Source: an optimization exercise on an open RTL-to-GDS flow (aim: small area, a short achievable clock period and few clock cycles). Production flows keep margins and buffers that such runs may drop. At most, simulation tests tie the RTL to the original design; equivalence was not proved. Some runs may be left out. An edit can pass the tests and still lose a function that they never use. Function not checked in runs 2, 3 and 7 to 12: the RTL went through the layout flow alone.

===== flow/config.mk =====
export PLATFORM = sky130hd
export DESIGN_NAME = SimpleCPU
export DESIGN_NICKNAME = SimpleCPU
export VERILOG_FILES = /design/flow/design.v
export SDC_FILE = /design/flow/constraint.sdc
export NUM_CORES = 4
export LEC_CHECK = 0
export CAP_MARGIN = 20
export CORE_MARGIN = 2
export CORE_UTILIZATION = 40
export PLACE_DENSITY = 0.6
export SLEW_MARGIN = 20

===== flow/constraint.sdc =====
create_clock -name core_clock -period 10.0 [get_ports {clk}]
set_input_delay 2.0000 -clock core_clock [delete_from_list [all_inputs] [get_ports {clk}]]
set_output_delay 2.0000 -clock core_clock [all_outputs]
set_load 0.01 [all_outputs]

===== flow/design.v =====
module SimpleCPU(clk,rst,wrEn,data_fromRAM,addr_toRAM,data_toRAM,pCounter);
parameter SIZE = 13;
input clk,rst;
input wire [15:0] data_fromRAM;
output reg wrEn;
output reg [15:0] data_toRAM;
output reg [SIZE-1:0] addr_toRAM;
output reg [SIZE-1:0] pCounter;
reg [1:0] state,stateNxt;
reg [2:0] opcode,opcodeNxt;
reg [12:0] arg,argNxt;
reg [15:0] starArg,starArgNxt;
reg [SIZE-1:0] pCounterNxt;
reg [15:0] W,WNxt;
always @(posedge clk) begin
    state <= stateNxt;
    pCounter <= pCounterNxt;
    opcode <= opcodeNxt;
    arg <= argNxt;
    starArg <= starArgNxt;
    W <= WNxt;
end
always @(*) begin
    stateNxt = state+1;
    pCounterNxt = pCounter;
    opcodeNxt = opcode;
    argNxt = arg;
    starArgNxt = starArg;
    WNxt = W;
    wrEn = 0;
    addr_toRAM = 13'bx;
    data_toRAM = 16'bx;
    if(rst)begin
        stateNxt = 0;
        opcodeNxt = 0;
        argNxt = 0;
        starArgNxt = 0;
        WNxt = 0;
        data_toRAM = 0;
        pCounterNxt = 0;
        addr_toRAM = 0;
        wrEn = 0;
    end else begin
        case(state)
            0:begin
                {opcodeNxt,argNxt} = data_fromRAM;
                if(argNxt == 0)
                    addr_toRAM = 4;
                else
                    addr_toRAM = argNxt;
            end
            1:begin
                starArgNxt = data_fromRAM;  
					 addr_toRAM = arg;
                if(arg == 0)
                    addr_toRAM = starArgNxt;  
            end
            2:begin
						  starArgNxt = data_fromRAM;
                wrEn = (opcode == 3'b110) ? 1 : 0;
                addr_toRAM = (arg == 0) ? starArg : arg;  
                pCounterNxt = pCounter +1;
                case(opcode)
                    3'b000: WNxt = W + starArgNxt;
                    3'b001: WNxt = ~(W & starArgNxt);
                    3'b010: WNxt = (starArgNxt <= 16) ? (W >> starArgNxt) : (W << (starArgNxt - 16));
                    3'b011: WNxt = (W < starArgNxt);
                    3'b101: WNxt = starArgNxt;
                    3'b110: data_toRAM = W;
                    3'b111: WNxt = starArgNxt * W;
                    3'b100: pCounterNxt = (W == 0) ? starArgNxt : pCounter+1;
                endcase
            end
            3:begin addr_toRAM = pCounter;stateNxt = 0;end
            default:begin 
                  stateNxt = 0;
                  opcodeNxt = 0;
                  argNxt = 0;
                  starArgNxt = 0;
                  WNxt = 0;
                  data_toRAM = 0;
                  pCounterNxt = 0;
                  addr_toRAM = 0;
                  wrEn = 0;
                end
        endcase
    end
end
endmodule

===== flow/run.sh =====
#!/bin/bash
# synth_recipe.tcl (not shown) runs the flow's synth.tcl, then flattens the netlist and writes it again
# the make line also repeats each setting of config.mk as NAME=value (left out here)
make -C /OpenROAD-flow-scripts/flow DESIGN_CONFIG=/design/flow/config.mk WORK_HOME=/design/flow/orfs CLKGATE_MAP_FILE= SYNTH_SCRIPT=/design/flow/synth_recipe.tcl finish

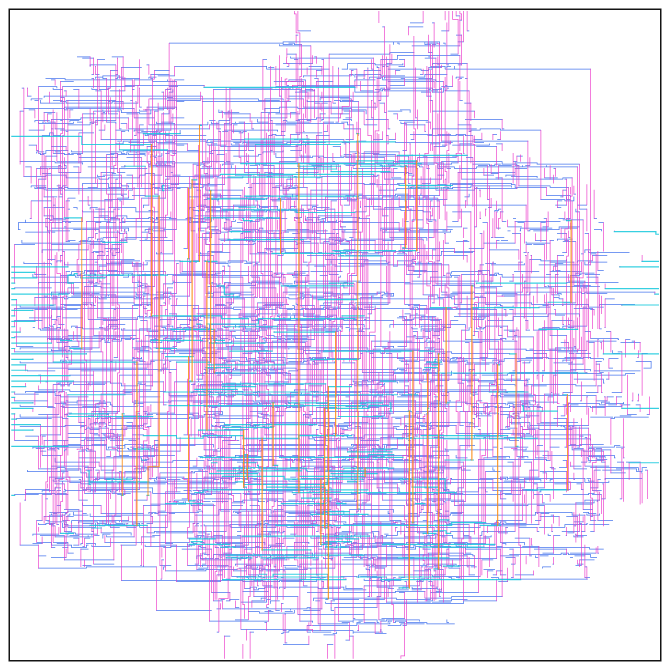
Fig. 1. Wiring by layer (run 1).
Scale: 4 px per um.
- blue: metal 1 (wire length 15,400 um)
- orange: metal 4 (wire length 1,230 um)
- cyan: metal 3 (wire length 2,630 um)
- magenta: metal 2 (wire length 17,100 um)

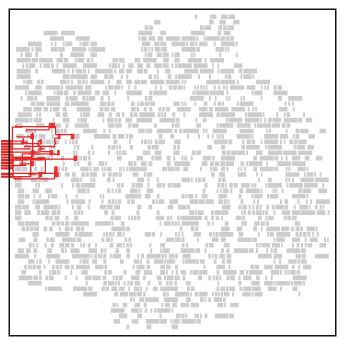
Fig. 2. I/O nets highlighted (run 1).
Scale: 2 px per um.
- red: `addr_toRAM` (bits 13; direction output; edge left; end cells 13; buffers 13; wire 395 um)

==> summary.txt, run 1 <==
Status
  – Status: complete, no violations

Setup path
  – Critical Path Sink: W[14]
  – CP cell instances: clkdlybuf4s50_1, ha_1, fa_1, inv_1, fa_1, fa_1, fa_1, inv_1, fa_1, inv_1, fa_1, inv_1, ha_1, and3_1, a211oi_1, a21oi_1, xor2_1, a221o_1, o21a_1
  – Type of origin of the critical path: input pin
  – CP dominant cell by count: fa_1
  – Number of cells on the critical path: 19
  – Critical Path RT: 10.24 ns
  – Worst r2r dst: W[15]
  – RR Startpoint: W[1]
  – Cell family with most CP delay: adder cells
  – Crit path from: data_fromRAM[5]
  – WP data arrival: 8.06 ns
  – Endpoint type of the worst setup path: flip-flop
  – Reg2Reg Setup Slack: 3.84 ns
  – Slowest cell delay on critical path: 0.81 ns
  – FF-to-FF path depth: 20
  – Worst Path Max Fanout: 17
  – Slowest cell on crit path: clkdlybuf4s50_1

Clock network
  – Clock transition at path regs: 0.05 ns
  – H-tree levels: 3
  – Num CTS Buffers: 9
  – Resized cells post-CTS: 0
  – Hold-fix buffers at CTS: 0
  – Clock tree sinks: 60
  – # Post-CTS Setup Buffers: 0
  – Clock latency on the worst-skew pair: 0.35 ns
  – CTS tree: yes
  – Clock Path Buffers: 2
  – Clock root cell: clkbuf_16

Cells and area
  – Nets: 1,538
  – Final non-filler cell total: 1,684
  – Multi-input gate area: 0.00788 mm2
  – Area Growth Syn to Fin: 11.6%
  – Number of inserted diodes: 0
  – Ratio of cells with drive above 1 in the final layout: 5.24%
  – Layout filler cell count: 2,552
  – CLK BUF: 12
  – Layout clock area frac: 2.71%
  – Biggest Area Class: multi-input gates
  – Most common cell after layout, fill and taps aside: inv_1
  – #MultiIn Comb: 1,027
  – Non-clock inverters: 158
  – Storage cell area: 0.00120 mm2
  – Multi-input combinational area share: 70.2%
  – Most frequent cells in the layout: inv_1, nand2_1, nor2_1
  – Repair and plain buffers: 93

Floorplan
  – Die Ht: 162 um
  – I/O Pins: 61
  – Die W: 162 um

STA
  – Hold Slack: 0.486 ns
  – PnR worst setup slack: 2.18 ns
  – Setup Skew: 0.00836 ns
  – Final worst path period need: 7.82 ns
  – Final Max Tran Viols: 0
  – Tcrit/Tclk final: 78.2%
  – Hold Vio Cnt, Final: 0
  – Final setup viols: 0
  – Slew HR: 28.7%
  – Total negative slack: 0 ns
  – Worst-margin pin slew: 1.07 ns

Detailed routing
  – Vias per inst: 5.80
  – Routed WL: 36,400 um
  – Initial drt markers: 889
  – DRC: 0
  – DR WL/cell: 21.6 um
  – WL met3: 2630 um
  – Vias: 9,761
  – DR WL met2: 17,100 um
  – WL met1: 15,400 um

Synthesis
  – Mapped Area: 0.0100 mm2
  – Top cell type's share of synthesized area: 16.1%
  – Top_reg_cell synth: dfxtp_1
  – Main combinational cell family by area after synthesis: adder cells
  – Synth Area in Compound Gates: 17.8%
  – Synthesized area per cell: 7.49 um2
  – Cells after Synth: 1,342
  – Mux contribution to synthesized area: 7.66%
  – Syn nets: 1,531
  – Simple-Gate Fraction of Synth Area: 21.1%
  – Yosys cell types: 63
  – Ys Warns: 1
  – Synth top area cells: fa_1, dfxtp_1, ha_1, inv_1, nand2_1
  – Sequential fraction of the synthesis area: 12.0%
  – Post-Synth Adder-Cell Area: 27.3%
  – Synth Register Bits: 60
  – Asr flop ratio synth: 0%

Global route
  – Number of global-route vias before repair: 9,600
  – Initial antenna violation count: 0
  – Largest net degree at the start of global routing: 56

Placement
  – Placed cell count: 1,668
  – Placed Area: 0.0109 mm2
  – Setup WS pre-CTS: 1.88 ns
  – HPWL Detailed: 26,700 um
  – Port buffer count: 60

Flow run
  – Max cap viols: 0
Testbench counts for the RTL of run 1, summed over its fixed seeds: cycles 942,824.
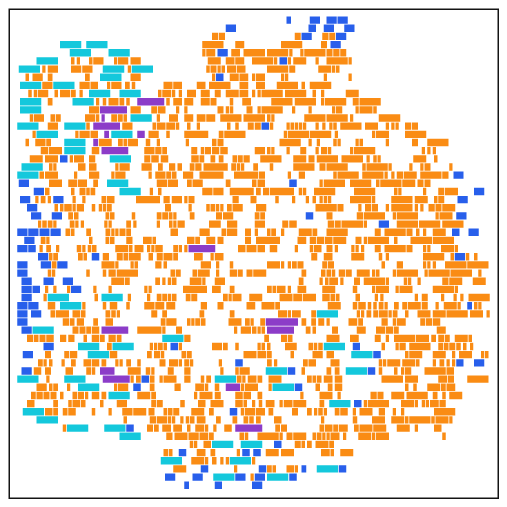
Fig. 3. Cells colored by class (run 1).
Scale: 3 px per um.
- cyan: sequential cells (cells 60)
- blue: remaining buffers and delay cells (cells 93)
- purple: clock drivers and dummy loads (cells 16)
- orange: combinational and other logic (cells 1,185)
final core utilization: 45.1%
Core ar.: 0.0249 mm2
Seq area share: 10.7%
fin area: 0.0112 mm2
Rows: 58

## run 1: flip-flops by register name (all words and copies together) (netlist names)
name,cells
arg,13
pCounter,13
W,16
starArg,13
opcode,3
state,2
## run 1: worst min-delay path by stage
stage,to,slack [ns],cells past startpoint
CTS,state[0],0.48,1
finish,state[0],0.49,1
floorplan,state[0],0.45,1
detailed placement,state[0],0.48,1
global route,state[0],0.50,1
global placement,state[0],0.47,1
## run 1: Yosys cell counts, drive strengths merged, types with 18 or more instances
library cell	count
fa	81
nand2b	18
nand2	153
nor2	124
and2	49
inv	157
dfxtp	60
nor3	23
a21oi	78
clkbuf	79
ha	90
xnor2	38
nor2b	20
o21ai	94
mux2i	51
buf	18
## run 1: layer usage
| layer | vias up | GRT usage [%] |
|---|---|---|
| met3 | 79 | 3.36 |
| met1 | 4727 | 36.6 |
| li1 | 4507 | - |
| met4 | 0 | 9.37 |
| met2 | 448 | 46.9 |
| met5 | - | 0 |
==> run 2, diff against run 1 <==
==> flow/design.v (replaced) <==
module SimpleCPU(clk,rst,wrEn,data_fromRAM,addr_toRAM,data_toRAM,pCounter);
parameter SIZE = 13;
input clk,rst;
input wire [15:0] data_fromRAM;
output reg wrEn;
output reg [15:0] data_toRAM;
output reg [SIZE-1:0] addr_toRAM;
output reg [SIZE-1:0] pCounter;
localparam OP_ADD = 3'd0, OP_NAND = 3'd1, OP_SRL = 3'd2, OP_LT = 3'd3,
           OP_BZ = 3'd4, OP_CP2W = 3'd5, OP_CPFW = 3'd6, OP_MUL = 3'd7;
localparam S_F = 3'd0, S_I = 3'd1, S_E = 3'd2, S_D = 3'd3, S_M = 3'd4;
reg [2:0] state, stateNxt;
reg [2:0] op, opNxt;
reg [15:0] W, WNxt;
reg [15:0] opnd, acc;
localparam MR = 2;
reg [12:0] pcNxt;
wire [15:0] d = data_fromRAM;
wire [2:0] dOp = d[15:13];
wire dZero = ~|d[12:0];
wire wNZ = |W;
wire [12:0] pcInc = pCounter + 13'd1;
wire isLT = (op == OP_LT);
wire [16:0] sum = {1'b0, W} + {1'b0, d ^ {16{isLT}}} + {16'd0, isLT};
wire [3:0] sh = d[3:0];
wire shLeft = d[4];
wire shZero = (|d[15:5]) | (shLeft & ~|sh);
wire [15:0] shIn, shOut, shRes;
genvar k;
generate for (k = 0; k < 16; k = k + 1) begin : rev
    assign shIn[k] = shLeft ? W[15-k] : W[k];
    assign shRes[k] = shLeft ? shOut[15-k] : shOut[k];
end endgenerate
assign shOut = shIn >> sh;
wire inE = (state == S_E);
wire [15:0] mB = inE ? d : opnd;
wire [15:0] mAcc = inE ? 16'd0 : acc;
reg [15:0] mSum;
integer j;
always @(*) begin
    mSum = mAcc;
    for (j = 0; j < MR; j = j + 1)
        mSum = mSum + ((W << j) & {16{mB[j]}});
end
wire [15:0] mBRest = mB >> MR;
wire [15:0] mWRest = W << MR;
wire mDone = ~|mBRest | ~|mWRest;
reg [15:0] alu;
always @(*) begin
    case (op)
        OP_ADD:  alu = sum[15:0];
        OP_NAND: alu = ~(W & d);
        OP_SRL:  alu = shZero ? 16'd0 : shRes;
        OP_LT:   alu = {15'd0, ~sum[16]};
        OP_MUL:  alu = mSum;
        default: alu = d;
    endcase
end
always @(*) begin
    stateNxt = state;
    opNxt = op;
    WNxt = W;
    pcNxt = pCounter;
    wrEn = 1'b0;
    data_toRAM = W;
    addr_toRAM = pcInc;
    if (rst) begin
        stateNxt = S_F;
        WNxt = 16'd0;
        pcNxt = 13'd0;
        addr_toRAM = 13'd0;
    end else begin
        case (state)
            S_F: begin
                opNxt = dOp;
                if (dOp == OP_BZ && wNZ) begin
                    pcNxt = pcInc;
                end else begin
                    addr_toRAM = {d[12:3], d[2] | dZero, d[1:0]};
                    if (dZero)
                        stateNxt = S_I;
                    else if (dOp == OP_CPFW) begin
                        wrEn = 1'b1;
                        stateNxt = S_D;
                    end else
                        stateNxt = S_E;
                end
            end
            S_I: begin
                addr_toRAM = d[12:0];
                if (op == OP_CPFW) begin
                    wrEn = 1'b1;
                    stateNxt = S_D;
                end else
                    stateNxt = S_E;
            end
            S_E: begin
                if (op == OP_BZ) begin
                    addr_toRAM = d[12:0];
                    pcNxt = d[12:0];
                    stateNxt = S_F;
                end else if (op == OP_MUL && !mDone) begin
                    addr_toRAM = pCounter;
                    WNxt = mWRest;
                    stateNxt = S_M;
                end else begin
                    WNxt = alu;
                    pcNxt = pcInc;
                    stateNxt = S_F;
                end
            end
            S_M: begin
                if (mDone) begin
                    WNxt = mSum;
                    pcNxt = pcInc;
                    stateNxt = S_F;
                end else begin
                    addr_toRAM = pCounter;
                    WNxt = mWRest;
                end
            end
            default: begin  
                pcNxt = pcInc;
                stateNxt = S_F;
            end
        endcase
    end
end
always @(posedge clk) begin
    state <= stateNxt;
    op <= opNxt;
    W <= WNxt;
    pCounter <= pcNxt;
    opnd <= mBRest;
    acc <= mSum;
end
endmodule
--- a/flow/config.mk
+++ b/flow/config.mk
@@ -10,3 +10,4 @@
 export CORE_UTILIZATION = 40
 export PLACE_DENSITY = 0.6
+export SETUP_SLACK_MARGIN = 4
 export SLEW_MARGIN = 20
==> run 2 against run 1 <==
  * Cell count decreased by 19%
  * Still clean on timing, DRC and antenna
  * Highest routed layer unchanged
  * Fmax increased by 31%
  * Critical path depth decreased by 12
  * Clock-buffer cell count decreased by 2
  * Cell area decreased by 17%
  * Non-clock buffer count increased by 40
  * Via count decreased by 9.3%
  * Critical path type is now in -> out
==> summary.txt, run 2 <==
Clock network
  – Clock latency on the worst-skew pair: 0.36 ns
  – Num CTS Buffers: 9
  – Hold-fix buffers at CTS: 0
  – Clock tree sinks: 65
  – Clock transition at path regs: 0.06 ns
  – H-tree levels: 3
  – Clock root cell: clkbuf_16
  – CTS tree: yes
  – Clock Path Buffers: 2

Synthesis
  – Top_reg_cell synth: dfxtp_1
  – Post-synth top cells: nand2_1, nor2_1, o21ai_0, a21oi_1, dfxtp_1
  – Mux contribution to synthesized area: 8.44%
  – Yosys cell types: 87
  – Most common cell in the netlist: nand2_1
  – Synthesized area per cell: 7.44 um2
  – Sequential fraction of the synthesis area: 17.3%
  – Synth top area cells: dfxtp_1, nand2_1, ha_1, xnor2_1, nor2_1
  – Cells after Synth: 1,036
  – Main combinational cell family by area after synthesis: compound AO/OA/AOI/OAI gates
  – Syn nets: 1,102
  – Synth Register Bits: 65
  – Synth Area in Compound Gates: 30.1%
  – Post-Synth Adder-Cell Area: 9.35%
  – Asr flop ratio synth: 0%
  – EDFF count, synth: 3
  – Top cell type's share of synthesized area: 16.1%
  – Mapped Area: 0.00771 mm2
  – Ys Warns: 1
  – Simple-Gate Fraction of Synth Area: 22.2%

STA
  – Tcrit/Tclk final: 59.7%
  – Total negative slack: 0 ns
  – Hold Slack: 0.446 ns
  – Hold Vio Cnt, Final: 0
  – Final setup viols: 0
  – Setup Skew: 0.0168 ns
  – Final worst path period need: 5.97 ns
  – Final Max Tran Viols: 0
  – Slew HR: 42.1%
  – Max Clk Rate: 168 MHz
  – RSZ-0062 raised after global routing: true
  – Worst-margin pin slew: 0.866 ns

Detailed routing
  – DRC: 0
  – Routed WL: 32,200 um
  – Vias per inst: 6.53
  – Initial drt markers: 1,162
  – DR WL met2: 13,600 um
  – WL met1: 13,400 um
  – WL met3: 3670 um
  – Top sig layer: met4
  – Vias: 8,852
  – DR WL/cell: 23.8 um
  – Post-route antenna net violation count: 0

Floorplan
  – Core ar.: 0.0188 mm2
  – Initial core utilization: 40.9%
  – Die Ht: 143 um
  – Die W: 143 um
  – Rows: 50

Setup path
  – Type of origin of the critical path: input pin
  – WP data arrival: 3.97 ns
  – Slowest cell on crit path: clkdlybuf4s50_1
  – Endpoint type of the worst setup path: primary output
  – Critical Path RT: 8.00 ns
  – CP cell instances: clkdlybuf4s50_1, buf_6, nor2_1, nand3_1, a21oi_1, nor3_1, clkdlybuf4s50_1
  – Worst Path Max Fanout: 25
  – Slowest cell delay on critical path: 0.51 ns
  – Cell family with most CP delay: buffers and inverters
  – CP dominant cell by count: clkdlybuf4s50_1

Cells and area
  – Ratio of cells with drive above 1 in the final layout: 16.4%
  – Final core utilization: 49.7%
  – Most common cell after layout, fill and taps aside: nand2_1
  – Fin area: 0.00936 mm2
  – Biggest regs: W x16, acc x16, opnd x14
  – Layout filler cell count: 1,885
  – Nets: 1,157
  – Number of inserted diodes: 0
  – Most frequent cells in the layout: nand2_1, nor2_1, dfxtp_1, a21oi_1, buf_4
  – Area Growth Syn to Fin: 21.4%

Global route
  – Number of global-route vias before repair: 8,164
  – Met3 usage: 8.12%
  – Fraction of met2 tracks used by global routing: 45.1%
  – Initial antenna violation count: 0
  – Met1 Use GR: 43.5%
  – Largest net degree at the start of global routing: 53
  – GR peak layer: met2

Placement
  – Placed Area: 0.00850 mm2
  – HPWL Detailed: 21,800 um

Flow run
  – Max cap viols: 0

Status
  – Status: complete, no violations
run 2: path summary, 6_finish.rpt:
kind | endpoint | start | cells after the start | slack [ns]
setup / recovery | wrEn | data_fromRAM[0] | 7 | 4.03
hold / removal | opnd[2] | opnd[4] | 2 | 0.45
setup reg to reg | W[10] | op[1] | 12 | 5.23
hold reg to reg | opnd[2] | opnd[4] | 2 | 0.45
run 2: timing repair:
item                       4_1_cts  5_1_grt
gates cloned                     4        1
setup buffers                   19       15
setup endpoints to repair       26       19
pin swaps                       25       19
gates resized for setup        121       56
run 2: final cells by class:
cell class | count | area, um2 | area share [%]
inverter | 45 | 169 | 1.80
multi-input combinational | 837 | 6000 | 64.1
clock buffer | 10 | 250 | 2.67
sequential | 65 | 1330 | 14.2
tap | 260 | 325 | 3.48
timing repair buffer | 133 | 1220 | 13.0
clock inverter | 6 | 65.1 | 0.695
run 2: per-stage QoR:
| step | std cells | setup slack (ns) |
|---|---|---|
| after detailed placement | 1300 | 2.68 |
| final | 1356 | 4.03 |
| after global placement | 1300 | 2.72 |
| after CTS | 1339 | 4.00 |
| after global routing | 1356 | 3.91 |
| after floorplan | 1036 | 4.21 |
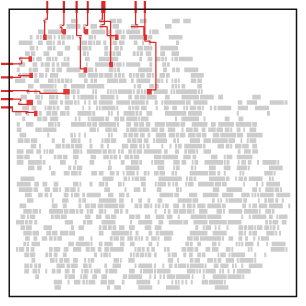
Fig. 4. I/O nets highlighted (run 2).
Scale: 2 px per um.
- red: `addr_toRAM` (bits 13; direction output; edge 8 top, 5 left; end cells 13; buffers 13; wire 270 um)
I/O Pins: 61
port buffer count: 60

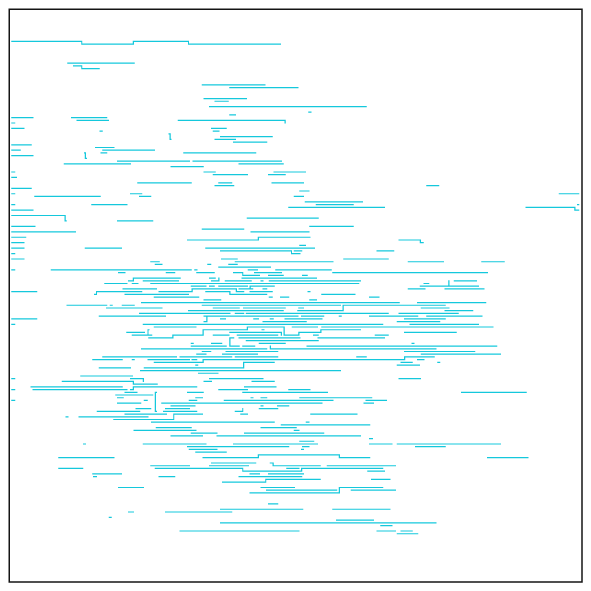
Fig. 5. Metal 3 (run 2).
Scale: 4 px per um.
- share of all routed wire: 11%
- wire length on this layer: 3,670 um
- nets with wire on the layer: 174
- main direction: horizontal
- longest straight run: 64.4 um

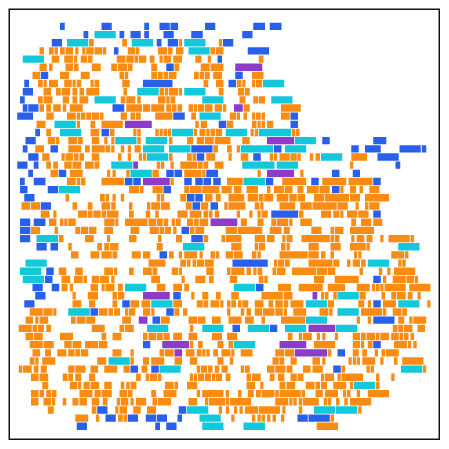
Fig. 6. Cells colored by class (run 2).
Scale: 3 px per um.
- purple: clock drivers and dummy loads (cells 16)
- blue: remaining buffers and delay cells (cells 133)
- orange: combinational and other logic (cells 882)
- cyan: sequential cells (cells 65)

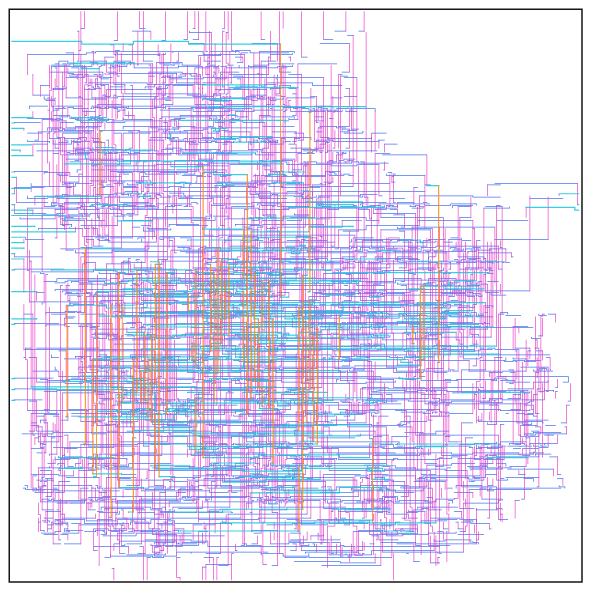
Fig. 7. Wiring by layer (run 2).
Scale: 4 px per um.
- magenta: metal 2 (wire length 13,600 um)
- cyan: metal 3 (wire length 3,670 um)
- blue: metal 1 (wire length 13,400 um)
- orange: metal 4 (wire length 1,500 um)

==> run 3, diff against run 2 <==
--- a/flow/config.mk
+++ b/flow/config.mk
@@ -10,4 +10,4 @@
 export CORE_UTILIZATION = 40
 export PLACE_DENSITY = 0.6
-export SETUP_SLACK_MARGIN = 4
+export SETUP_SLACK_MARGIN = 5
 export SLEW_MARGIN = 20
==> run 3 against run 2 <==
  * Global-route usage is 2.5 points higher
  * Fmax is 0.74% higher
  * Critical endpoint is now addr_toRAM[11]
  * Setup slack better by 0.044 ns
  * Die area stayed put
  * Sequential share of layout area is 1.5 points lower
  * Largest cell class unchanged
  * Clock skew is 0.0063 ns lower
  * Core utilization is 5.9 points higher
  * Still clean
  * Synthesized area stayed put
  * Non-clock buffer count is 44 higher
  * First-iteration DRC count is 20% lower
==> summary.txt, run 3 <==
Synthesis
  – Syn nets: 1,102
  – Mapped Area: 0.00771 mm2
  – Top_reg_cell synth: dfxtp_1
  – Mux contribution to synthesized area: 8.44%
  – Most common cell in the netlist: nand2_1
  – Asr flop ratio synth: 0%
  – Synthesized area per cell: 7.44 um2
  – Synth top area cells: dfxtp_1, nand2_1, ha_1, xnor2_1, nor2_1
  – Main combinational cell family by area after synthesis: compound AO/OA/AOI/OAI gates
  – Ys Warns: 1
  – EDFF count, synth: 3

Detailed routing
  – DR WL/cell: 24.9 um
  – Vias per inst: 6.57
  – Initial drt markers: 934
  – Routed WL: 34,800 um
  – Top sig layer: met4
  – DR WL met2: 14,800 um
  – WL met1: 14,300 um
  – Post-route antenna net violation count: 0

Cells and area
  – Nets: 1,200
  – Storage cell area: 0.00133 mm2
  – Area Growth Syn to Fin: 35.8%
  – Ratio of cells with drive above 1 in the final layout: 27.6%
  – Final non-filler cell total: 1,399
  – Fin area: 0.0105 mm2
  – Biggest regs: W x16, acc x16, opnd x14
  – Layout filler cell count: 1,760

STA
  – Hold Vio Cnt, Final: 0
  – Final Max Tran Viols: 0
  – Max Clk Rate: 169 MHz
  – Total negative slack: 0 ns
  – Hold Slack: 0.447 ns
  – Tcrit/Tclk final: 59.2%

Status
  – Status: complete, no violations

Floorplan
  – I/O Pins: 61
  – Rows: 50
  – Die W: 143 um
  – Die Ht: 143 um
  – Core ar.: 0.0188 mm2

Min path
  – Min-Delay Startpoint: opnd[11]

Setup path
  – Crit path from: data_fromRAM[13]
  – Endpoint type of the worst setup path: primary output
  – Worst Path Max Fanout: 8
  – FF-to-FF path depth: 12
  – RR Startpoint: op[0]
  – Critical Path Sink: addr_toRAM[11]

Clock network
  – Clock transition at path regs: 0.06 ns
  – Clock Path Buffers: 2
  – Clock root cell: clkbuf_16
  – H-tree levels: 3

Flow run
  – Max cap viols: 0

Global route
  – Largest net degree at the start of global routing: 53

Placement
  – Setup WS pre-CTS: 2.68 ns
## run 3: cell count changes in the layout (fill, tap and decap cells not counted), moves of 10 or more
cell and delta:
a21oi_2 +13, buf_4 +31, ha_1 -10, a21oi_1 -15, ha_4 +11, o21ai_2 +15
## run 3: critical path: stages
cell,delay [ns]
clkdlybuf4s15_2,0.32
nor3_2,0.27
and4_4,0.34
nor3_4,0.08
buf_12,0.18
buf_16,0.12
a2bb2o_4,0.19
a22oi_2,0.16
a21oi_2,0.08
buf_2,0.17
## run 3: repair_timing
| item | in CTS | in global routing |
|---|---|---|
| pin swaps | 53 | 37 |
| endpoints found under the setup margin | 40 | 25 |
| resized for setup | 234 | 45 |
| setup buffers | 62 | 18 |
| gates cloned | 8 | 0 |
## run 3: area by class of cell
class                      instances  area share [%]
multi-input combinational        836            62.3
timing repair buffer             177            16.7
sequential                        65            12.7
tap                              260            3.11
clock buffer                      10            2.19
inverter                          45            1.77
clock inverter                     6            1.24
## run 3: metal layers
layer,global-route usage (%),up-vias
met2,49.4,593
met5,0,-
met3,7.21,153
li1,-,4036
met4,16.8,0
met1,46.9,4416
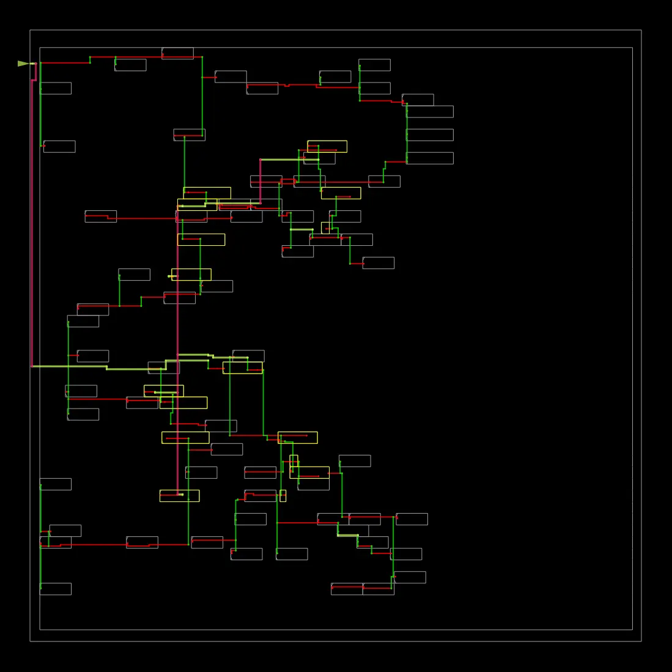
Fig. 8. The clock network (run 3).
clock tree sinks: 65
clock latency on the worst-skew pair: 0.34 ns
seq_cells: 65

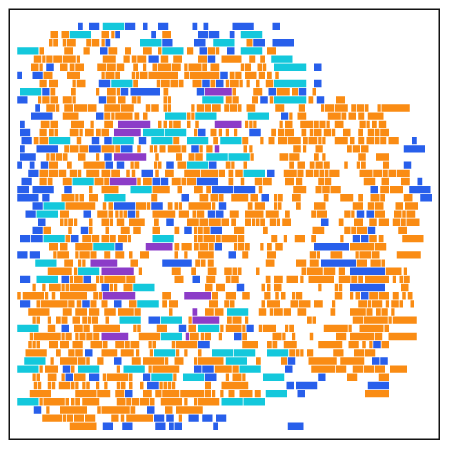
Fig. 9. Cells colored by class (run 3).
Scale: 3 px per um.
- purple: clock drivers and dummy loads (cells 16)
- cyan: sequential cells (cells 65)
- blue: remaining buffers and delay cells (cells 177)
- orange: combinational and other logic (cells 881)

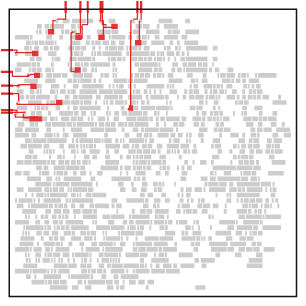
Fig. 10. I/O nets highlighted (run 3).
Scale: 2 px per um.
- red: `addr_toRAM` (bits 13; direction output; edge 7 top, 6 left; end cells 13; buffers 13; wire 272 um)

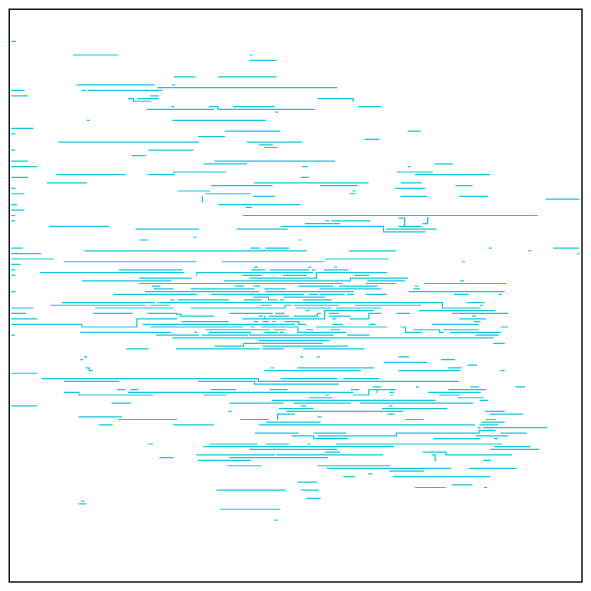
Fig. 11. Metal 3 (run 3).
Scale: 4 px per um.
- main direction: horizontal
- longest straight run: 80.0 um

==> run 4, diff against run 3 <==
--- a/flow/design.v
+++ b/flow/design.v
@@ -13,6 +13,5 @@
 reg [2:0] op, opNxt;
 reg [15:0] W, WNxt;
-reg [15:0] opnd, acc;
-localparam MR = 2;
+reg [15:0] opnd;
 reg [12:0] pcNxt;
 wire [15:0] d = data_fromRAM;
@@ -33,17 +32,4 @@
 end endgenerate
 assign shOut = shIn >> sh;
-wire inE = (state == S_E);
-wire [15:0] mB = inE ? d : opnd;
-wire [15:0] mAcc = inE ? 16'd0 : acc;
-reg [15:0] mSum;
-integer j;
-always @(*) begin
-    mSum = mAcc;
-    for (j = 0; j < MR; j = j + 1)
-        mSum = mSum + ((W << j) & {16{mB[j]}});
-end
-wire [15:0] mBRest = mB >> MR;
-wire [15:0] mWRest = W << MR;
-wire mDone = ~|mBRest | ~|mWRest;
 reg [15:0] alu;
 always @(*) begin
@@ -53,5 +39,4 @@
         OP_SRL:  alu = shZero ? 16'd0 : shRes;
         OP_LT:   alu = {15'd0, ~sum[16]};
-        OP_MUL:  alu = mSum;
         default: alu = d;
     endcase
@@ -100,7 +85,6 @@
                     pcNxt = d[12:0];
                     stateNxt = S_F;
-                end else if (op == OP_MUL && !mDone) begin
+                end else if (op == OP_MUL) begin
                     addr_toRAM = pCounter;
-                    WNxt = mWRest;
                     stateNxt = S_M;
                 end else begin
@@ -111,12 +95,7 @@
             end
             S_M: begin
-                if (mDone) begin
-                    WNxt = mSum;
-                    pcNxt = pcInc;
-                    stateNxt = S_F;
-                end else begin
-                    addr_toRAM = pCounter;
-                    WNxt = mWRest;
-                end
+                WNxt = W * opnd;
+                pcNxt = pcInc;
+                stateNxt = S_F;
             end
             default: begin  
@@ -132,6 +111,5 @@
     W <= WNxt;
     pCounter <= pcNxt;
-    opnd <= mBRest;
-    acc <= mSum;
+    opnd <= d;
 end
 endmodule
--- a/flow/config.mk
+++ b/flow/config.mk
@@ -10,4 +10,3 @@
 export CORE_UTILIZATION = 40
 export PLACE_DENSITY = 0.6
-export SETUP_SLACK_MARGIN = 5
 export SLEW_MARGIN = 20
==> run 4 against run 3 <==
  * Die area grew 21%
  * Wire length shrank 13%
  * Worst hold slack gained 0.089 ns
  * Critical path depth shrank 4
  * Flip-flop and latch count shrank 14
  * First-iteration DRC count shrank 24%
  * Core utilization shrank 11 points
  * Largest cell class unchanged
==> summary.txt, run 4 <==
Status
  – Status: complete, no violations

Synthesis
  – Post-synth top cells: nand2_1, inv_1, fa_1, and2_1, nor2_1
  – Top cell type's share of synthesized area: 17.2%
  – Post-Synth Adder-Cell Area: 26.0%
  – Most common cell in the netlist: nand2_1
  – Main combinational cell family by area after synthesis: adder cells
  – Synth top area cells: fa_1, dfxtp_1, ha_1, xnor2_1, nand2_1
  – Cells after Synth: 1,173
  – Top_reg_cell synth: dfxtp_1
  – EDFF count, synth: 3

Setup path
  – Critical Path Sink: addr_toRAM[2]
  – Endpoint type of the worst setup path: primary output
  – Worst Path Max Fanout: 23
  – WP data arrival: 4.72 ns
  – Critical Path RT: 8.00 ns
  – Crit path from: data_fromRAM[14]
  – Type of origin of the critical path: input pin
  – Worst r2r dst: W[14]

Cells and area
  – Fin area: 0.0104 mm2
  – Biggest regs: W x16, opnd x16, pCounter x13
  – Most frequent cells in the layout: nand2_1, inv_1, fa_1

Global route
  – GR peak layer: met2

Clock network
  – # Post-CTS Setup Buffers: 0
  – Clock transition at path regs: 0.08 ns
  – CTS tree: yes
  – Clock root cell: clkbuf_16
  – Resized cells post-CTS: 0

STA
  – Worst-margin pin slew: 0.984 ns
  – Tcrit/Tclk final: 67.2%
  – Max Clk Rate: 149 MHz
  – Hold Vio Cnt, Final: 0

Placement
  – Placed Area: 0.0102 mm2
  – Setup WS pre-CTS: 3.33 ns
  – Placed cell count: 1,488
  – Port buffer count: 60

Floorplan
  – Initial core utilization: 40.4%
  – I/O Pins: 61
  – Die Ht: 157 um

Detailed routing
  – DR WL/cell: 20.3 um
  – Initial drt markers: 709
  – DRC: 0
Testbench counts for the RTL of run 4, summed over its fixed seeds: cycles 477,662.
==> run 4: cell count changes after synthesis, sizes merged, moves of 20 or more <==
cell / previous run / this run
a22oi: 35 / 8
and2: 9 / 77
fa: 16 / 81
ha: 32 / 66
inv: 45 / 118
o21ai: 67 / 46
xnor2: 38 / 59
xor2: 6 / 26
==> run 4: layout make-up <==
class / instances / area (um2)
Sequential cell: 51 / 1050
Clock inverter: 2 / 60.1
Clock buffer: 6 / 129
Fill cell: 2344 / 12900
Tap cell: 319 / 399
Multi-Input combinational cell: 912 / 7510
Inverter: 119 / 447
Timing Repair Buffer: 87 / 788
==> run 4: critical path: stages <==
cell	delay [ns]
clkdlybuf4s50_1	0.70
nand3b_1	0.23
o21a_1	0.69
o21ai_0	0.23
a31oi_1	0.28
clkdlybuf4s50_1	0.58
==> run 4: per-layer routing <==
layer | vias up | wire length, um
met2 | 432 | 13600
met1 | 4222 | 13300
li1 | 4006 | -
met4 | 0 | 753
met3 | 66 | 2720
met5 | - | 0
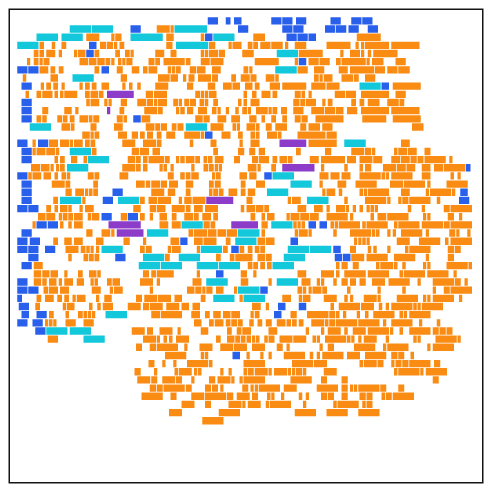
Fig. 12. Cells colored by class (run 4).
Scale: 3 px per um.
- blue: remaining buffers and delay cells (cells 87)
- orange: combinational and other logic (cells 1,031)
- purple: clock drivers and dummy loads (cells 8)
- cyan: sequential cells (cells 51)

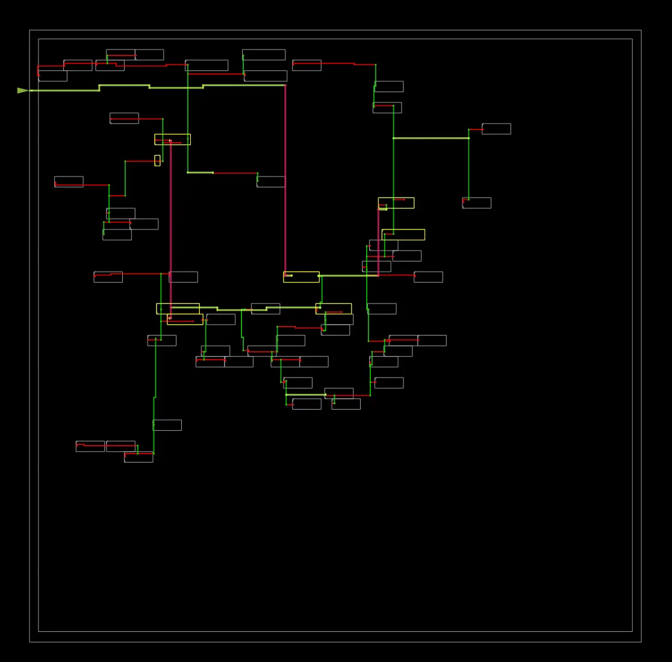
Fig. 13. The clock network (run 4).
Setup Skew: 0.0125 ns
clock latency on the worst-skew pair: 0.31 ns
clock tree sinks: 51

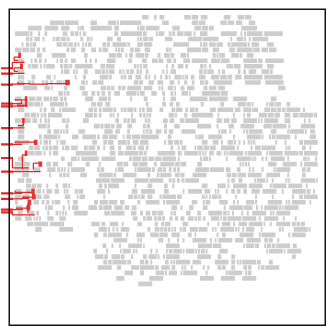
Fig. 14. I/O nets highlighted (run 4).
Scale: 2 px per um.
- red: `addr_toRAM` (bits 13; direction output; edge left; end cells 13; buffers 13; wire 218 um)

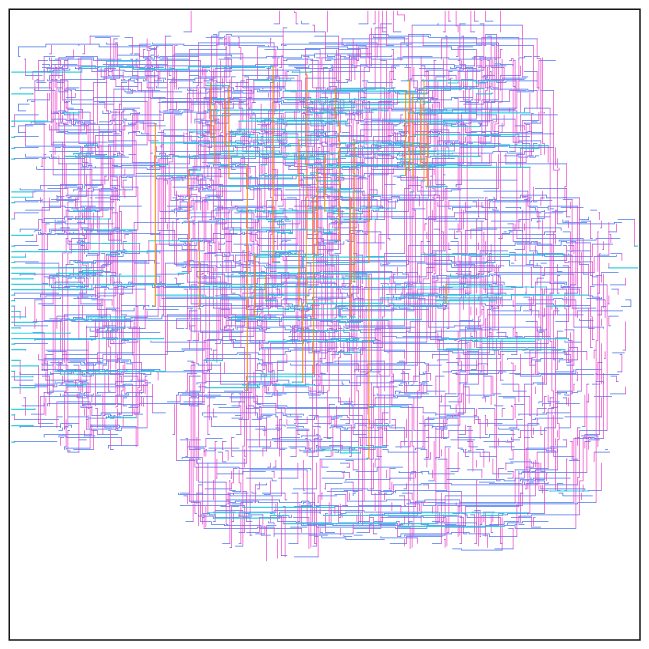
Fig. 15. Wiring by layer (run 4).
Scale: 4 px per um.
- cyan: metal 3 (wire length 2,720 um)
- magenta: metal 2 (wire length 13,600 um)
- blue: metal 1 (wire length 13,300 um)
- orange: metal 4 (wire length 753 um)

==> run 5, diff against run 4 <==
==> flow/design.v (replaced) <==
module SimpleCPU(clk,rst,wrEn,data_fromRAM,addr_toRAM,data_toRAM,pCounter);
parameter SIZE = 13;
input clk,rst;
input wire [15:0] data_fromRAM;
output reg wrEn;
output reg [15:0] data_toRAM;
output reg [SIZE-1:0] addr_toRAM;
output reg [SIZE-1:0] pCounter;
localparam OP_ADD = 3'd0, OP_NAND = 3'd1, OP_SRL = 3'd2, OP_LT = 3'd3,
           OP_BZ = 3'd4, OP_CP2W = 3'd5, OP_CPFW = 3'd6, OP_MUL = 3'd7;
localparam S_F = 3'd0, S_I = 3'd1, S_E = 3'd2, S_D = 3'd3, S_M = 3'd4;
localparam MR = 2;
reg [2:0] state, stateNxt;
reg [2:0] op, opNxt;
reg [15:0] W, WNxt;
reg [15:0] opnd, acc;
reg [12:0] pcNxt;
wire [15:0] d = data_fromRAM;
wire [2:0] dOp = d[15:13];
wire dZero = ~|d[12:0];
wire wNZ = |W;
wire [12:0] pcInc = pCounter + 13'd1;
wire isLT = (op == OP_LT);
wire [16:0] sum = {1'b0, W} + {1'b0, d ^ {16{isLT}}} + {16'd0, isLT};
wire [3:0] sh = d[3:0];
wire shLeft = d[4];
wire shZero = (|d[15:5]) | (shLeft & ~|sh);
wire [15:0] shIn, shOut, shRes;
genvar k;
generate for (k = 0; k < 16; k = k + 1) begin : rev
    assign shIn[k] = shLeft ? W[15-k] : W[k];
    assign shRes[k] = shLeft ? shOut[15-k] : shOut[k];
end endgenerate
assign shOut = shIn >> sh;
wire inE = (state == S_E);
wire [15:0] mB = inE ? d : opnd;
wire [15:0] mAcc = inE ? 16'd0 : acc;
reg [15:0] mSum;
integer j;
always @(*) begin
    mSum = mAcc;
    for (j = 0; j < MR; j = j + 1)
        mSum = mSum + ((W << j) & {16{mB[j]}});
end
wire [15:0] mBRest = mB >> MR;
wire [15:0] mWRest = W << MR;
wire mDone = ~|mBRest | ~|mWRest;
reg [15:0] alu;
always @(*) begin
    case (op)
        OP_ADD:  alu = sum[15:0];
        OP_NAND: alu = ~(W & d);
        OP_SRL:  alu = shZero ? 16'd0 : shRes;
        OP_LT:   alu = {15'd0, ~sum[16]};
        OP_MUL:  alu = mSum;
        default: alu = d;
    endcase
end
always @(*) begin
    stateNxt = state;
    opNxt = op;
    WNxt = W;
    pcNxt = pCounter;
    wrEn = 1'b0;
    data_toRAM = W;
    addr_toRAM = pcInc;
    case (state)
        S_F: begin
            opNxt = dOp;
            if (dOp == OP_BZ && wNZ) begin
                pcNxt = pcInc;
            end else begin
                addr_toRAM = {d[12:3], d[2] | dZero, d[1:0]};
                if (dZero)
                    stateNxt = S_I;
                else if (dOp == OP_CPFW) begin
                    wrEn = 1'b1;
                    pcNxt = pcInc;
                    stateNxt = S_D;
                end else
                    stateNxt = S_E;
            end
        end
        S_I: begin
            addr_toRAM = d[12:0];
            if (op == OP_CPFW) begin
                wrEn = 1'b1;
                pcNxt = pcInc;
                stateNxt = S_D;
            end else
                stateNxt = S_E;
        end
        S_E: begin
            if (op == OP_BZ) begin
                addr_toRAM = d[12:0];
                pcNxt = d[12:0];
                stateNxt = S_F;
            end else if (op == OP_MUL && !mDone) begin
                WNxt = mWRest;
                stateNxt = S_M;
            end else begin
                WNxt = alu;
                pcNxt = pcInc;
                stateNxt = S_F;
            end
        end
        S_M: begin
            if (mDone) begin
                WNxt = mSum;
                pcNxt = pcInc;
                stateNxt = S_F;
            end else
                WNxt = mWRest;
        end
        default: begin  
            addr_toRAM = pCounter;
            stateNxt = S_F;
        end
    endcase
    if (rst) begin
        stateNxt = S_D;
        WNxt = 16'd0;
        pcNxt = 13'd0;
    end
end
always @(posedge clk) begin
    state <= stateNxt;
    op <= opNxt;
    W <= WNxt;
    pCounter <= pcNxt;
    opnd <= mBRest;
    acc <= mSum;
end
endmodule
==> flow/flow/run.sh (new file) <==
#!/bin/bash
# The standard layout (standard.sh, standard synthesis unchanged), with
# buf_2 cells instead of the default port buffers; make's output goes to
# standard.log and each ORFS step logs under orfs/logs/.
export BUFFER_PORTS_ARGS="-buffer_cell sky130_fd_sc_hd__buf_2"
bash standard.sh > standard.log 2>&1
==> flow/standard.sh (new file) <==
#!/bin/bash
# synth_recipe.tcl (not shown) runs the flow's synth.tcl, then flattens the netlist and writes it again
# the make line also repeats each setting of config.mk as NAME=value (left out here)
make -C /OpenROAD-flow-scripts/flow DESIGN_CONFIG=/design/flow/config.mk WORK_HOME=/design/flow/orfs CLKGATE_MAP_FILE= SYNTH_SCRIPT=/design/flow/synth_recipe.tcl "${@:-finish}"
--- a/flow/config.mk
+++ b/flow/config.mk
@@ -10,3 +10,4 @@
 export CORE_UTILIZATION = 40
 export PLACE_DENSITY = 0.6
+export SETUP_SLACK_MARGIN = 4.5
 export SLEW_MARGIN = 20
removed: flow/run.sh
==> run 5 against run 4 <==
  * Cell area fell by 18%
  * Fmax rose by 22%
  * Cell count fell by 15%
  * Worst hold slack got worse by 0.096 ns
  * Clock-buffer cell count rose by 3
  * Register-to-register slack improved by 1.5 ns
  * Synthesized area fell by 19%
  * Wire length fell by 2.2%
  * Non-clock buffer count rose by 6
  * Critical endpoint unchanged
==> summary.txt, run 5 <==
STA
  – Slew HR: 29.9%
  – Final worst path period need: 5.52 ns
  – Setup Skew: 0.00628 ns
  – Final Max Tran Viols: 0
  – RSZ-0062 raised after global routing: true
  – PnR worst setup slack: 4.48 ns
  – Tcrit/Tclk final: 55.2%
  – Hold Vio Cnt, Final: 0
  – Max Clk Rate: 181 MHz
  – Worst-margin pin slew: 1.05 ns

Placement
  – HPWL Detailed: 20,500 um
  – Placed cell count: 1,250
  – Setup WS pre-CTS: 4.07 ns
  – Port buffer count: 60
  – Placed Area: 0.00804 mm2

Cells and area
  – Area Growth Syn to Fin: 11.9%
  – Non-clock inverters: 47
  – Most frequent cells in the layout: nand2_1, nor2_1, a21oi_1
  – Layout filler cell count: 1,920
  – Storage cell area: 0.00133 mm2
  – Final non-filler cell total: 1,277
  – Number of inserted diodes: 0
  – Biggest regs: W x16, acc x16, opnd x14
  – Nets: 1,104
  – Ratio of cells with drive above 1 in the final layout: 16.3%
  – Most common cell after layout, fill and taps aside: nand2_1
  – Biggest Area Class: multi-input gates
  – #MultiIn Comb: 822
  – Layout clock area frac: 3.46%
  – Repair and plain buffers: 93
  – NonClk Buf Share: 7.37%

Setup path
  – Worst Path Max Fanout: 8
  – Slowest cell delay on critical path: 0.27 ns
  – Critical Path RT: 8.00 ns
  – RR Startpoint: op[2]
  – Type of origin of the critical path: input pin
  – Endpoint type of the worst setup path: primary output
  – WP data arrival: 3.52 ns
  – CP cell instances: buf_16, or2_4, nor3_4, nand4_1, mux2i_1, nand2_1, a32oi_1, buf_2
  – CP bufs+invs: 2

Flow run
  – Max cap viols: 0

Synthesis
  – Post-Synth Adder-Cell Area: 9.42%
  – Synth top area cells: dfxtp_1, nand2_1, ha_1, mux2i_1, nor2_1
  – Ys Warns: 1
  – Simple-Gate Fraction of Synth Area: 23.5%
  – Main combinational cell family by area after synthesis: compound AO/OA/AOI/OAI gates
  – Most common cell in the netlist: nand2_1
  – EDFF count, synth: 3
  – Synthesized area per cell: 7.51 um2
  – Asr flop ratio synth: 0%
  – Top_reg_cell synth: dfxtp_1
  – Mapped Area: 0.00765 mm2

Clock network
  – Clock root cell: clkbuf_16
  – H-tree levels: 3
  – Clock tree sinks: 65
  – Clock latency on the worst-skew pair: 0.34 ns
  – CTS tree: yes

Global route
  – Initial antenna violation count: 0
  – Number of global-route vias before repair: 7,620
  – Largest net degree at the start of global routing: 42

Detailed routing
  – Vias: 8,227
  – DRC: 0
  – DR WL/cell: 23.2 um
  – Routed WL: 29,700 um

Status
  – Status: complete, no violations

Floorplan
  – Initial core utilization: 40.8%
  – Die W: 142 um
Testbench counts for the RTL of run 5, summed over its fixed seeds: cycles 500,458.
==> run 5: cell count changes after synthesis, sizes merged, moves of 10 or more <==
cell / delta
xnor2: -30
nor2: +23
inv: -73
ha: -34
and2: -67
dfxtp: +14
fa: -65
a221o: +12
mux2i: +18
clkbuf: -10
xor2: -12
nand2: +16
==> run 5: worst paths after layout <==
kind | endpoint | slack, ns | depth (start not counted)
hold / removal | opnd[10] | 0.44 | 2
setup / recovery | addr_toRAM[2] | 4.48 | 8
setup reg to reg | W[5] | 5.30 | 13
hold reg to reg | opnd[10] | 0.44 | 2
==> run 5: layer usage <==
layer  track usage, %  up-vias  wire (um)  share of wire (%)
li1                 -     3746          -                  -
met1             37.9     3825      12100                 41
met2             45.1      531      12900                 43
met3             6.63      125       3050                 10
met4             13.4        0       1610                5.4
met5                0        -          0                  0
==> run 5: what timing repair did <==
item	4_1_cts	5_1_grt
pin swaps	4	6
setup buffers	4	5
setup endpoints to repair	19	23
cloned	1	1
gates resized for setup	13	23
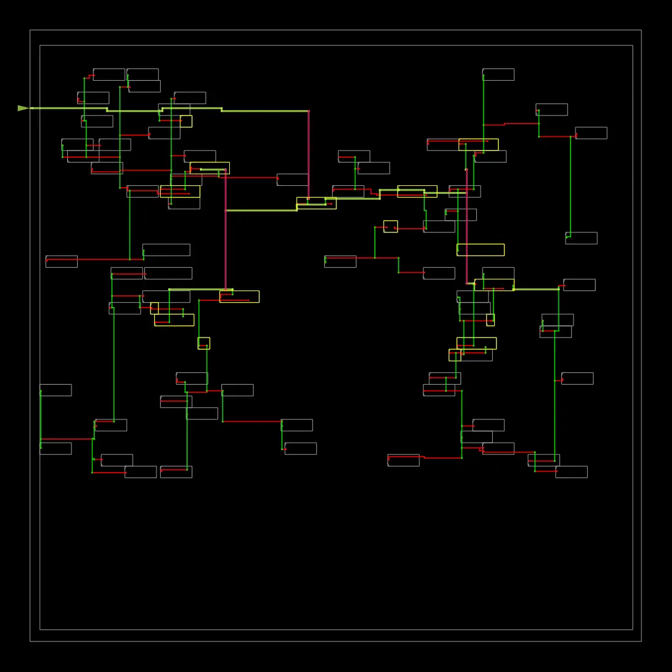
Fig. 16. The clock network (run 5).
CLK BUF: 9
Num CTS Buffers: 9

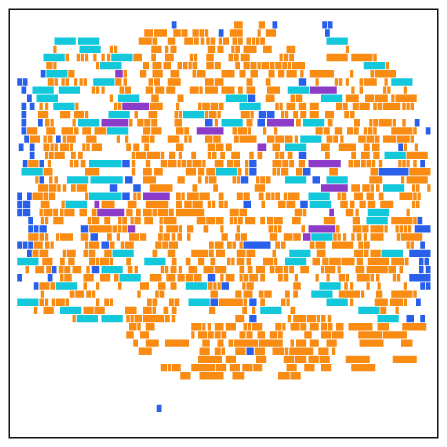
Fig. 17. Cells colored by class (run 5).
Scale: 3 px per um.
- cyan: sequential cells (cells 65)
- blue: remaining buffers and delay cells (cells 93)
- orange: combinational and other logic (cells 869)
- purple: clock drivers and dummy loads (cells 16)
final core utilization: 45.6%
Rows: 50
fin area: 0.00856 mm2
Core ar.: 0.0188 mm2
Seq area share: 15.5%

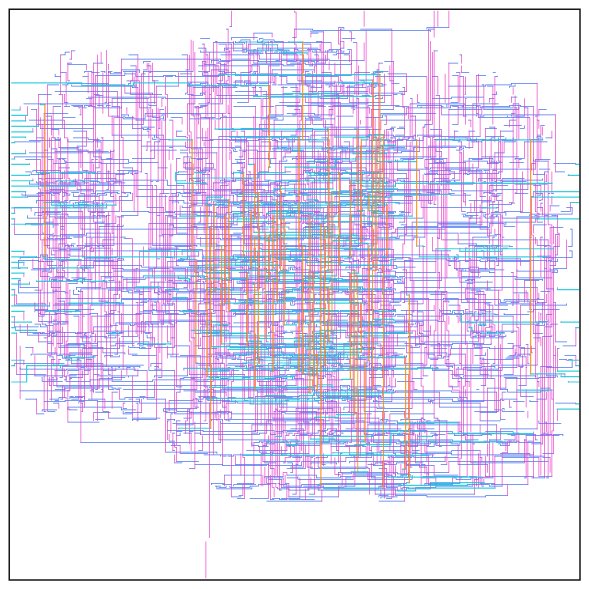
Fig. 18. Wiring by layer (run 5).
Scale: 4 px per um.
- magenta: metal 2 (wire length 12,900 um)
- blue: metal 1 (wire length 12,100 um)
- orange: metal 4 (wire length 1,610 um)
- cyan: metal 3 (wire length 3,050 um)

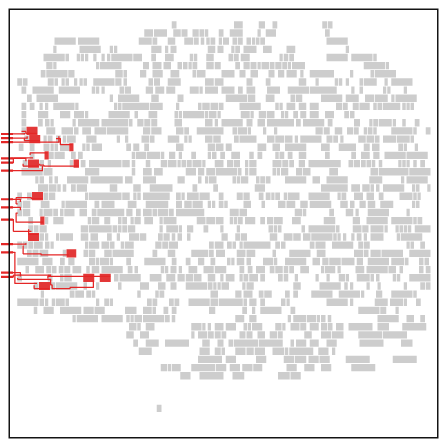
Fig. 19. I/O nets highlighted (run 5).
Scale: 3 px per um.
- red: `addr_toRAM` (bits 13; direction output; edge left; end cells 13; buffers 13; wire 265 um)

==> run 6, diff against run 5 <==
--- a/flow/config.mk
+++ b/flow/config.mk
@@ -6,8 +6,9 @@
 export NUM_CORES = 4
 export LEC_CHECK = 0
+export ABC_CLOCK_PERIOD_IN_PS = 2000
 export CAP_MARGIN = 20
 export CORE_MARGIN = 2
 export CORE_UTILIZATION = 40
 export PLACE_DENSITY = 0.6
-export SETUP_SLACK_MARGIN = 4.5
+export SETUP_SLACK_MARGIN = 5
 export SLEW_MARGIN = 20
==> run 6 against run 5 <==
  * Highest routed layer unchanged
  * Register-to-register slack lost 0.02 ns
  * Via count decreased by 0.13%
  * Critical endpoint unchanged
  * Wire length is 0.87% higher
==> summary.txt, run 6 <==
Cells and area
  – Final non-filler cell total: 1,283
  – Ratio of cells with drive above 1 in the final layout: 18.7%
  – Nets: 1,110
  – Most frequent cells in the layout: nand2_1, nor2_1, a21oi_1
  – Most common cell after layout, fill and taps aside: nand2_1
  – Biggest regs: W x16, acc x16, opnd x14
  – Layout filler cell count: 1,893
  – Area Growth Syn to Fin: 15.5%
  – Number of inserted diodes: 0

Setup path
  – Worst r2r dst: W[5]
  – Slowest cell delay on critical path: 0.27 ns
  – Reg2Reg Setup Slack: 5.28 ns
  – CP bufs+invs: 2
  – Critical Path RT: 8.00 ns
  – CP cell instances: buf_16, or2_4, nor3_4, nand4_1, mux2i_1, nand2_1, a32oi_2, buf_2
  – Type of origin of the critical path: input pin
  – Slowest cell on crit path: or2_4
  – RR Startpoint: op[2]
  – WP data arrival: 3.42 ns
  – Endpoint type of the worst setup path: primary output
  – FF-to-FF path depth: 12
  – Worst Path Max Fanout: 4
  – Cell family with most CP delay: simple AND/OR/NAND/NOR gates

Global route
  – Met3 usage: 6.12%
  – Fraction of met2 tracks used by global routing: 45.8%
  – Met1 Use GR: 41.5%
  – Largest net degree at the start of global routing: 42
  – Initial antenna violation count: 0
  – GR peak layer: met2
  – Number of global-route vias before repair: 7,623

Synthesis
  – EDFF count, synth: 3
  – Mux contribution to synthesized area: 11.4%
  – Mapped Area: 0.00765 mm2
  – Yosys cell types: 87
  – Synth Area in Compound Gates: 25.6%
  – Synth top area cells: dfxtp_1, nand2_1, ha_1, mux2i_1, nor2_1
  – Simple-Gate Fraction of Synth Area: 23.5%
  – Synth Register Bits: 65
  – Post-synth top cells: nand2_1, nor2_1, a21oi_1, dfxtp_1, clkbuf_1
  – Sequential fraction of the synthesis area: 17.4%
  – Ys Warns: 1
  – Syn nets: 1,085
  – Cell accounting for the most synthesized area: dfxtp_1
  – Synthesized area per cell: 7.51 um2
  – Cells after Synth: 1,019
  – Main combinational cell family by area after synthesis: compound AO/OA/AOI/OAI gates
  – Top_reg_cell synth: dfxtp_1
  – Post-Synth Adder-Cell Area: 9.42%
  – Asr flop ratio synth: 0%
  – Most common cell in the netlist: nand2_1
  – Top cell type's share of synthesized area: 16.2%

Min path
  – Tightest Hold Check Type: reg -> reg
  – Min-Delay Startpoint: opnd[12]
  – Cell count of the worst hold path: 2
  – Hold path endpoint: opnd[10]

Detailed routing
  – WL met3: 3010 um
  – WL met1: 12,600 um
  – Top sig layer: met4
  – Post-route antenna net violation count: 0
  – Initial drt markers: 901
  – Drt first pass iters: 6
  – DR WL met2: 13,100 um
  – DR WL/cell: 23.3 um
  – DRC: 0
  – Vias per inst: 6.40

STA
  – Final Max Tran Viols: 0
  – Worst-margin pin slew: 0.928 ns
  – Max Clk Rate: 185 MHz
  – PnR worst setup slack: 4.58 ns
  – Final setup viols: 0
  – RSZ-0062 raised after global routing: true
  – Hold Slack: 0.440 ns
  – Slew HR: 37.7%
  – Tcrit/Tclk final: 54.2%
  – Total negative slack: 0 ns
  – Hold Vio Cnt, Final: 0
  – Final worst path period need: 5.42 ns

Clock network
  – Clock transition at path regs: 0.05 ns
  – Clock Path Buffers: 2
  – CTS tree: yes
  – Clock root cell: clkbuf_16
  – Num CTS Buffers: 9
  – Hold-fix buffers at CTS: 0
  – H-tree levels: 3

Flow run
  – Max cap viols: 0

Floorplan
  – Core ar.: 0.0188 mm2
  – Die Ht: 142 um
  – Rows: 50
  – I/O Pins: 61
  – Die W: 142 um
  – Initial core utilization: 40.8%

Placement
  – Setup WS pre-CTS: 4.09 ns
  – Routability cong.: 0.973
  – Port buffer count: 60
  – Placed Area: 0.00814 mm2
  – HPWL Detailed: 20,400 um
  – Placed cell count: 1,247

Status
  – Status: complete, no violations
## run 6: cell counts after synthesis
Identical to the previous run, type by type.
## run 6: worst max-delay path by stage
stage | from | endpoint | slack, ns | cells after the start
final | data_fromRAM[3] | addr_toRAM[2] | 4.58 | 8
after global routing | data_fromRAM[3] | addr_toRAM[2] | 4.52 | 8
after CTS | data_fromRAM[2] | addr_toRAM[2] | 4.55 | 8
after detailed placement | data_fromRAM[4] | wrEn | 4.09 | 7
after global placement | data_fromRAM[4] | wrEn | 4.17 | 7
after floorplan | data_fromRAM[2] | addr_toRAM[2] | 4.70 | 8
## run 6: cell type report
type	instances	area (um2)	share of cell area, %
clock inverter	7	85.1	0.963
clock buffer	9	225	2.55
sequential	65	1330	15.1
inverter	47	179	2.02
multi-input combinational	823	5990	67.8
tap	234	293	3.31
timing repair buffer	98	732	8.28
## run 6: timing repair
item,4_1_cts,5_1_grt
setup buffers,11,6
cloned,2,1
setup endpoints to repair,36,24
pin swaps,9,11
gates resized for setup,34,15
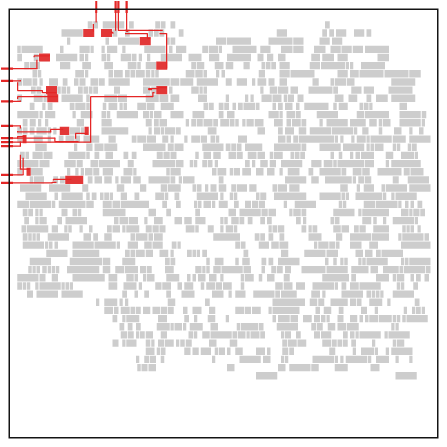
Fig. 20. I/O nets highlighted (run 6).
Scale: 3 px per um.
- red: `addr_toRAM` (bits 13; direction output; edge 9 left, 4 top; end cells 13; buffers 13; wire 288 um)

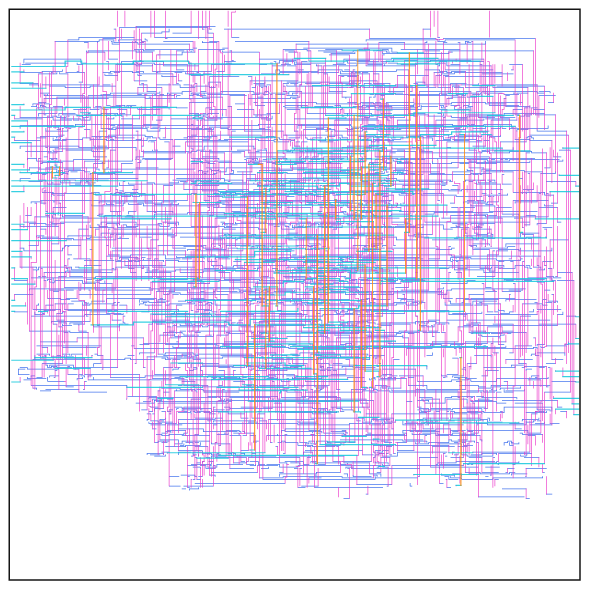
Fig. 21. Wiring by layer (run 6).
Scale: 4 px per um.
- cyan: metal 3 (wire length 3,010 um)
- blue: metal 1 (wire length 12,600 um)
- magenta: metal 2 (wire length 13,100 um)
- orange: metal 4 (wire length 1,150 um)
Vias: 8,216
Routed WL: 29,900 um
GR Util All Layers: 29.9%

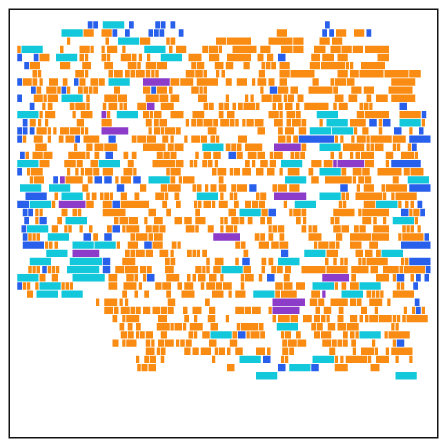
Fig. 22. Cells colored by class (run 6).
Scale: 3 px per um.
- cyan: sequential cells (cells 65)
- blue: remaining buffers and delay cells (cells 98)
- purple: clock drivers and dummy loads (cells 16)
- orange: combinational and other logic (cells 870)
Seq area share: 15.1%
final core utilization: 47.1%
fin area: 0.00884 mm2

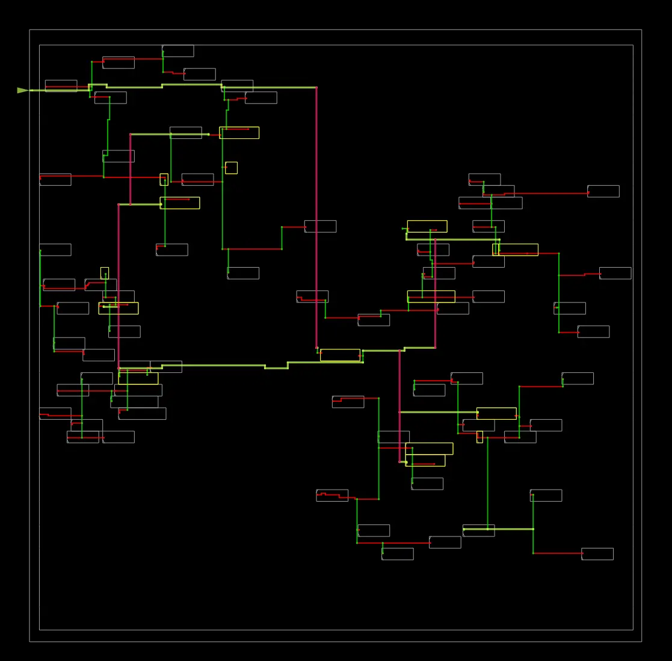
Fig. 23. The clock network (run 6).
clock latency on the worst-skew pair: 0.36 ns
clock tree sinks: 65
Setup Skew: 0.00951 ns

==> run 7, diff against run 6 <==
--- a/flow/design.v
+++ b/flow/design.v
@@ -33,7 +33,7 @@
 end endgenerate
 assign shOut = shIn >> sh;
-wire inE = (state == S_E);
-wire [15:0] mB = inE ? d : opnd;
-wire [15:0] mAcc = inE ? 16'd0 : acc;
+wire inM = (state == S_M);
+wire [15:0] mB = opnd;
+wire [15:0] mAcc = acc;
 reg [15:0] mSum;
 integer j;
@@ -53,5 +53,4 @@
         OP_SRL:  alu = shZero ? 16'd0 : shRes;
         OP_LT:   alu = {15'd0, ~sum[16]};
-        OP_MUL:  alu = mSum;
         default: alu = d;
     endcase
@@ -96,6 +95,5 @@
                 pcNxt = d[12:0];
                 stateNxt = S_F;
-            end else if (op == OP_MUL && !mDone) begin
-                WNxt = mWRest;
+            end else if (op == OP_MUL) begin
                 stateNxt = S_M;
             end else begin
@@ -129,6 +127,6 @@
     W <= WNxt;
     pCounter <= pcNxt;
-    opnd <= mBRest;
-    acc <= mSum;
+    opnd <= inM ? mBRest : d;
+    acc <= inM ? mSum : 16'd0;
 end
 endmodule
--- a/flow/config.mk
+++ b/flow/config.mk
@@ -6,9 +6,9 @@
 export NUM_CORES = 4
 export LEC_CHECK = 0
-export ABC_CLOCK_PERIOD_IN_PS = 2000
+export ABC_AREA = 1
 export CAP_MARGIN = 20
 export CORE_MARGIN = 2
 export CORE_UTILIZATION = 40
 export PLACE_DENSITY = 0.6
-export SETUP_SLACK_MARGIN = 5
+export SETUP_SLACK_MARGIN = 4.5
 export SLEW_MARGIN = 20
==> run 7 against run 6 <==
  * Still clean on timing, DRC and antenna
  * Wire length decreased by 11%
  * Cell area decreased by 8.7%
  * Register-to-register slack better by 1.3 ns
  * Sequential share of layout area grew 1.9 points
  * Setup slack got worse by 0.0032 ns
  * Non-clock buffer count down 25
  * Clock skew is 0.0059 ns higher
  * Core utilization down 2.3 points
  * Cell count up 16%
  * Clock-buffer cell count up 1
  * Largest cell class unchanged
==> summary.txt, run 7 <==
Status
  – Status: complete, no violations

Synthesis
  – Synth Register Bits: 67
  – Synth Area in Compound Gates: 19.8%
  – Simple-Gate Fraction of Synth Area: 36.4%
  – Synth top area cells: dfxtp_1, nand2_1, nand3_1, a21oi_1, inv_1
  – Mapped Area: 0.00735 mm2
  – Cell accounting for the most synthesized area: dfxtp_1
  – Yosys cell types: 58
  – Sequential fraction of the synthesis area: 18.7%
  – Top_reg_cell synth: dfxtp_1
  – Most common cell in the netlist: nand2_1
  – Main combinational cell family by area after synthesis: simple AND/OR/NAND/NOR gates
  – Mux contribution to synthesized area: 0%
  – Post-Synth Adder-Cell Area: 10.3%
  – Cells after Synth: 1,224

Cells and area
  – Storage cell area: 0.00137 mm2
  – Multi-input combinational area share: 63.9%
  – #MultiIn Comb: 953
  – Multi-input gate area: 0.00515 mm2
  – Number of inserted diodes: 0
  – Area Growth Syn to Fin: 9.74%
  – NonClk Buf Share: 5.06%
  – Most common cell after layout, fill and taps aside: nand2_1
  – Layout filler cell count: 1,986
  – Biggest Area Class: multi-input gates
  – Ratio of cells with drive above 1 in the final layout: 10.3%
  – Layout clock area frac: 3.35%
  – Nets: 1,321
  – Non-clock inverters: 148

STA
  – Worst-margin pin slew: 0.988 ns
  – Hold Vio Cnt, Final: 0
  – Total negative slack: 0 ns
  – Setup Skew: 0.0155 ns
  – Max Clk Rate: 184 MHz
  – RSZ-0062 raised after global routing: true
  – Final Max Tran Viols: 0
  – Hold Slack: 0.464 ns
  – PnR worst setup slack: 4.58 ns
  – Slew HR: 34.1%

Setup path
  – CP bufs+invs: 5
  – WP data arrival: 3.42 ns
  – Reg2Reg Setup Slack: 6.62 ns
  – Number of cells on the critical path: 9
  – FF-to-FF path depth: 15
  – Critical Path Sink: addr_toRAM[4]
  – RR Startpoint: opnd[0]
  – Type of origin of the critical path: input pin
  – Endpoint type of the worst setup path: primary output
  – Slowest cell delay on critical path: 0.25 ns
  – Cell family with most CP delay: buffers and inverters
  – Slowest cell on crit path: buf_6
  – Crit path from: data_fromRAM[4]

Placement
  – Setup WS pre-CTS: 4.42 ns
  – Placed cell count: 1,462
  – Placed Area: 0.00769 mm2

Global route
  – Number of global-route vias before repair: 7,830
  – Fraction of met2 tracks used by global routing: 44.3%
  – Initial antenna violation count: 0

Clock network
  – Clock transition at path regs: 0.06 ns
  – CTS tree: yes
  – Clock latency on the worst-skew pair: 0.35 ns
  – Num CTS Buffers: 9
  – # Post-CTS Setup Buffers: 0

Floorplan
  – Initial core utilization: 40.8%
  – Core ar.: 0.0180 mm2
  – Die Ht: 140 um

Detailed routing
  – Initial drt markers: 914
  – Top sig layer: met4
  – DRC: 0
  – WL met3: 1900 um

Flow run
  – Max cap viols: 0

Min path
  – Tightest Hold Check Type: reg -> reg
-- run 7: cell count changes after synthesis, moves of 43 or more --
cell	change
nand2_1	+157
clkbuf_1	-43
inv_1	+87
a21oi_1	+56
nand3_1	+131
o21ai_0	+43
-- run 7: worst min path at each step --
stage / start / to / slack [ns] / depth (start not counted)
2_1_floorplan: opnd[2] / opnd[0] / 0.43 / 2
4_1_cts: opnd[5] / opnd[3] / 0.46 / 2
3_5_place_dp: opnd[5] / opnd[3] / 0.45 / 2
6_report: opnd[5] / opnd[3] / 0.46 / 2
3_3_place_gp: opnd[4] / opnd[2] / 0.45 / 2
5_1_grt: opnd[13] / opnd[11] / 0.50 / 2
-- run 7: cells by family after synthesis --
family,count (synthesis)
AOI/OAI and AO/OA,270
xor gates and xnor gates,28
adders and majority gates,51
buffers and inverters,204
DFF,67
and+or+nand+nor,604
-- run 7: worst min-delay path, delay by kind of cell (launching register included) --
kind	cells	cell delay, ns
flops	1	0.32
compound gates	1	0.05
simple gates	1	0.05
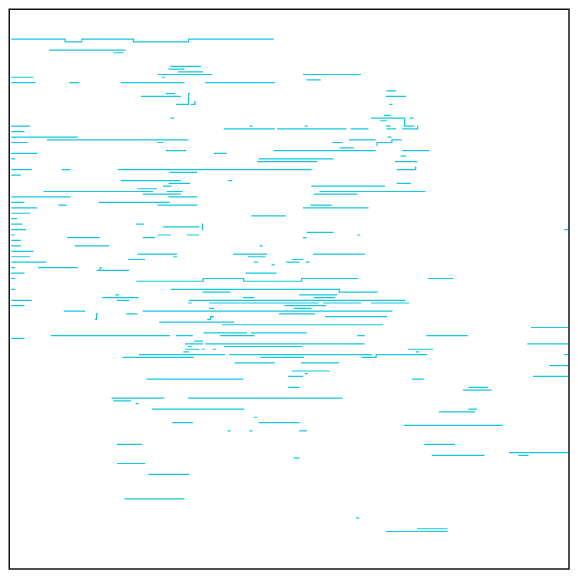
Fig. 24. Metal 3 (run 7).
Scale: 4 px per um.
- wire length on this layer: 1,900 um
- share of all routed wire: 7.1%
Vias: 8,423
met3 usage: 3.65%
Routed WL: 26,700 um

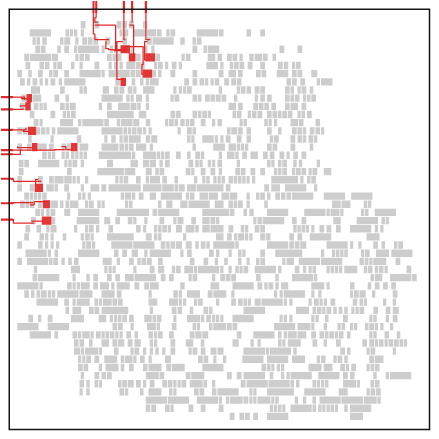
Fig. 25. I/O nets highlighted (run 7).
Scale: 3 px per um.
- red: `addr_toRAM` (bits 13; direction output; edge 8 left, 5 top; end cells 13; buffers 13; wire 222 um)

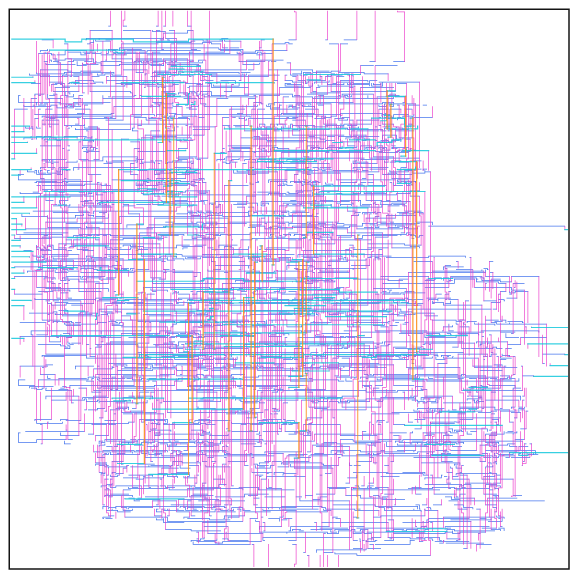
Fig. 26. Wiring by layer (run 7).
Scale: 4 px per um.
- blue: metal 1 (wire length 11,600 um)
- cyan: metal 3 (wire length 1,900 um)
- magenta: metal 2 (wire length 12,200 um)
- orange: metal 4 (wire length 981 um)
DR WL/cell: 18.0 um
GR Util All Layers: 27.1%

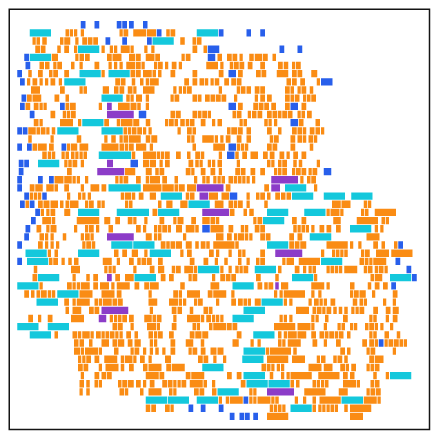
Fig. 27. Cells colored by class (run 7).
Scale: 3 px per um.
- purple: clock drivers and dummy loads (cells 16)
- cyan: sequential cells (cells 67)
- blue: remaining buffers and delay cells (cells 73)
- orange: combinational and other logic (cells 1,101)
final core utilization: 44.7%
Rows: 49
fin area: 0.00807 mm2

==> run 8, diff against run 7 <==
--- a/flow/config.mk
+++ b/flow/config.mk
@@ -11,4 +11,4 @@
 export CORE_UTILIZATION = 40
 export PLACE_DENSITY = 0.6
-export SETUP_SLACK_MARGIN = 4.5
+export SETUP_SLACK_MARGIN = 5
 export SLEW_MARGIN = 20
==> run 8 against run 7 <==
  * Critical path depth decreased by 1
  * Highest routed layer unchanged
  * Clock-buffer cell count is the same
  * Sequential share of layout area fell by 1.3 points
  * Still clean
==> summary.txt, run 8 <==
Synthesis
  – Most common cell in the netlist: nand2_1
  – Mapped Area: 0.00735 mm2
  – Asr flop ratio synth: 0%
  – EDFF count, synth: 3
  – Synth Area in Compound Gates: 19.8%
  – Mux contribution to synthesized area: 0%
  – Post-synth top cells: nand2_1, nand3_1, inv_1, a21oi_1, o21ai_0
  – Post-Synth Adder-Cell Area: 10.3%
  – Synth top area cells: dfxtp_1, nand2_1, nand3_1, a21oi_1, inv_1
  – Top cell type's share of synthesized area: 17.4%
  – Sequential fraction of the synthesis area: 18.7%
  – Ys Warns: 1
  – Cells after Synth: 1,224
  – Main combinational cell family by area after synthesis: simple AND/OR/NAND/NOR gates
  – Yosys cell types: 58
  – Cell accounting for the most synthesized area: dfxtp_1

Global route
  – Initial antenna violation count: 0
  – GR peak layer: met2
  – Met3 usage: 3.82%
  – Largest net degree at the start of global routing: 45
  – GR Util All Layers: 28.2%

Cells and area
  – Final core utilization: 48.3%
  – Ratio of cells with drive above 1 in the final layout: 15.7%
  – Nets: 1,353
  – Number of inserted diodes: 0
  – Area Growth Syn to Fin: 18.6%
  – Most frequent cells in the layout: nand2_1, nand3_1, inv_1
  – Most common cell after layout, fill and taps aside: nand2_1

Floorplan
  – I/O Pins: 61
  – Rows: 49
  – Die Ht: 140 um

Clock network
  – Clock Path Buffers: 2
  – Clock tree sinks: 67
  – H-tree levels: 3
  – Hold-fix buffers at CTS: 0
  – Clock root cell: clkbuf_16
  – Num CTS Buffers: 9

STA
  – Final worst path period need: 5.18 ns
  – Slew HR: 25.4%
  – Max Clk Rate: 193 MHz
  – RSZ-0062 raised after global routing: true
  – Final Max Tran Viols: 0
  – Total negative slack: 0 ns
  – Worst-margin pin slew: 1.12 ns

Setup path
  – Critical Path RT: 8.00 ns
  – FF-to-FF path depth: 14
  – Slowest cell delay on critical path: 0.23 ns
  – Type of origin of the critical path: input pin
  – RR Startpoint: opnd[0]
  – CP cell instances: buf_12, nor2_4, nand3_4, nand2_4, nand2_2, a21oi_1, a22oi_1, buf_2
  – Endpoint type of the worst setup path: primary output
  – WP data arrival: 3.18 ns
  – Worst r2r dst: W[9]
  – Worst Path Max Fanout: 8

Detailed routing
  – Vias: 8,736
  – Routed WL: 28,500 um
  – DRC: 0
  – Top sig layer: met4
  – DR WL/cell: 18.8 um
  – DR WL met2: 13,100 um
  – Post-route antenna net violation count: 0
  – Initial drt markers: 860
  – Drt first pass iters: 5

Flow run
  – Max cap viols: 0

Min path
  – Hold path endpoint: opnd[2]
  – Cell count of the worst hold path: 2
  – Min-Delay Startpoint: opnd[4]

Status
  – Status: complete, no violations
-- run 8: cell counts after synthesis --
Identical to the previous run, type by type.
-- run 8: per-stage QoR --
stage / area, um2 / hold slack [ns] / setup WS [ns] / instances
floorplan: 7400 / 0.429 / 4.98 / 1224
global placement: 7720 / 0.449 / 4.41 / 1463
detailed placement: 7720 / 0.448 / 4.36 / 1463
CTS: 8370 / 0.463 / 4.85 / 1499
global route: 8710 / 0.485 / 4.81 / 1516
finish: 8710 / 0.464 / 4.82 / 1516
-- run 8: area by class of cell --
cell class / count / area [um2]
Fill cell: 1957 / 9310
Multi-Input combinational cell: 953 / 5350
Sequential cell: 67 / 1370
Timing Repair Buffer: 103 / 805
Inverter: 148 / 623
Tap cell: 229 / 287
Clock buffer: 10 / 239
Clock inverter: 4 / 26.3
Timing Repair inverter: 2 / 15.0
-- run 8: timing repair --
action	CTS	global route
endpoints found under the setup margin	14	14
cloned	3	0
setup buffers	19	17
pin swaps	15	21
gates resized for setup	63	61
-- run 8: worst max-delay path, delay by kind of cell --
kind                   cells  cell delay [ns]
AND/OR/NAND/NOR            4             0.55
AO/OA/AOI/OAI              2             0.34
buffers and inverters      2             0.28
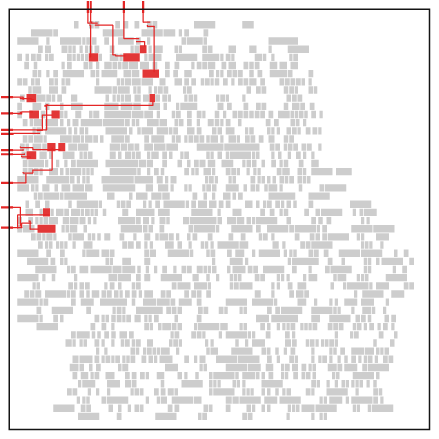
Fig. 28. I/O nets highlighted (run 8).
Scale: 3 px per um.
- red: `addr_toRAM` (bits 13; direction output; edge 9 left, 4 top; end cells 13; buffers 13; wire 275 um)

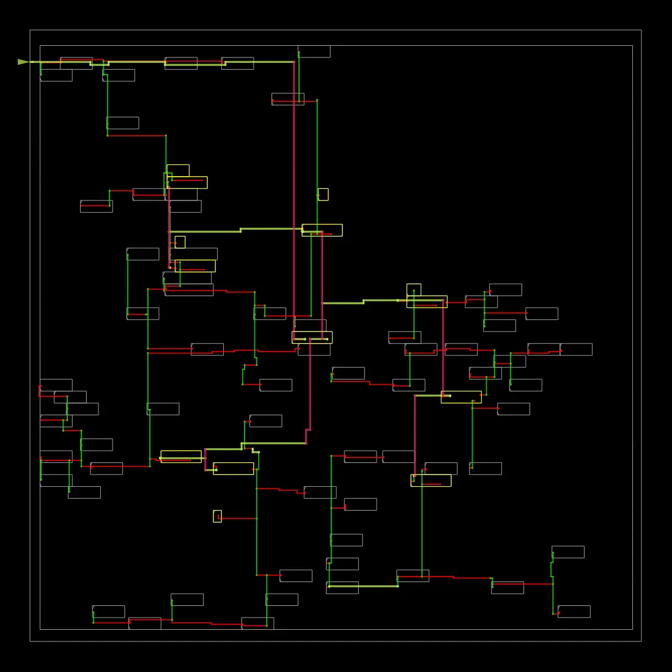
Fig. 29. The clock network (run 8).
CLK BUF: 10
clock latency on the worst-skew pair: 0.35 ns
seq_cells: 67
Setup Skew: 0.0144 ns

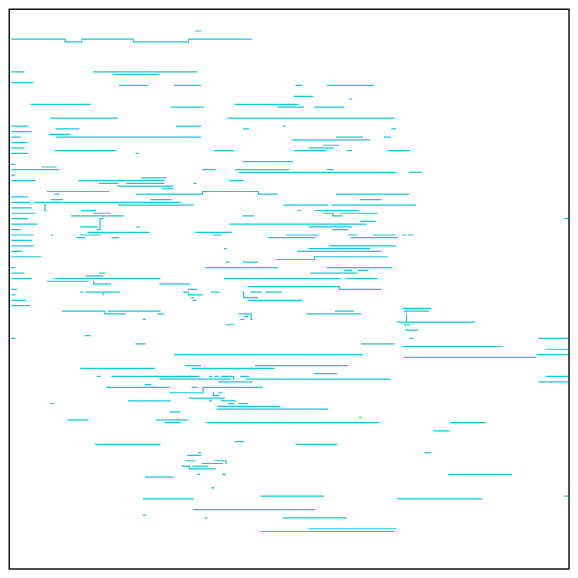
Fig. 30. Metal 3 (run 8).
Scale: 4 px per um.
- main direction: horizontal
- wire length on this layer: 2,110 um
- nets with wire on the layer: 162
- longest straight run: 46.9 um

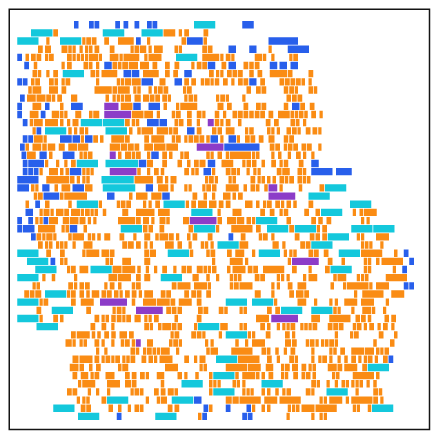
Fig. 31. Cells colored by class (run 8).
Scale: 3 px per um.
- orange: combinational and other logic (cells 1,103)
- purple: clock drivers and dummy loads (cells 14)
- blue: remaining buffers and delay cells (cells 103)
- cyan: sequential cells (cells 67)
Seq area share: 15.7%
fin area: 0.00871 mm2
Core ar.: 0.0180 mm2

==> run 9, diff against run 8 <==
--- a/flow/config.mk
+++ b/flow/config.mk
@@ -11,4 +11,4 @@
 export CORE_UTILIZATION = 40
 export PLACE_DENSITY = 0.6
-export SETUP_SLACK_MARGIN = 5
+export SETUP_SLACK_MARGIN = 4.75
 export SLEW_MARGIN = 20
==> run 9 against run 8 <==
  * Fmax is 0.49% lower
  * Cell count shrank 1.5%
  * First-iteration DRC count grew 6.0%
  * Sequential share of layout area increased by 0.79 points
  * Largest cell class unchanged
  * Via count shrank 2.7%
  * Still clean on timing, DRC and antenna
==> summary.txt, run 9 <==
Synthesis
  – Sequential fraction of the synthesis area: 18.7%
  – Synth top area cells: dfxtp_1, nand2_1, nand3_1, a21oi_1, inv_1
  – Cells after Synth: 1,224
  – Syn nets: 1,293
  – Asr flop ratio synth: 0%
  – Synthesized area per cell: 6.00 um2
  – Ys Warns: 1
  – Cell accounting for the most synthesized area: dfxtp_1
  – Yosys cell types: 58

Detailed routing
  – Drt first pass iters: 5
  – DR WL/cell: 18.2 um
  – DRC: 0
  – Vias: 8,500
  – Initial drt markers: 912
  – Vias per inst: 5.69
  – Post-route antenna net violation count: 0

Setup path
  – Endpoint type of the worst setup path: primary output
  – Worst r2r dst: W[13]
  – Slowest cell delay on critical path: 0.39 ns
  – Worst Path Max Fanout: 4
  – CP cell instances: buf_12, clkinv_8, nand2_4, nor4_4, inv_2, nor2_4, nor2_1, o2111ai_1, buf_2
  – CP bufs+invs: 4
  – Number of cells on the critical path: 9
  – Crit path from: data_fromRAM[10]
  – Critical Path RT: 8.00 ns
  – Slowest cell on crit path: nor4_4
  – RR Startpoint: opnd[0]
  – WP data arrival: 3.20 ns

Clock network
  – Clock transition at path regs: 0.06 ns
  – Hold-fix buffers at CTS: 0
  – Num CTS Buffers: 9
  – # Post-CTS Setup Buffers: 5
  – Clock Path Buffers: 2
  – Resized cells post-CTS: 18

STA
  – RSZ-0062 raised after global routing: true
  – Max Clk Rate: 192 MHz
  – PnR worst setup slack: 4.80 ns
  – Hold Vio Cnt, Final: 0
  – Final worst path period need: 5.20 ns
  – Worst-margin pin slew: 1.01 ns
  – Slew HR: 32.5%
  – Tcrit/Tclk final: 52.0%
  – Final setup viols: 0
  – Hold Slack: 0.466 ns

Placement
  – Placed Area: 0.00769 mm2
  – Port buffer count: 60
  – Placed cell count: 1,462
  – HPWL Detailed: 20,300 um

Min path
  – Min-Delay Startpoint: opnd[5]

Cells and area
  – Biggest regs: W x16, acc x16, opnd x16
  – Nets: 1,328
  – Fin area: 0.00830 mm2
  – Final non-filler cell total: 1,493
  – Ratio of cells with drive above 1 in the final layout: 11.4%
  – Most frequent cells in the layout: nand2_1, nand3_1, inv_1
  – Final core utilization: 46.0%

Status
  – Status: complete, no violations

Global route
  – Number of global-route vias before repair: 7,854
  – Largest net degree at the start of global routing: 45
  – Initial antenna violation count: 0

Floorplan
  – Die Ht: 140 um
  – I/O Pins: 61
  – Die W: 140 um
  – Initial core utilization: 40.8%
  – Rows: 49
  – Core ar.: 0.0180 mm2

Flow run
  – Max cap viols: 0
==> run 9: final cells by class <==
type | instances | area, um2
clock buffer | 10 | 229
clock inverter | 6 | 41.3
fill | 1970 | 9730
inverter | 148 | 608
multi-input combinational | 953 | 5190
sequential | 67 | 1370
tap | 229 | 287
timing repair buffer | 80 | 572
==> run 9: kinds of logic (layout without fill, tap and decap cells) <==
logic type               Yosys count  count (layout)  synth area share, %
AND/OR/NAND/NOR                  604             604                 36.4
AO/OA/AOI/OAI                    270             270                 19.8
buffers and inverters            204             244                 11.4
flip-flops                        67              67                 18.7
adder cells (fa/ha/maj)           51              51                 10.3
XOR/XNOR                          28              28                 3.34
==> run 9: per-layer routing <==
layer / part of all wire, % / global-route usage (%) / vias to the layer above
met3: 8.2 / 4.20 / 57
met2: 46 / 45.0 / 418
met4: 3.3 / 11.2 / 0
li1: - / - / 4139
met1: 43 / 35.9 / 3886
met5: 0 / 0 / -
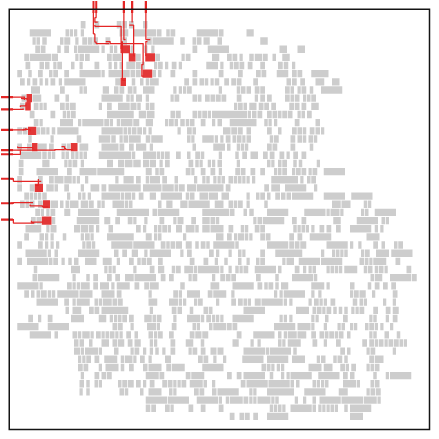
Fig. 32. I/O nets highlighted (run 9).
Scale: 3 px per um.
- red: `addr_toRAM` (bits 13; direction output; edge 8 left, 5 top; end cells 13; buffers 13; wire 215 um)

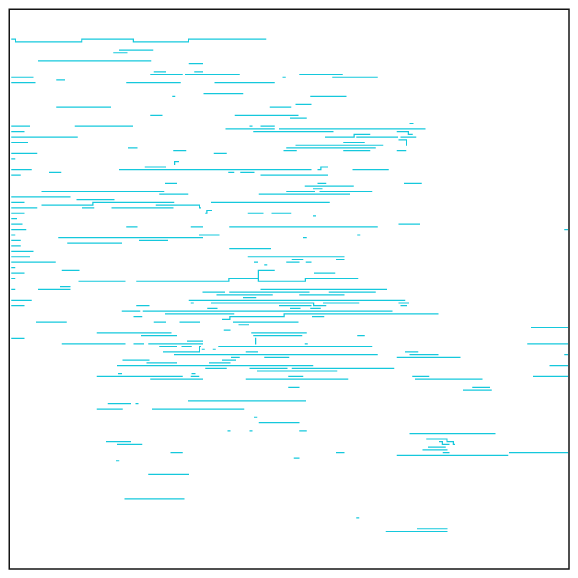
Fig. 33. Metal 3 (run 9).
Scale: 4 px per um.
- share of all routed wire: 8.2%
- nets with wire on the layer: 169
- longest straight run: 62.1 um

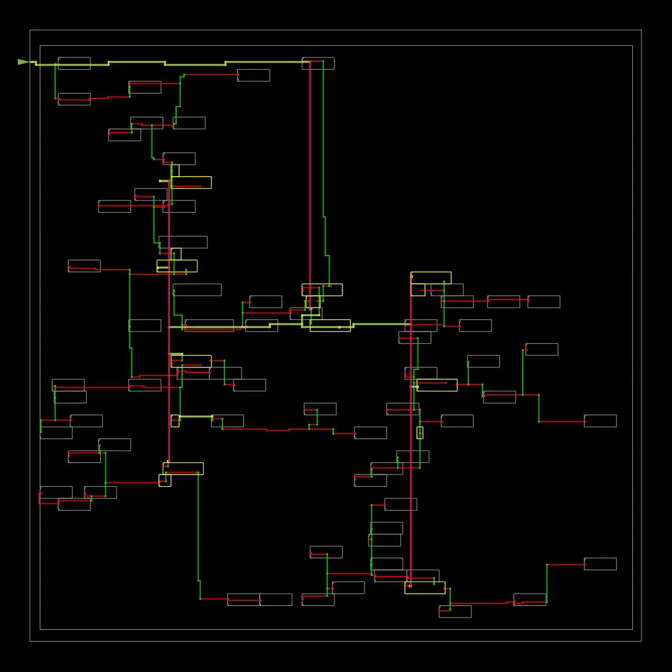
Fig. 34. The clock network (run 9).
Setup Skew: 0.0152 ns
clock tree sinks: 67

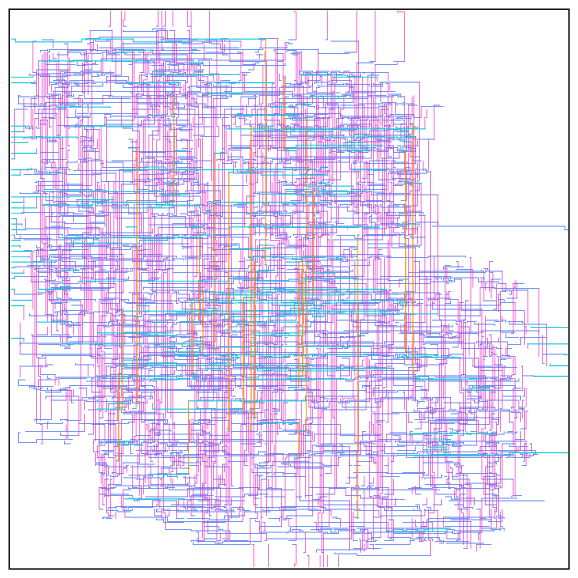
Fig. 35. Wiring by layer (run 9).
Scale: 4 px per um.
- cyan: metal 3 (wire length 2,230 um)
- blue: metal 1 (wire length 11,600 um)
- magenta: metal 2 (wire length 12,500 um)
- orange: metal 4 (wire length 889 um)

==> run 10, diff against run 9 <==
--- a/flow/config.mk
+++ b/flow/config.mk
@@ -6,5 +6,4 @@
 export NUM_CORES = 4
 export LEC_CHECK = 0
-export ABC_AREA = 1
 export CAP_MARGIN = 20
 export CORE_MARGIN = 2
==> run 10 against run 9 <==
  * Register-to-register slack lost 0.53 ns
  * Critical path depth shrank 2
  * Flip-flop and latch count is the same
  * Cell count shrank 19%
  * Non-clock buffer count grew 23
==> summary.txt, run 10 <==
Synthesis
  – Cell accounting for the most synthesized area: dfxtp_1
  – Mapped Area: 0.00735 mm2
  – Synth Register Bits: 67
  – Syn nets: 1,010
  – Most common cell in the netlist: nand2_1
  – EDFF count, synth: 3
  – Cells after Synth: 941
  – Synthesized area per cell: 7.81 um2
  – Asr flop ratio synth: 0%
  – Sequential fraction of the synthesis area: 18.7%
  – Synth top area cells: dfxtp_1, ha_1, nand2_1, o21ai_0, fa_1
  – Top_reg_cell synth: dfxtp_1
  – Post-synth top cells: nand2_1, nor2_1, o21ai_0, dfxtp_1, clkbuf_1

STA
  – Final worst path period need: 5.54 ns
  – Max Clk Rate: 180 MHz
  – Hold Slack: 0.438 ns
  – Final setup viols: 0

Setup path
  – CP cell instances: buf_12, a2111o_1, o41a_4, o21ai_2, nand2_2, o311ai_4, buf_2
  – Reg2Reg Setup Slack: 6.05 ns
  – Type of origin of the critical path: input pin
  – Critical Path RT: 8.00 ns
  – Cell family with most CP delay: compound AO/OA/AOI/OAI gates
  – Number of cells on the critical path: 7
  – Slowest cell delay on critical path: 0.51 ns

Detailed routing
  – Top sig layer: met4
  – DR WL met2: 12,300 um
  – Vias per inst: 6.45

Clock network
  – Num CTS Buffers: 9
  – Hold-fix buffers at CTS: 0
  – Resized cells post-CTS: 30

Floorplan
  – Die W: 140 um
  – Rows: 49

Status
  – Status: complete, no violations

Placement
  – Setup WS pre-CTS: 4.02 ns
  – Routability cong.: 0.963
  – HPWL Detailed: 18,500 um

Global route
  – Met1 Use GR: 34.6%
  – GR peak layer: met2
  – Met3 usage: 4.65%

Cells and area
  – Biggest regs: W x16, acc x16, opnd x16
  – Final non-filler cell total: 1,207

Min path
  – Tightest Hold Check Type: reg -> reg
  – Hold path endpoint: opnd[9]
## run 10: changes by cell type after synthesis, sizes merged, moves of 17 or more
cell,change
nand2,-209
nand3,-126
inv,-125
a21oi,-70
clkbuf,+42
o21ai,-35
and2,+31
nor3,+25
mux4,+24
xnor2,+20
nor2,-17
## run 10: final cells by class
| class | count | share of cell area, % |
|---|---|---|
| multi-input cells | 770 | 66.7 |
| flip-flops and latches | 67 | 16.0 |
| repair buffers | 103 | 8.89 |
| well taps | 229 | 3.34 |
| clock buffers | 11 | 3.08 |
| inverters | 22 | 1.04 |
| clock inverters | 5 | 0.949 |
## run 10: cells by family (layout without fill, tap and decap cells)
logic type,count (synthesis),in the layout,share of synthesized area [%]
AOI/OAI and AO/OA,284,286,26.4
xor gates and xnor gates,41,41,5.08
adders and majority gates,51,51,10.3
buffers and inverters,107,141,6.03
DFF,67,67,18.7
muxes,43,43,10.6
and+or+nand+nor,348,349,23.0
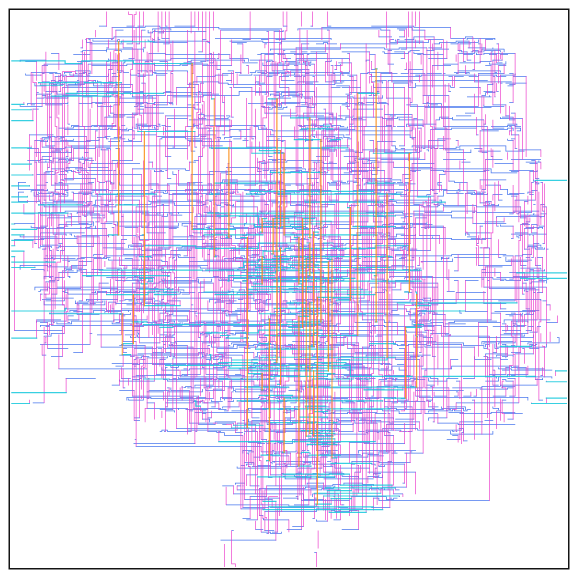
Fig. 36. Wiring by layer (run 10).
Scale: 4 px per um.
- magenta: metal 2 (wire length 12,300 um)
- blue: metal 1 (wire length 11,100 um)
- cyan: metal 3 (wire length 2,360 um)
- orange: metal 4 (wire length 1,150 um)
Routed WL: 26,900 um
Vias: 7,788
DR WL/cell: 22.3 um

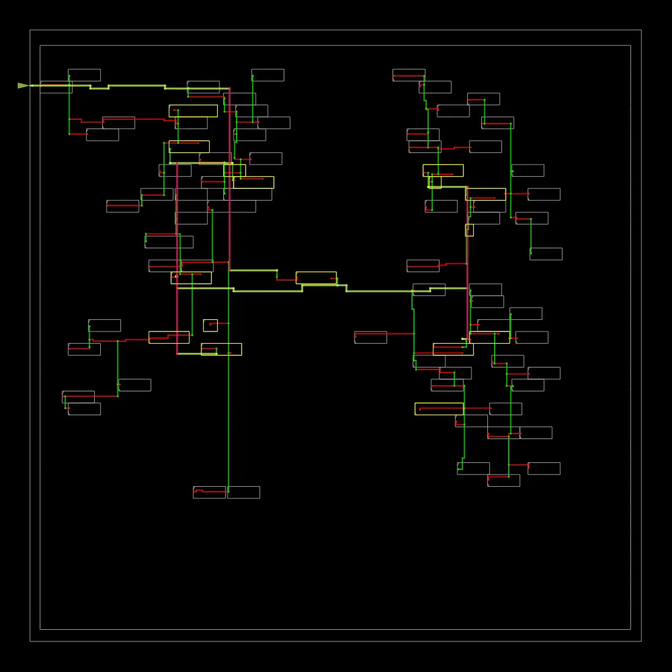
Fig. 37. The clock network (run 10).
clock latency on the worst-skew pair: 0.34 ns
Setup Skew: 0.00687 ns
CLK BUF: 11

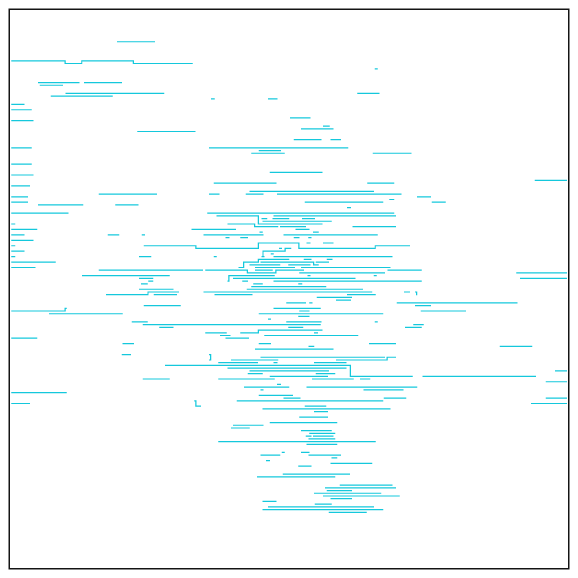
Fig. 38. Metal 3 (run 10).
Scale: 4 px per um.
- longest straight run: 46.5 um
- nets with wire on the layer: 139
- share of all routed wire: 8.8%
- main direction: horizontal
- wire length on this layer: 2,360 um

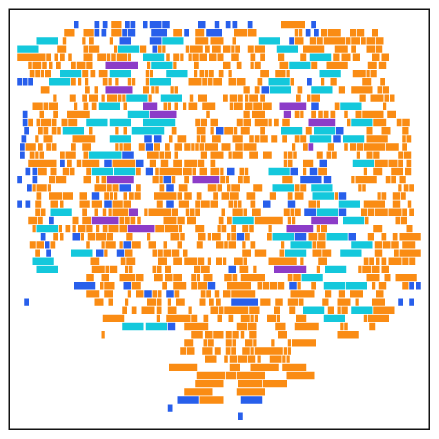
Fig. 39. Cells colored by class (run 10).
Scale: 3 px per um.
- purple: clock drivers and dummy loads (cells 16)
- cyan: sequential cells (cells 67)
- blue: remaining buffers and delay cells (cells 103)
- orange: combinational and other logic (cells 792)
fin area: 0.00857 mm2
final core utilization: 47.7%
Core ar.: 0.0180 mm2
Seq area share: 16.0%

==> run 11, diff against run 10 <==
--- a/flow/config.mk
+++ b/flow/config.mk
@@ -6,8 +6,9 @@
 export NUM_CORES = 4
 export LEC_CHECK = 0
+export ABC_AREA = 1
 export CAP_MARGIN = 20
 export CORE_MARGIN = 2
-export CORE_UTILIZATION = 40
-export PLACE_DENSITY = 0.6
-export SETUP_SLACK_MARGIN = 4.75
+export CORE_UTILIZATION = 60
+export PLACE_DENSITY = 0.75
+export SETUP_SLACK_MARGIN = 4.5
 export SLEW_MARGIN = 20
==> run 11 against run 10 <==
  * Cell count rose by 16%
  * Register-to-register slack improved by 0.50 ns
  * Critical path depth rose by 4
  * Worst hold slack improved by 0.021 ns
  * Flip-flop and latch count did not move
  * Fmax rose by 1.0%
==> summary.txt, run 11 <==
STA
  – Hold Vio Cnt, Final: 0
  – Slew HR: 33.2%
  – Final worst path period need: 5.49 ns
  – Final setup viols: 0
  – Final Max Tran Viols: 0
  – PnR worst setup slack: 4.51 ns
  – Max Clk Rate: 182 MHz
  – Tcrit/Tclk final: 54.9%
  – Worst-margin pin slew: 1.00 ns

Clock network
  – Num CTS Buffers: 9
  – H-tree levels: 3
  – CTS tree: yes
  – Clock root cell: clkbuf_16
  – Clock Path Buffers: 2
  – Clock tree sinks: 67
  – # Post-CTS Setup Buffers: 0
  – Resized cells post-CTS: 3

Synthesis
  – Post-synth top cells: nand2_1, nand3_1, inv_1, a21oi_1, o21ai_0
  – Synth top area cells: dfxtp_1, nand2_1, nand3_1, a21oi_1, inv_1
  – Cell accounting for the most synthesized area: dfxtp_1
  – Top cell type's share of synthesized area: 17.4%
  – Synthesized area per cell: 6.00 um2
  – Mapped Area: 0.00735 mm2
  – Top_reg_cell synth: dfxtp_1
  – Most common cell in the netlist: nand2_1
  – Cells after Synth: 1,224
  – Yosys cell types: 58
  – EDFF count, synth: 3
  – Asr flop ratio synth: 0%
  – Ys Warns: 1
  – Sequential fraction of the synthesis area: 18.7%

Placement
  – Port buffer count: 60
  – Placed cell count: 1,378
  – HPWL Detailed: 19,200 um
  – Routability cong.: 0.986
  – Setup WS pre-CTS: 4.31 ns

Cells and area
  – Final core utilization: 66.4%
  – Ratio of cells with drive above 1 in the final layout: 9.99%
  – Fin area: 0.00794 mm2
  – Biggest regs: W x16, acc x16, opnd x16
  – Nets: 1,315
  – Most frequent cells in the layout: nand2_1, nand3_1, inv_1
  – Most common cell after layout, fill and taps aside: nand2_1
  – Area Growth Syn to Fin: 8.05%
  – Layout filler cell count: 1,171

Setup path
  – RR Startpoint: opnd[0]
  – Type of origin of the critical path: input pin
  – Critical Path RT: 8.00 ns
  – Reg2Reg Setup Slack: 6.55 ns
  – Critical Path Sink: addr_toRAM[2]
  – WP data arrival: 3.49 ns
  – Endpoint type of the worst setup path: primary output
  – Worst Path Max Fanout: 17
  – FF-to-FF path depth: 14

Min path
  – Tightest Hold Check Type: reg -> reg
  – Min-Delay Startpoint: opnd[11]
  – Cell count of the worst hold path: 2
  – Hold path endpoint: opnd[9]

Detailed routing
  – Post-route antenna net violation count: 0
  – Drt first pass iters: 12
  – DRC: 0
  – DR WL/cell: 18.4 um

Floorplan
  – Core ar.: 0.0120 mm2
  – I/O Pins: 61
  – Initial core utilization: 61.4%

Global route
  – Largest net degree at the start of global routing: 45
  – GR Util All Layers: 39.6%
  – Initial antenna violation count: 2

Status
  – Status: complete, no violations
## run 11: worst max-delay path: stages
cell and delay (ns):
buf_2 0.22, inv_8 0.17, nand2_4 0.08, nor2_4 0.11, nand2_1 0.11, inv_2 0.08, nand2_1 0.07, nor2_1 0.18
nor2_1 0.06, o2111ai_1 0.23, buf_2 0.17
## run 11: kinds of logic after synthesis
group | after synthesis | synth area share (%)
adder cells (fa/ha/maj) | 51 | 10.3
AND/OR/NAND/NOR | 604 | 36.4
buffers and inverters | 204 | 11.4
flip-flops | 67 | 18.7
XOR/XNOR | 28 | 3.34
AO/OA/AOI/OAI | 270 | 19.8
## run 11: area by class of cell
class | instances | area (um2) | share of cell area, %
antenna | 1 | 2.50 | 0.0315
clock buffer | 11 | 243 | 3.06
clock inverter | 5 | 62.6 | 0.788
inverter | 148 | 577 | 7.26
multi-input combinational | 953 | 5140 | 64.8
sequential | 67 | 1370 | 17.3
tap | 147 | 184 | 2.32
timing repair buffer | 66 | 352 | 4.43
timing repair inverter | 1 | 5.00 | 0.0630
## run 11: per-layer routing
layer	up-vias	GRT usage (%)	share of wire, %
li1	4116	-	-
met1	3884	54.4	42
met2	477	60.5	45
met3	57	9.05	11
met4	2	14.6	2.8
met5	-	0	0.051
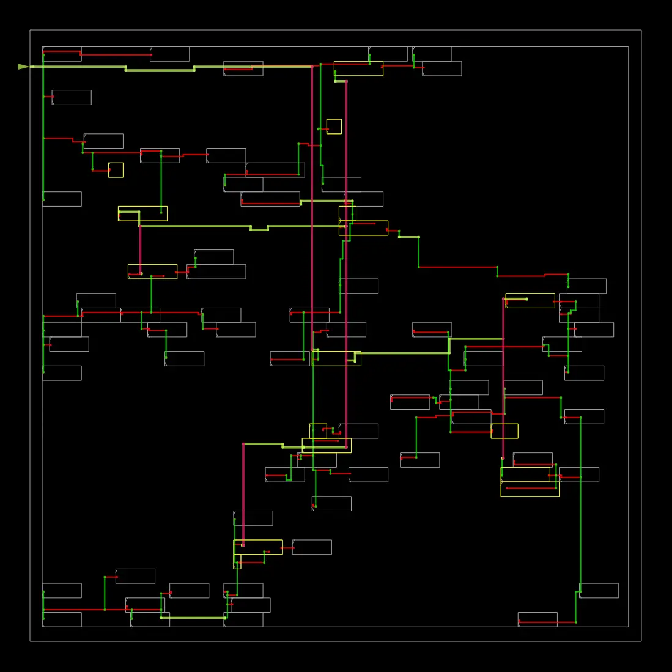
Fig. 40. The clock network (run 11).
Setup Skew: 0.00660 ns
clock latency on the worst-skew pair: 0.35 ns

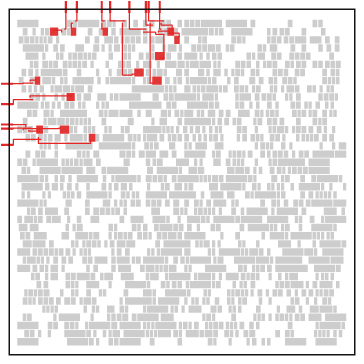
Fig. 41. I/O nets highlighted (run 11).
Scale: 3 px per um.
- red: `addr_toRAM` (bits 13; direction output; edge 8 top, 5 left; end cells 13; buffers 13; wire 239 um)

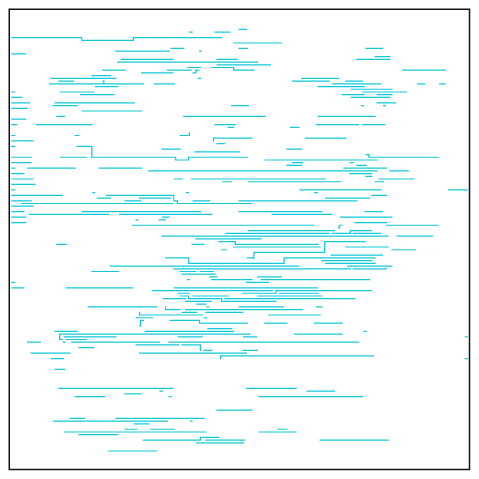
Fig. 42. Metal 3 (run 11).
Scale: 4 px per um.
- main direction: horizontal
- nets with wire on the layer: 169
- share of all routed wire: 11%
- wire length on this layer: 2,770 um
met3 usage: 9.05%
Routed WL: 25,700 um
Vias: 8,536

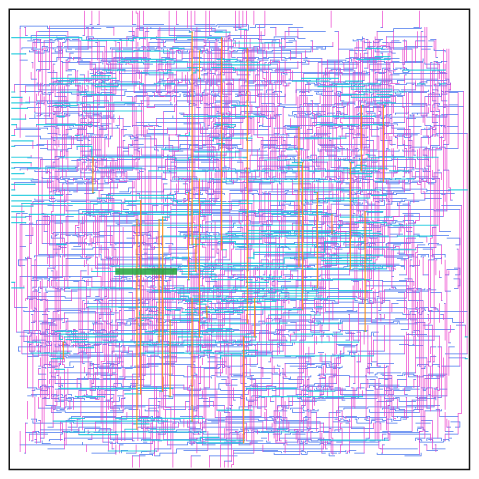
Fig. 43. Wiring by layer (run 11).
Scale: 4 px per um.
- blue: metal 1 (wire length 10,800 um)
- green: metal 5 (wire length 13.8 um)
- magenta: metal 2 (wire length 11,500 um)
- orange: metal 4 (wire length 719 um)
- cyan: metal 3 (wire length 2,770 um)

==> run 12, diff against run 11 <==
--- a/flow/design.v
+++ b/flow/design.v
@@ -9,5 +9,6 @@
 localparam OP_ADD = 3'd0, OP_NAND = 3'd1, OP_SRL = 3'd2, OP_LT = 3'd3,
            OP_BZ = 3'd4, OP_CP2W = 3'd5, OP_CPFW = 3'd6, OP_MUL = 3'd7;
-localparam S_F = 3'd0, S_I = 3'd1, S_E = 3'd2, S_D = 3'd3, S_M = 3'd4;
+localparam S_F = 3'd0, S_I = 3'd1, S_E = 3'd2, S_D = 3'd3, S_M = 3'd4,
+           S_S = 3'd5;
 localparam MR = 2;
 reg [2:0] state, stateNxt;
@@ -23,7 +24,7 @@
 wire isLT = (op == OP_LT);
 wire [16:0] sum = {1'b0, W} + {1'b0, d ^ {16{isLT}}} + {16'd0, isLT};
-wire [3:0] sh = d[3:0];
-wire shLeft = d[4];
-wire shZero = (|d[15:5]) | (shLeft & ~|sh);
+wire [3:0] sh = opnd[3:0];
+wire shLeft = opnd[4];
+wire shZero = (|opnd[15:5]) | (shLeft & ~|sh);
 wire [15:0] shIn, shOut, shRes;
 genvar k;
@@ -51,5 +52,4 @@
         OP_ADD:  alu = sum[15:0];
         OP_NAND: alu = ~(W & d);
-        OP_SRL:  alu = shZero ? 16'd0 : shRes;
         OP_LT:   alu = {15'd0, ~sum[16]};
         default: alu = d;
@@ -97,4 +97,6 @@
             end else if (op == OP_MUL) begin
                 stateNxt = S_M;
+            end else if (op == OP_SRL) begin
+                stateNxt = S_S;
             end else begin
                 WNxt = alu;
@@ -110,4 +112,9 @@
             end else
                 WNxt = mWRest;
+        end
+        S_S: begin
+            WNxt = shZero ? 16'd0 : shRes;
+            pcNxt = pcInc;
+            stateNxt = S_F;
         end
         default: begin  
--- a/flow/config.mk
+++ b/flow/config.mk
@@ -9,6 +9,6 @@
 export CAP_MARGIN = 20
 export CORE_MARGIN = 2
-export CORE_UTILIZATION = 60
-export PLACE_DENSITY = 0.75
-export SETUP_SLACK_MARGIN = 4.5
+export CORE_UTILIZATION = 40
+export PLACE_DENSITY = 0.6
+export SETUP_SLACK_MARGIN = 4.75
 export SLEW_MARGIN = 20
==> run 12 against run 11 <==
  * Wire length up 5.9%
  * Worst hold slack better by 0.031 ns
  * Clock-buffer cell count shrank 2
  * Core utilization fell by 21 points
  * Still clean
  * Register-to-register slack improved by 0.03 ns
  * Synthesized area increased by 0.83%
  * Die area up 49%
  * Setup slack improved by 0.26 ns
  * Critical path depth unchanged
  * Global-route usage shrank 12 points
==> summary.txt, run 12 <==
Global route
  – Number of global-route vias before repair: 7,720
  – Largest net degree at the start of global routing: 42
  – Met1 Use GR: 37.9%
  – GR Util All Layers: 27.4%
  – Initial antenna violation count: 1
  – Fraction of met2 tracks used by global routing: 43.2%
  – GR peak layer: met2

Synthesis
  – Most common cell in the netlist: nand2_1
  – Mapped Area: 0.00741 mm2
  – Post-synth top cells: nand2_1, inv_1, nand3_1, nor2_1, o21ai_0
  – Yosys cell types: 46
  – EDFF count, synth: 3
  – Ys Warns: 1
  – Synth top area cells: nand2_1, dfxtp_1, nand3_1, inv_1, o21ai_0
  – Cells after Synth: 1,267
  – Synth Register Bits: 67
  – Synthesized area per cell: 5.85 um2
  – Asr flop ratio synth: 0%

Setup path
  – Endpoint type of the worst setup path: primary output
  – FF-to-FF path depth: 10
  – RR Startpoint: state[0]
  – WP data arrival: 3.23 ns
  – Worst Path Max Fanout: 6
  – Slowest cell on crit path: buf_2
  – CP bufs+invs: 3
  – Number of cells on the critical path: 11
  – Cell family with most CP delay: simple AND/OR/NAND/NOR gates

Cells and area
  – Seq_cells: 67
  – Biggest regs: W x16, acc x16, opnd x16
  – Area Growth Syn to Fin: 11.3%
  – Most frequent cells in the layout: nand2_1, inv_1, nand3_1
  – Layout clock area frac: 4.14%
  – Multi-input gate area: 0.00523 mm2
  – Most common cell after layout, fill and taps aside: nand2_1
  – Fin area: 0.00825 mm2
  – Nets: 1,369
  – Non-clock inverters: 168
  – Number of inserted diodes: 0
  – CLK BUF: 9
  – NonClk Buf Share: 4.46%
  – Final core utilization: 45.6%
  – Ratio of cells with drive above 1 in the final layout: 10.6%

Placement
  – Setup WS pre-CTS: 4.55 ns
  – Placed Area: 0.00785 mm2
  – HPWL Detailed: 20,800 um
  – Port buffer count: 60

Status
  – Status: complete, no violations

Floorplan
  – Initial core utilization: 41.0%
  – Tapcells: 229
  – I/O Pins: 61
  – Rows: 49

Clock network
  – CTS tree: yes
  – Clock transition at path regs: 0.05 ns
  – Clock tree sinks: 67
  – Clock Path Buffers: 2
  – Num CTS Buffers: 9
  – Hold-fix buffers at CTS: 0

Detailed routing
  – Post-route antenna net violation count: 0
  – Initial drt markers: 911
  – Drt first pass iters: 18
  – Top sig layer: met4
  – Vias per inst: 5.57
  – WL met1: 12,100 um
  – DRC: 0
  – DR WL/cell: 17.7 um

STA
  – Final worst path period need: 5.23 ns
  – Total negative slack: 0 ns
  – Final Max Tran Viols: 0
  – Worst-margin pin slew: 0.999 ns
  – RSZ-0062 raised after global routing: true
  – Slew HR: 33.2%
  – Final setup viols: 0
  – Setup Skew: 0.0134 ns
  – PnR worst setup slack: 4.77 ns

Min path
  – Tightest Hold Check Type: reg -> reg
  – Min-Delay Startpoint: opnd[7]
  – Hold path endpoint: opnd[5]
  – Cell count of the worst hold path: 2
run 12: cell types whose count changed after synthesis, moves of 4 or more:
| cell | previous run | this run |
|---|---|---|
| clkbuf_2 | 4 | 0 |
| o21ai_0 | 97 | 103 |
| o211ai_1 | 2 | 14 |
| inv_1 | 132 | 152 |
| o21ai_1 | 6 | 10 |
| nand4_1 | 16 | 26 |
| buf_2 | 28 | 20 |
| nand3_1 | 150 | 137 |
| nand2_1 | 305 | 344 |
| a21oi_1 | 128 | 92 |
| nor2_1 | 86 | 107 |
run 12: logic make-up (layout without fill, tap and decap cells):
family	count (synthesis)	count (layout)	synth area share, %
xor gates and xnor gates	30	30	3.55
adders and majority gates	48	48	9.72
AOI/OAI and AO/OA	252	252	18.4
and+or+nand+nor	658	658	38.5
DFF	67	67	18.5
buffers and inverters	212	253	11.3
run 12: timing repair:
action	in CTS	in global routing
pin swaps	1	4
endpoints found under the setup margin	7	8
buffers inserted	1	1
hold endpoints to repair	0	0
resized for setup	4	22
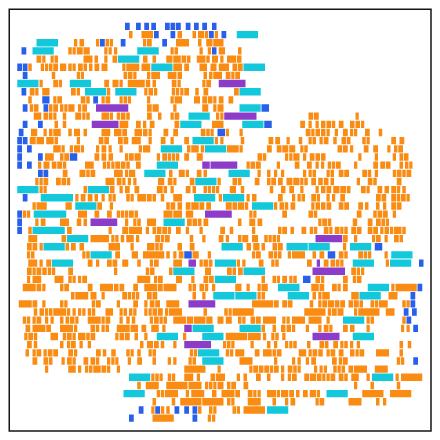
Fig. 44. Cells colored by class (run 12).
Scale: 3 px per um.
- cyan: sequential cells (cells 67)
- orange: combinational and other logic (cells 1,156)
- blue: remaining buffers and delay cells (cells 69)
- purple: clock drivers and dummy loads (cells 16)
Seq area share: 16.6%
Core ar.: 0.0181 mm2

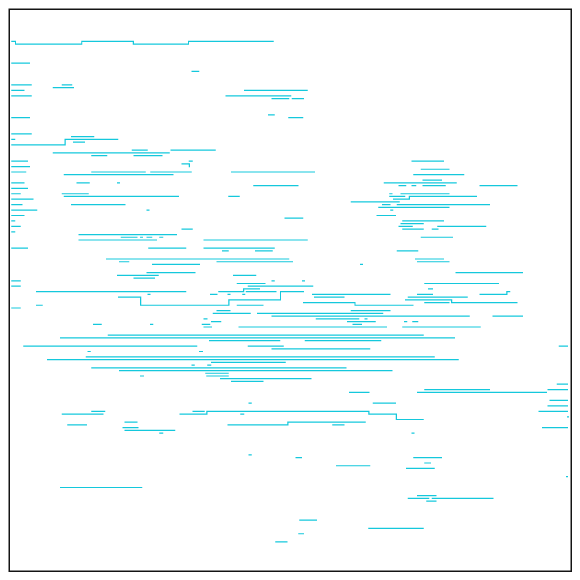
Fig. 45. Metal 3 (run 12).
Scale: 4 px per um.
- main direction: horizontal
- share of all routed wire: 8.7%
- nets with wire on the layer: 155
- longest straight run: 103 um
- wire length on this layer: 2,370 um
Routed WL: 27,200 um
Vias: 8,564

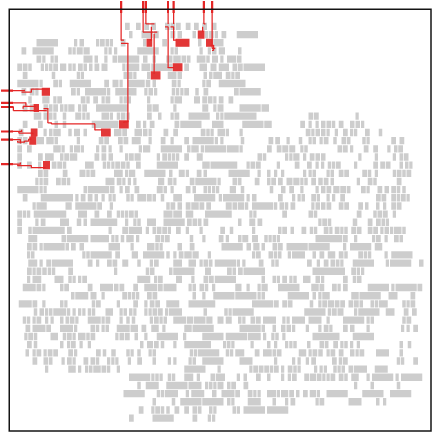
Fig. 46. I/O nets highlighted (run 12).
Scale: 3 px per um.
- red: `addr_toRAM` (bits 13; direction output; edge 7 top, 6 left; end cells 13; buffers 13; wire 229 um)

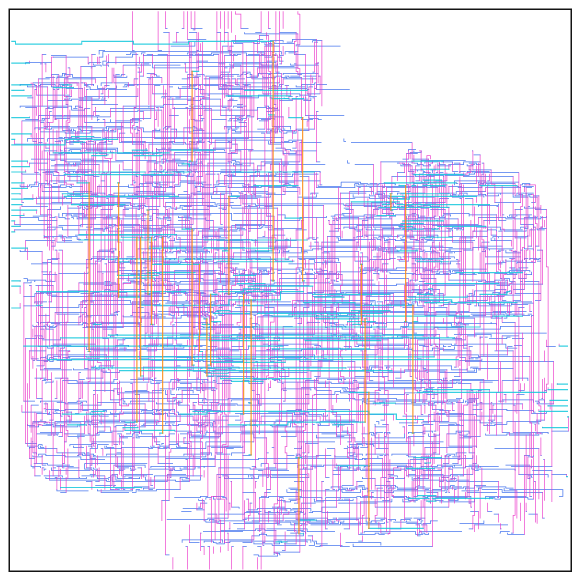
Fig. 47. Wiring by layer (run 12).
Scale: 4 px per um.
- cyan: metal 3 (wire length 2,370 um)
- blue: metal 1 (wire length 12,100 um)
- magenta: metal 2 (wire length 12,100 um)
- orange: metal 4 (wire length 711 um)


## Gallery

The clock network.
Plate I
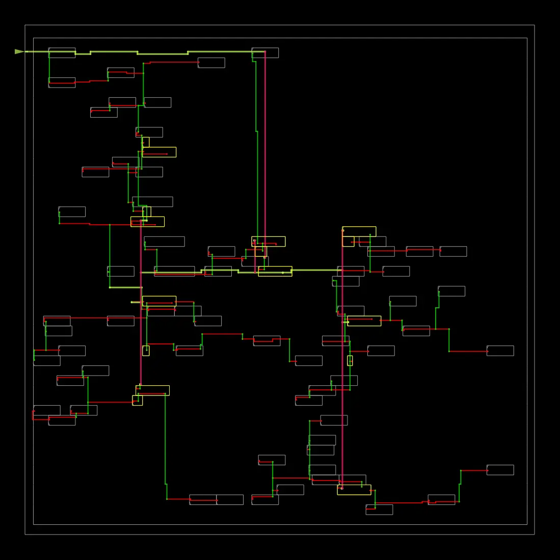
Plate II
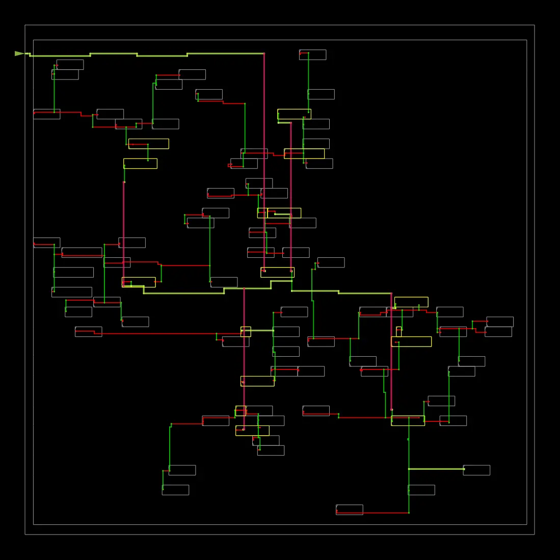
Plate III
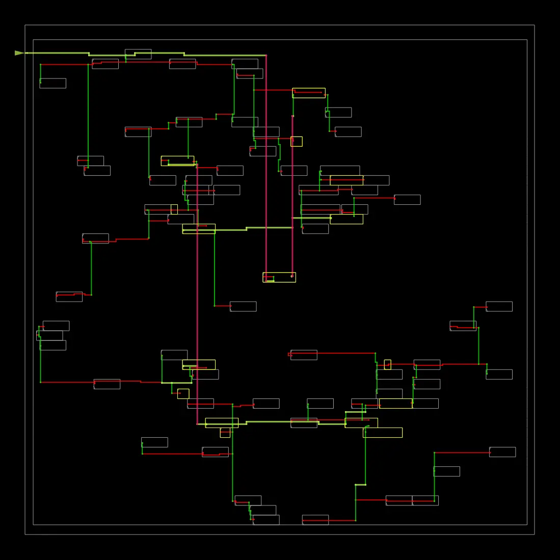
Plate IV
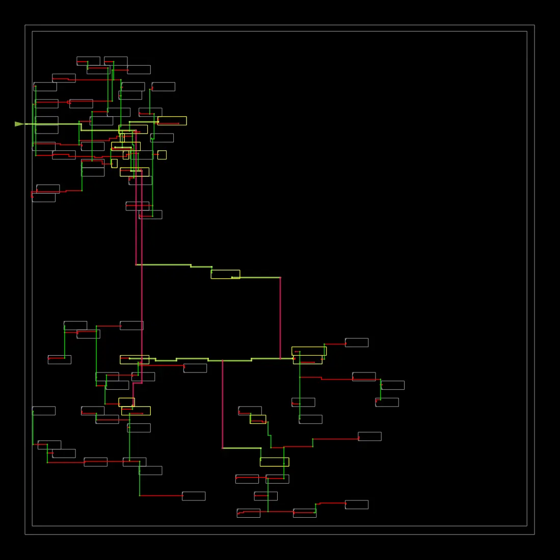
- Plate I = run 7
- Plate III = run 2
- Plate IV = run 1
- Plate II = run 12


==> layout pictures side by side <==
Metal 3.
Scale: 4 px per um.
panel A
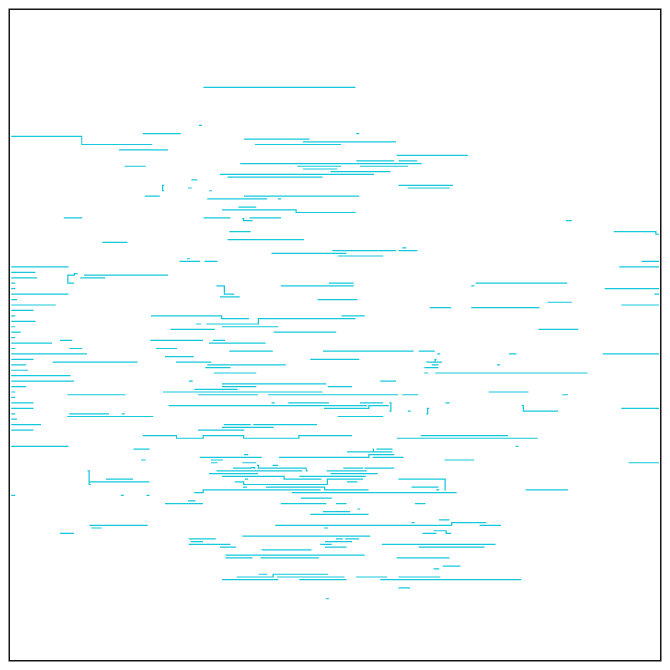
panel B
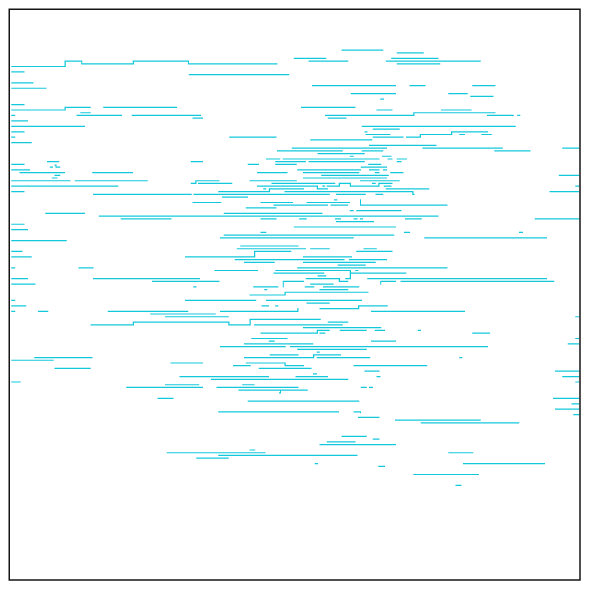
panel C
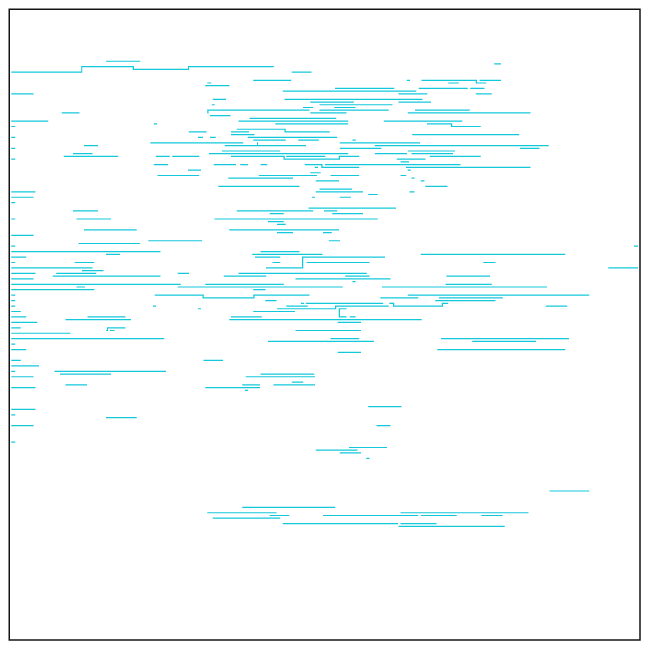
panel B -> run 6
panel A -> run 1
panel C -> run 4

port drivers added, routing unchanged:
In the flow no input, the clock included, has a driving cell. The finished layouts below were timed again as built, in two steps. Step 1 sets driving cells, clkbuf_16 on the clock port and buf_2 on the other inputs (assumed; they add their load-dependent delay and slew). Step 2 adds t to the input delays and takes it off the output delays; t is the mean of the earliest and latest rising clock arrival at the registers after step 1. Input paths then give back, and output paths get back, about the clock's delay inside the block. Three values: no drivers, after step 1, after step 2; two values: the first two.
run	t, ns	setup slack, ns	worst hold slack (ns)	latest minus earliest clock arrival (ns)	cell pins on the clock port's net
run 1	0.391	2.180 / 2.194 / 1.803	0.486 / 0.486 / 0.486	0.008 / 0.008	1
run 2	0.396	4.034 / 4.010 / 3.793	0.446 / 0.446 / 0.446	0.017 / 0.016	1
run 3	0.378	4.078 / 4.054 / 4.054	0.447 / 0.447 / 0.447	0.010 / 0.011	1
run 4	0.350	3.283 / 3.261 / 3.261	0.536 / 0.536 / 0.536	0.013 / 0.013	1
run 5	0.375	4.481 / 4.357 / 4.255	0.440 / 0.440 / 0.440	0.006 / 0.006	1
run 6	0.398	4.582 / 4.492 / 4.492	0.440 / 0.440 / 0.440	0.009 / 0.009	1
run 7	0.385	4.579 / 4.545 / 4.545	0.464 / 0.464 / 0.464	0.016 / 0.015	1
run 8	0.391	4.821 / 4.775 / 4.775	0.464 / 0.464 / 0.464	0.015 / 0.015	1
run 9	0.389	4.795 / 4.749 / 4.749	0.466 / 0.466 / 0.466	0.016 / 0.015	1
run 10	0.385	4.456 / 4.402 / 4.402	0.438 / 0.438 / 0.438	0.006 / 0.007	1
run 11	0.393	4.512 / 4.492 / 4.492	0.459 / 0.459 / 0.459	0.007 / 0.006	1
run 12	0.394	4.772 / 4.745 / 4.745	0.490 / 0.490 / 0.490	0.013 / 0.014	1
After both steps every run listed still meets setup and hold. The setup slack of run 1, which loses most, moves by +0.014 ns with the drivers and by -0.377 ns with both steps.
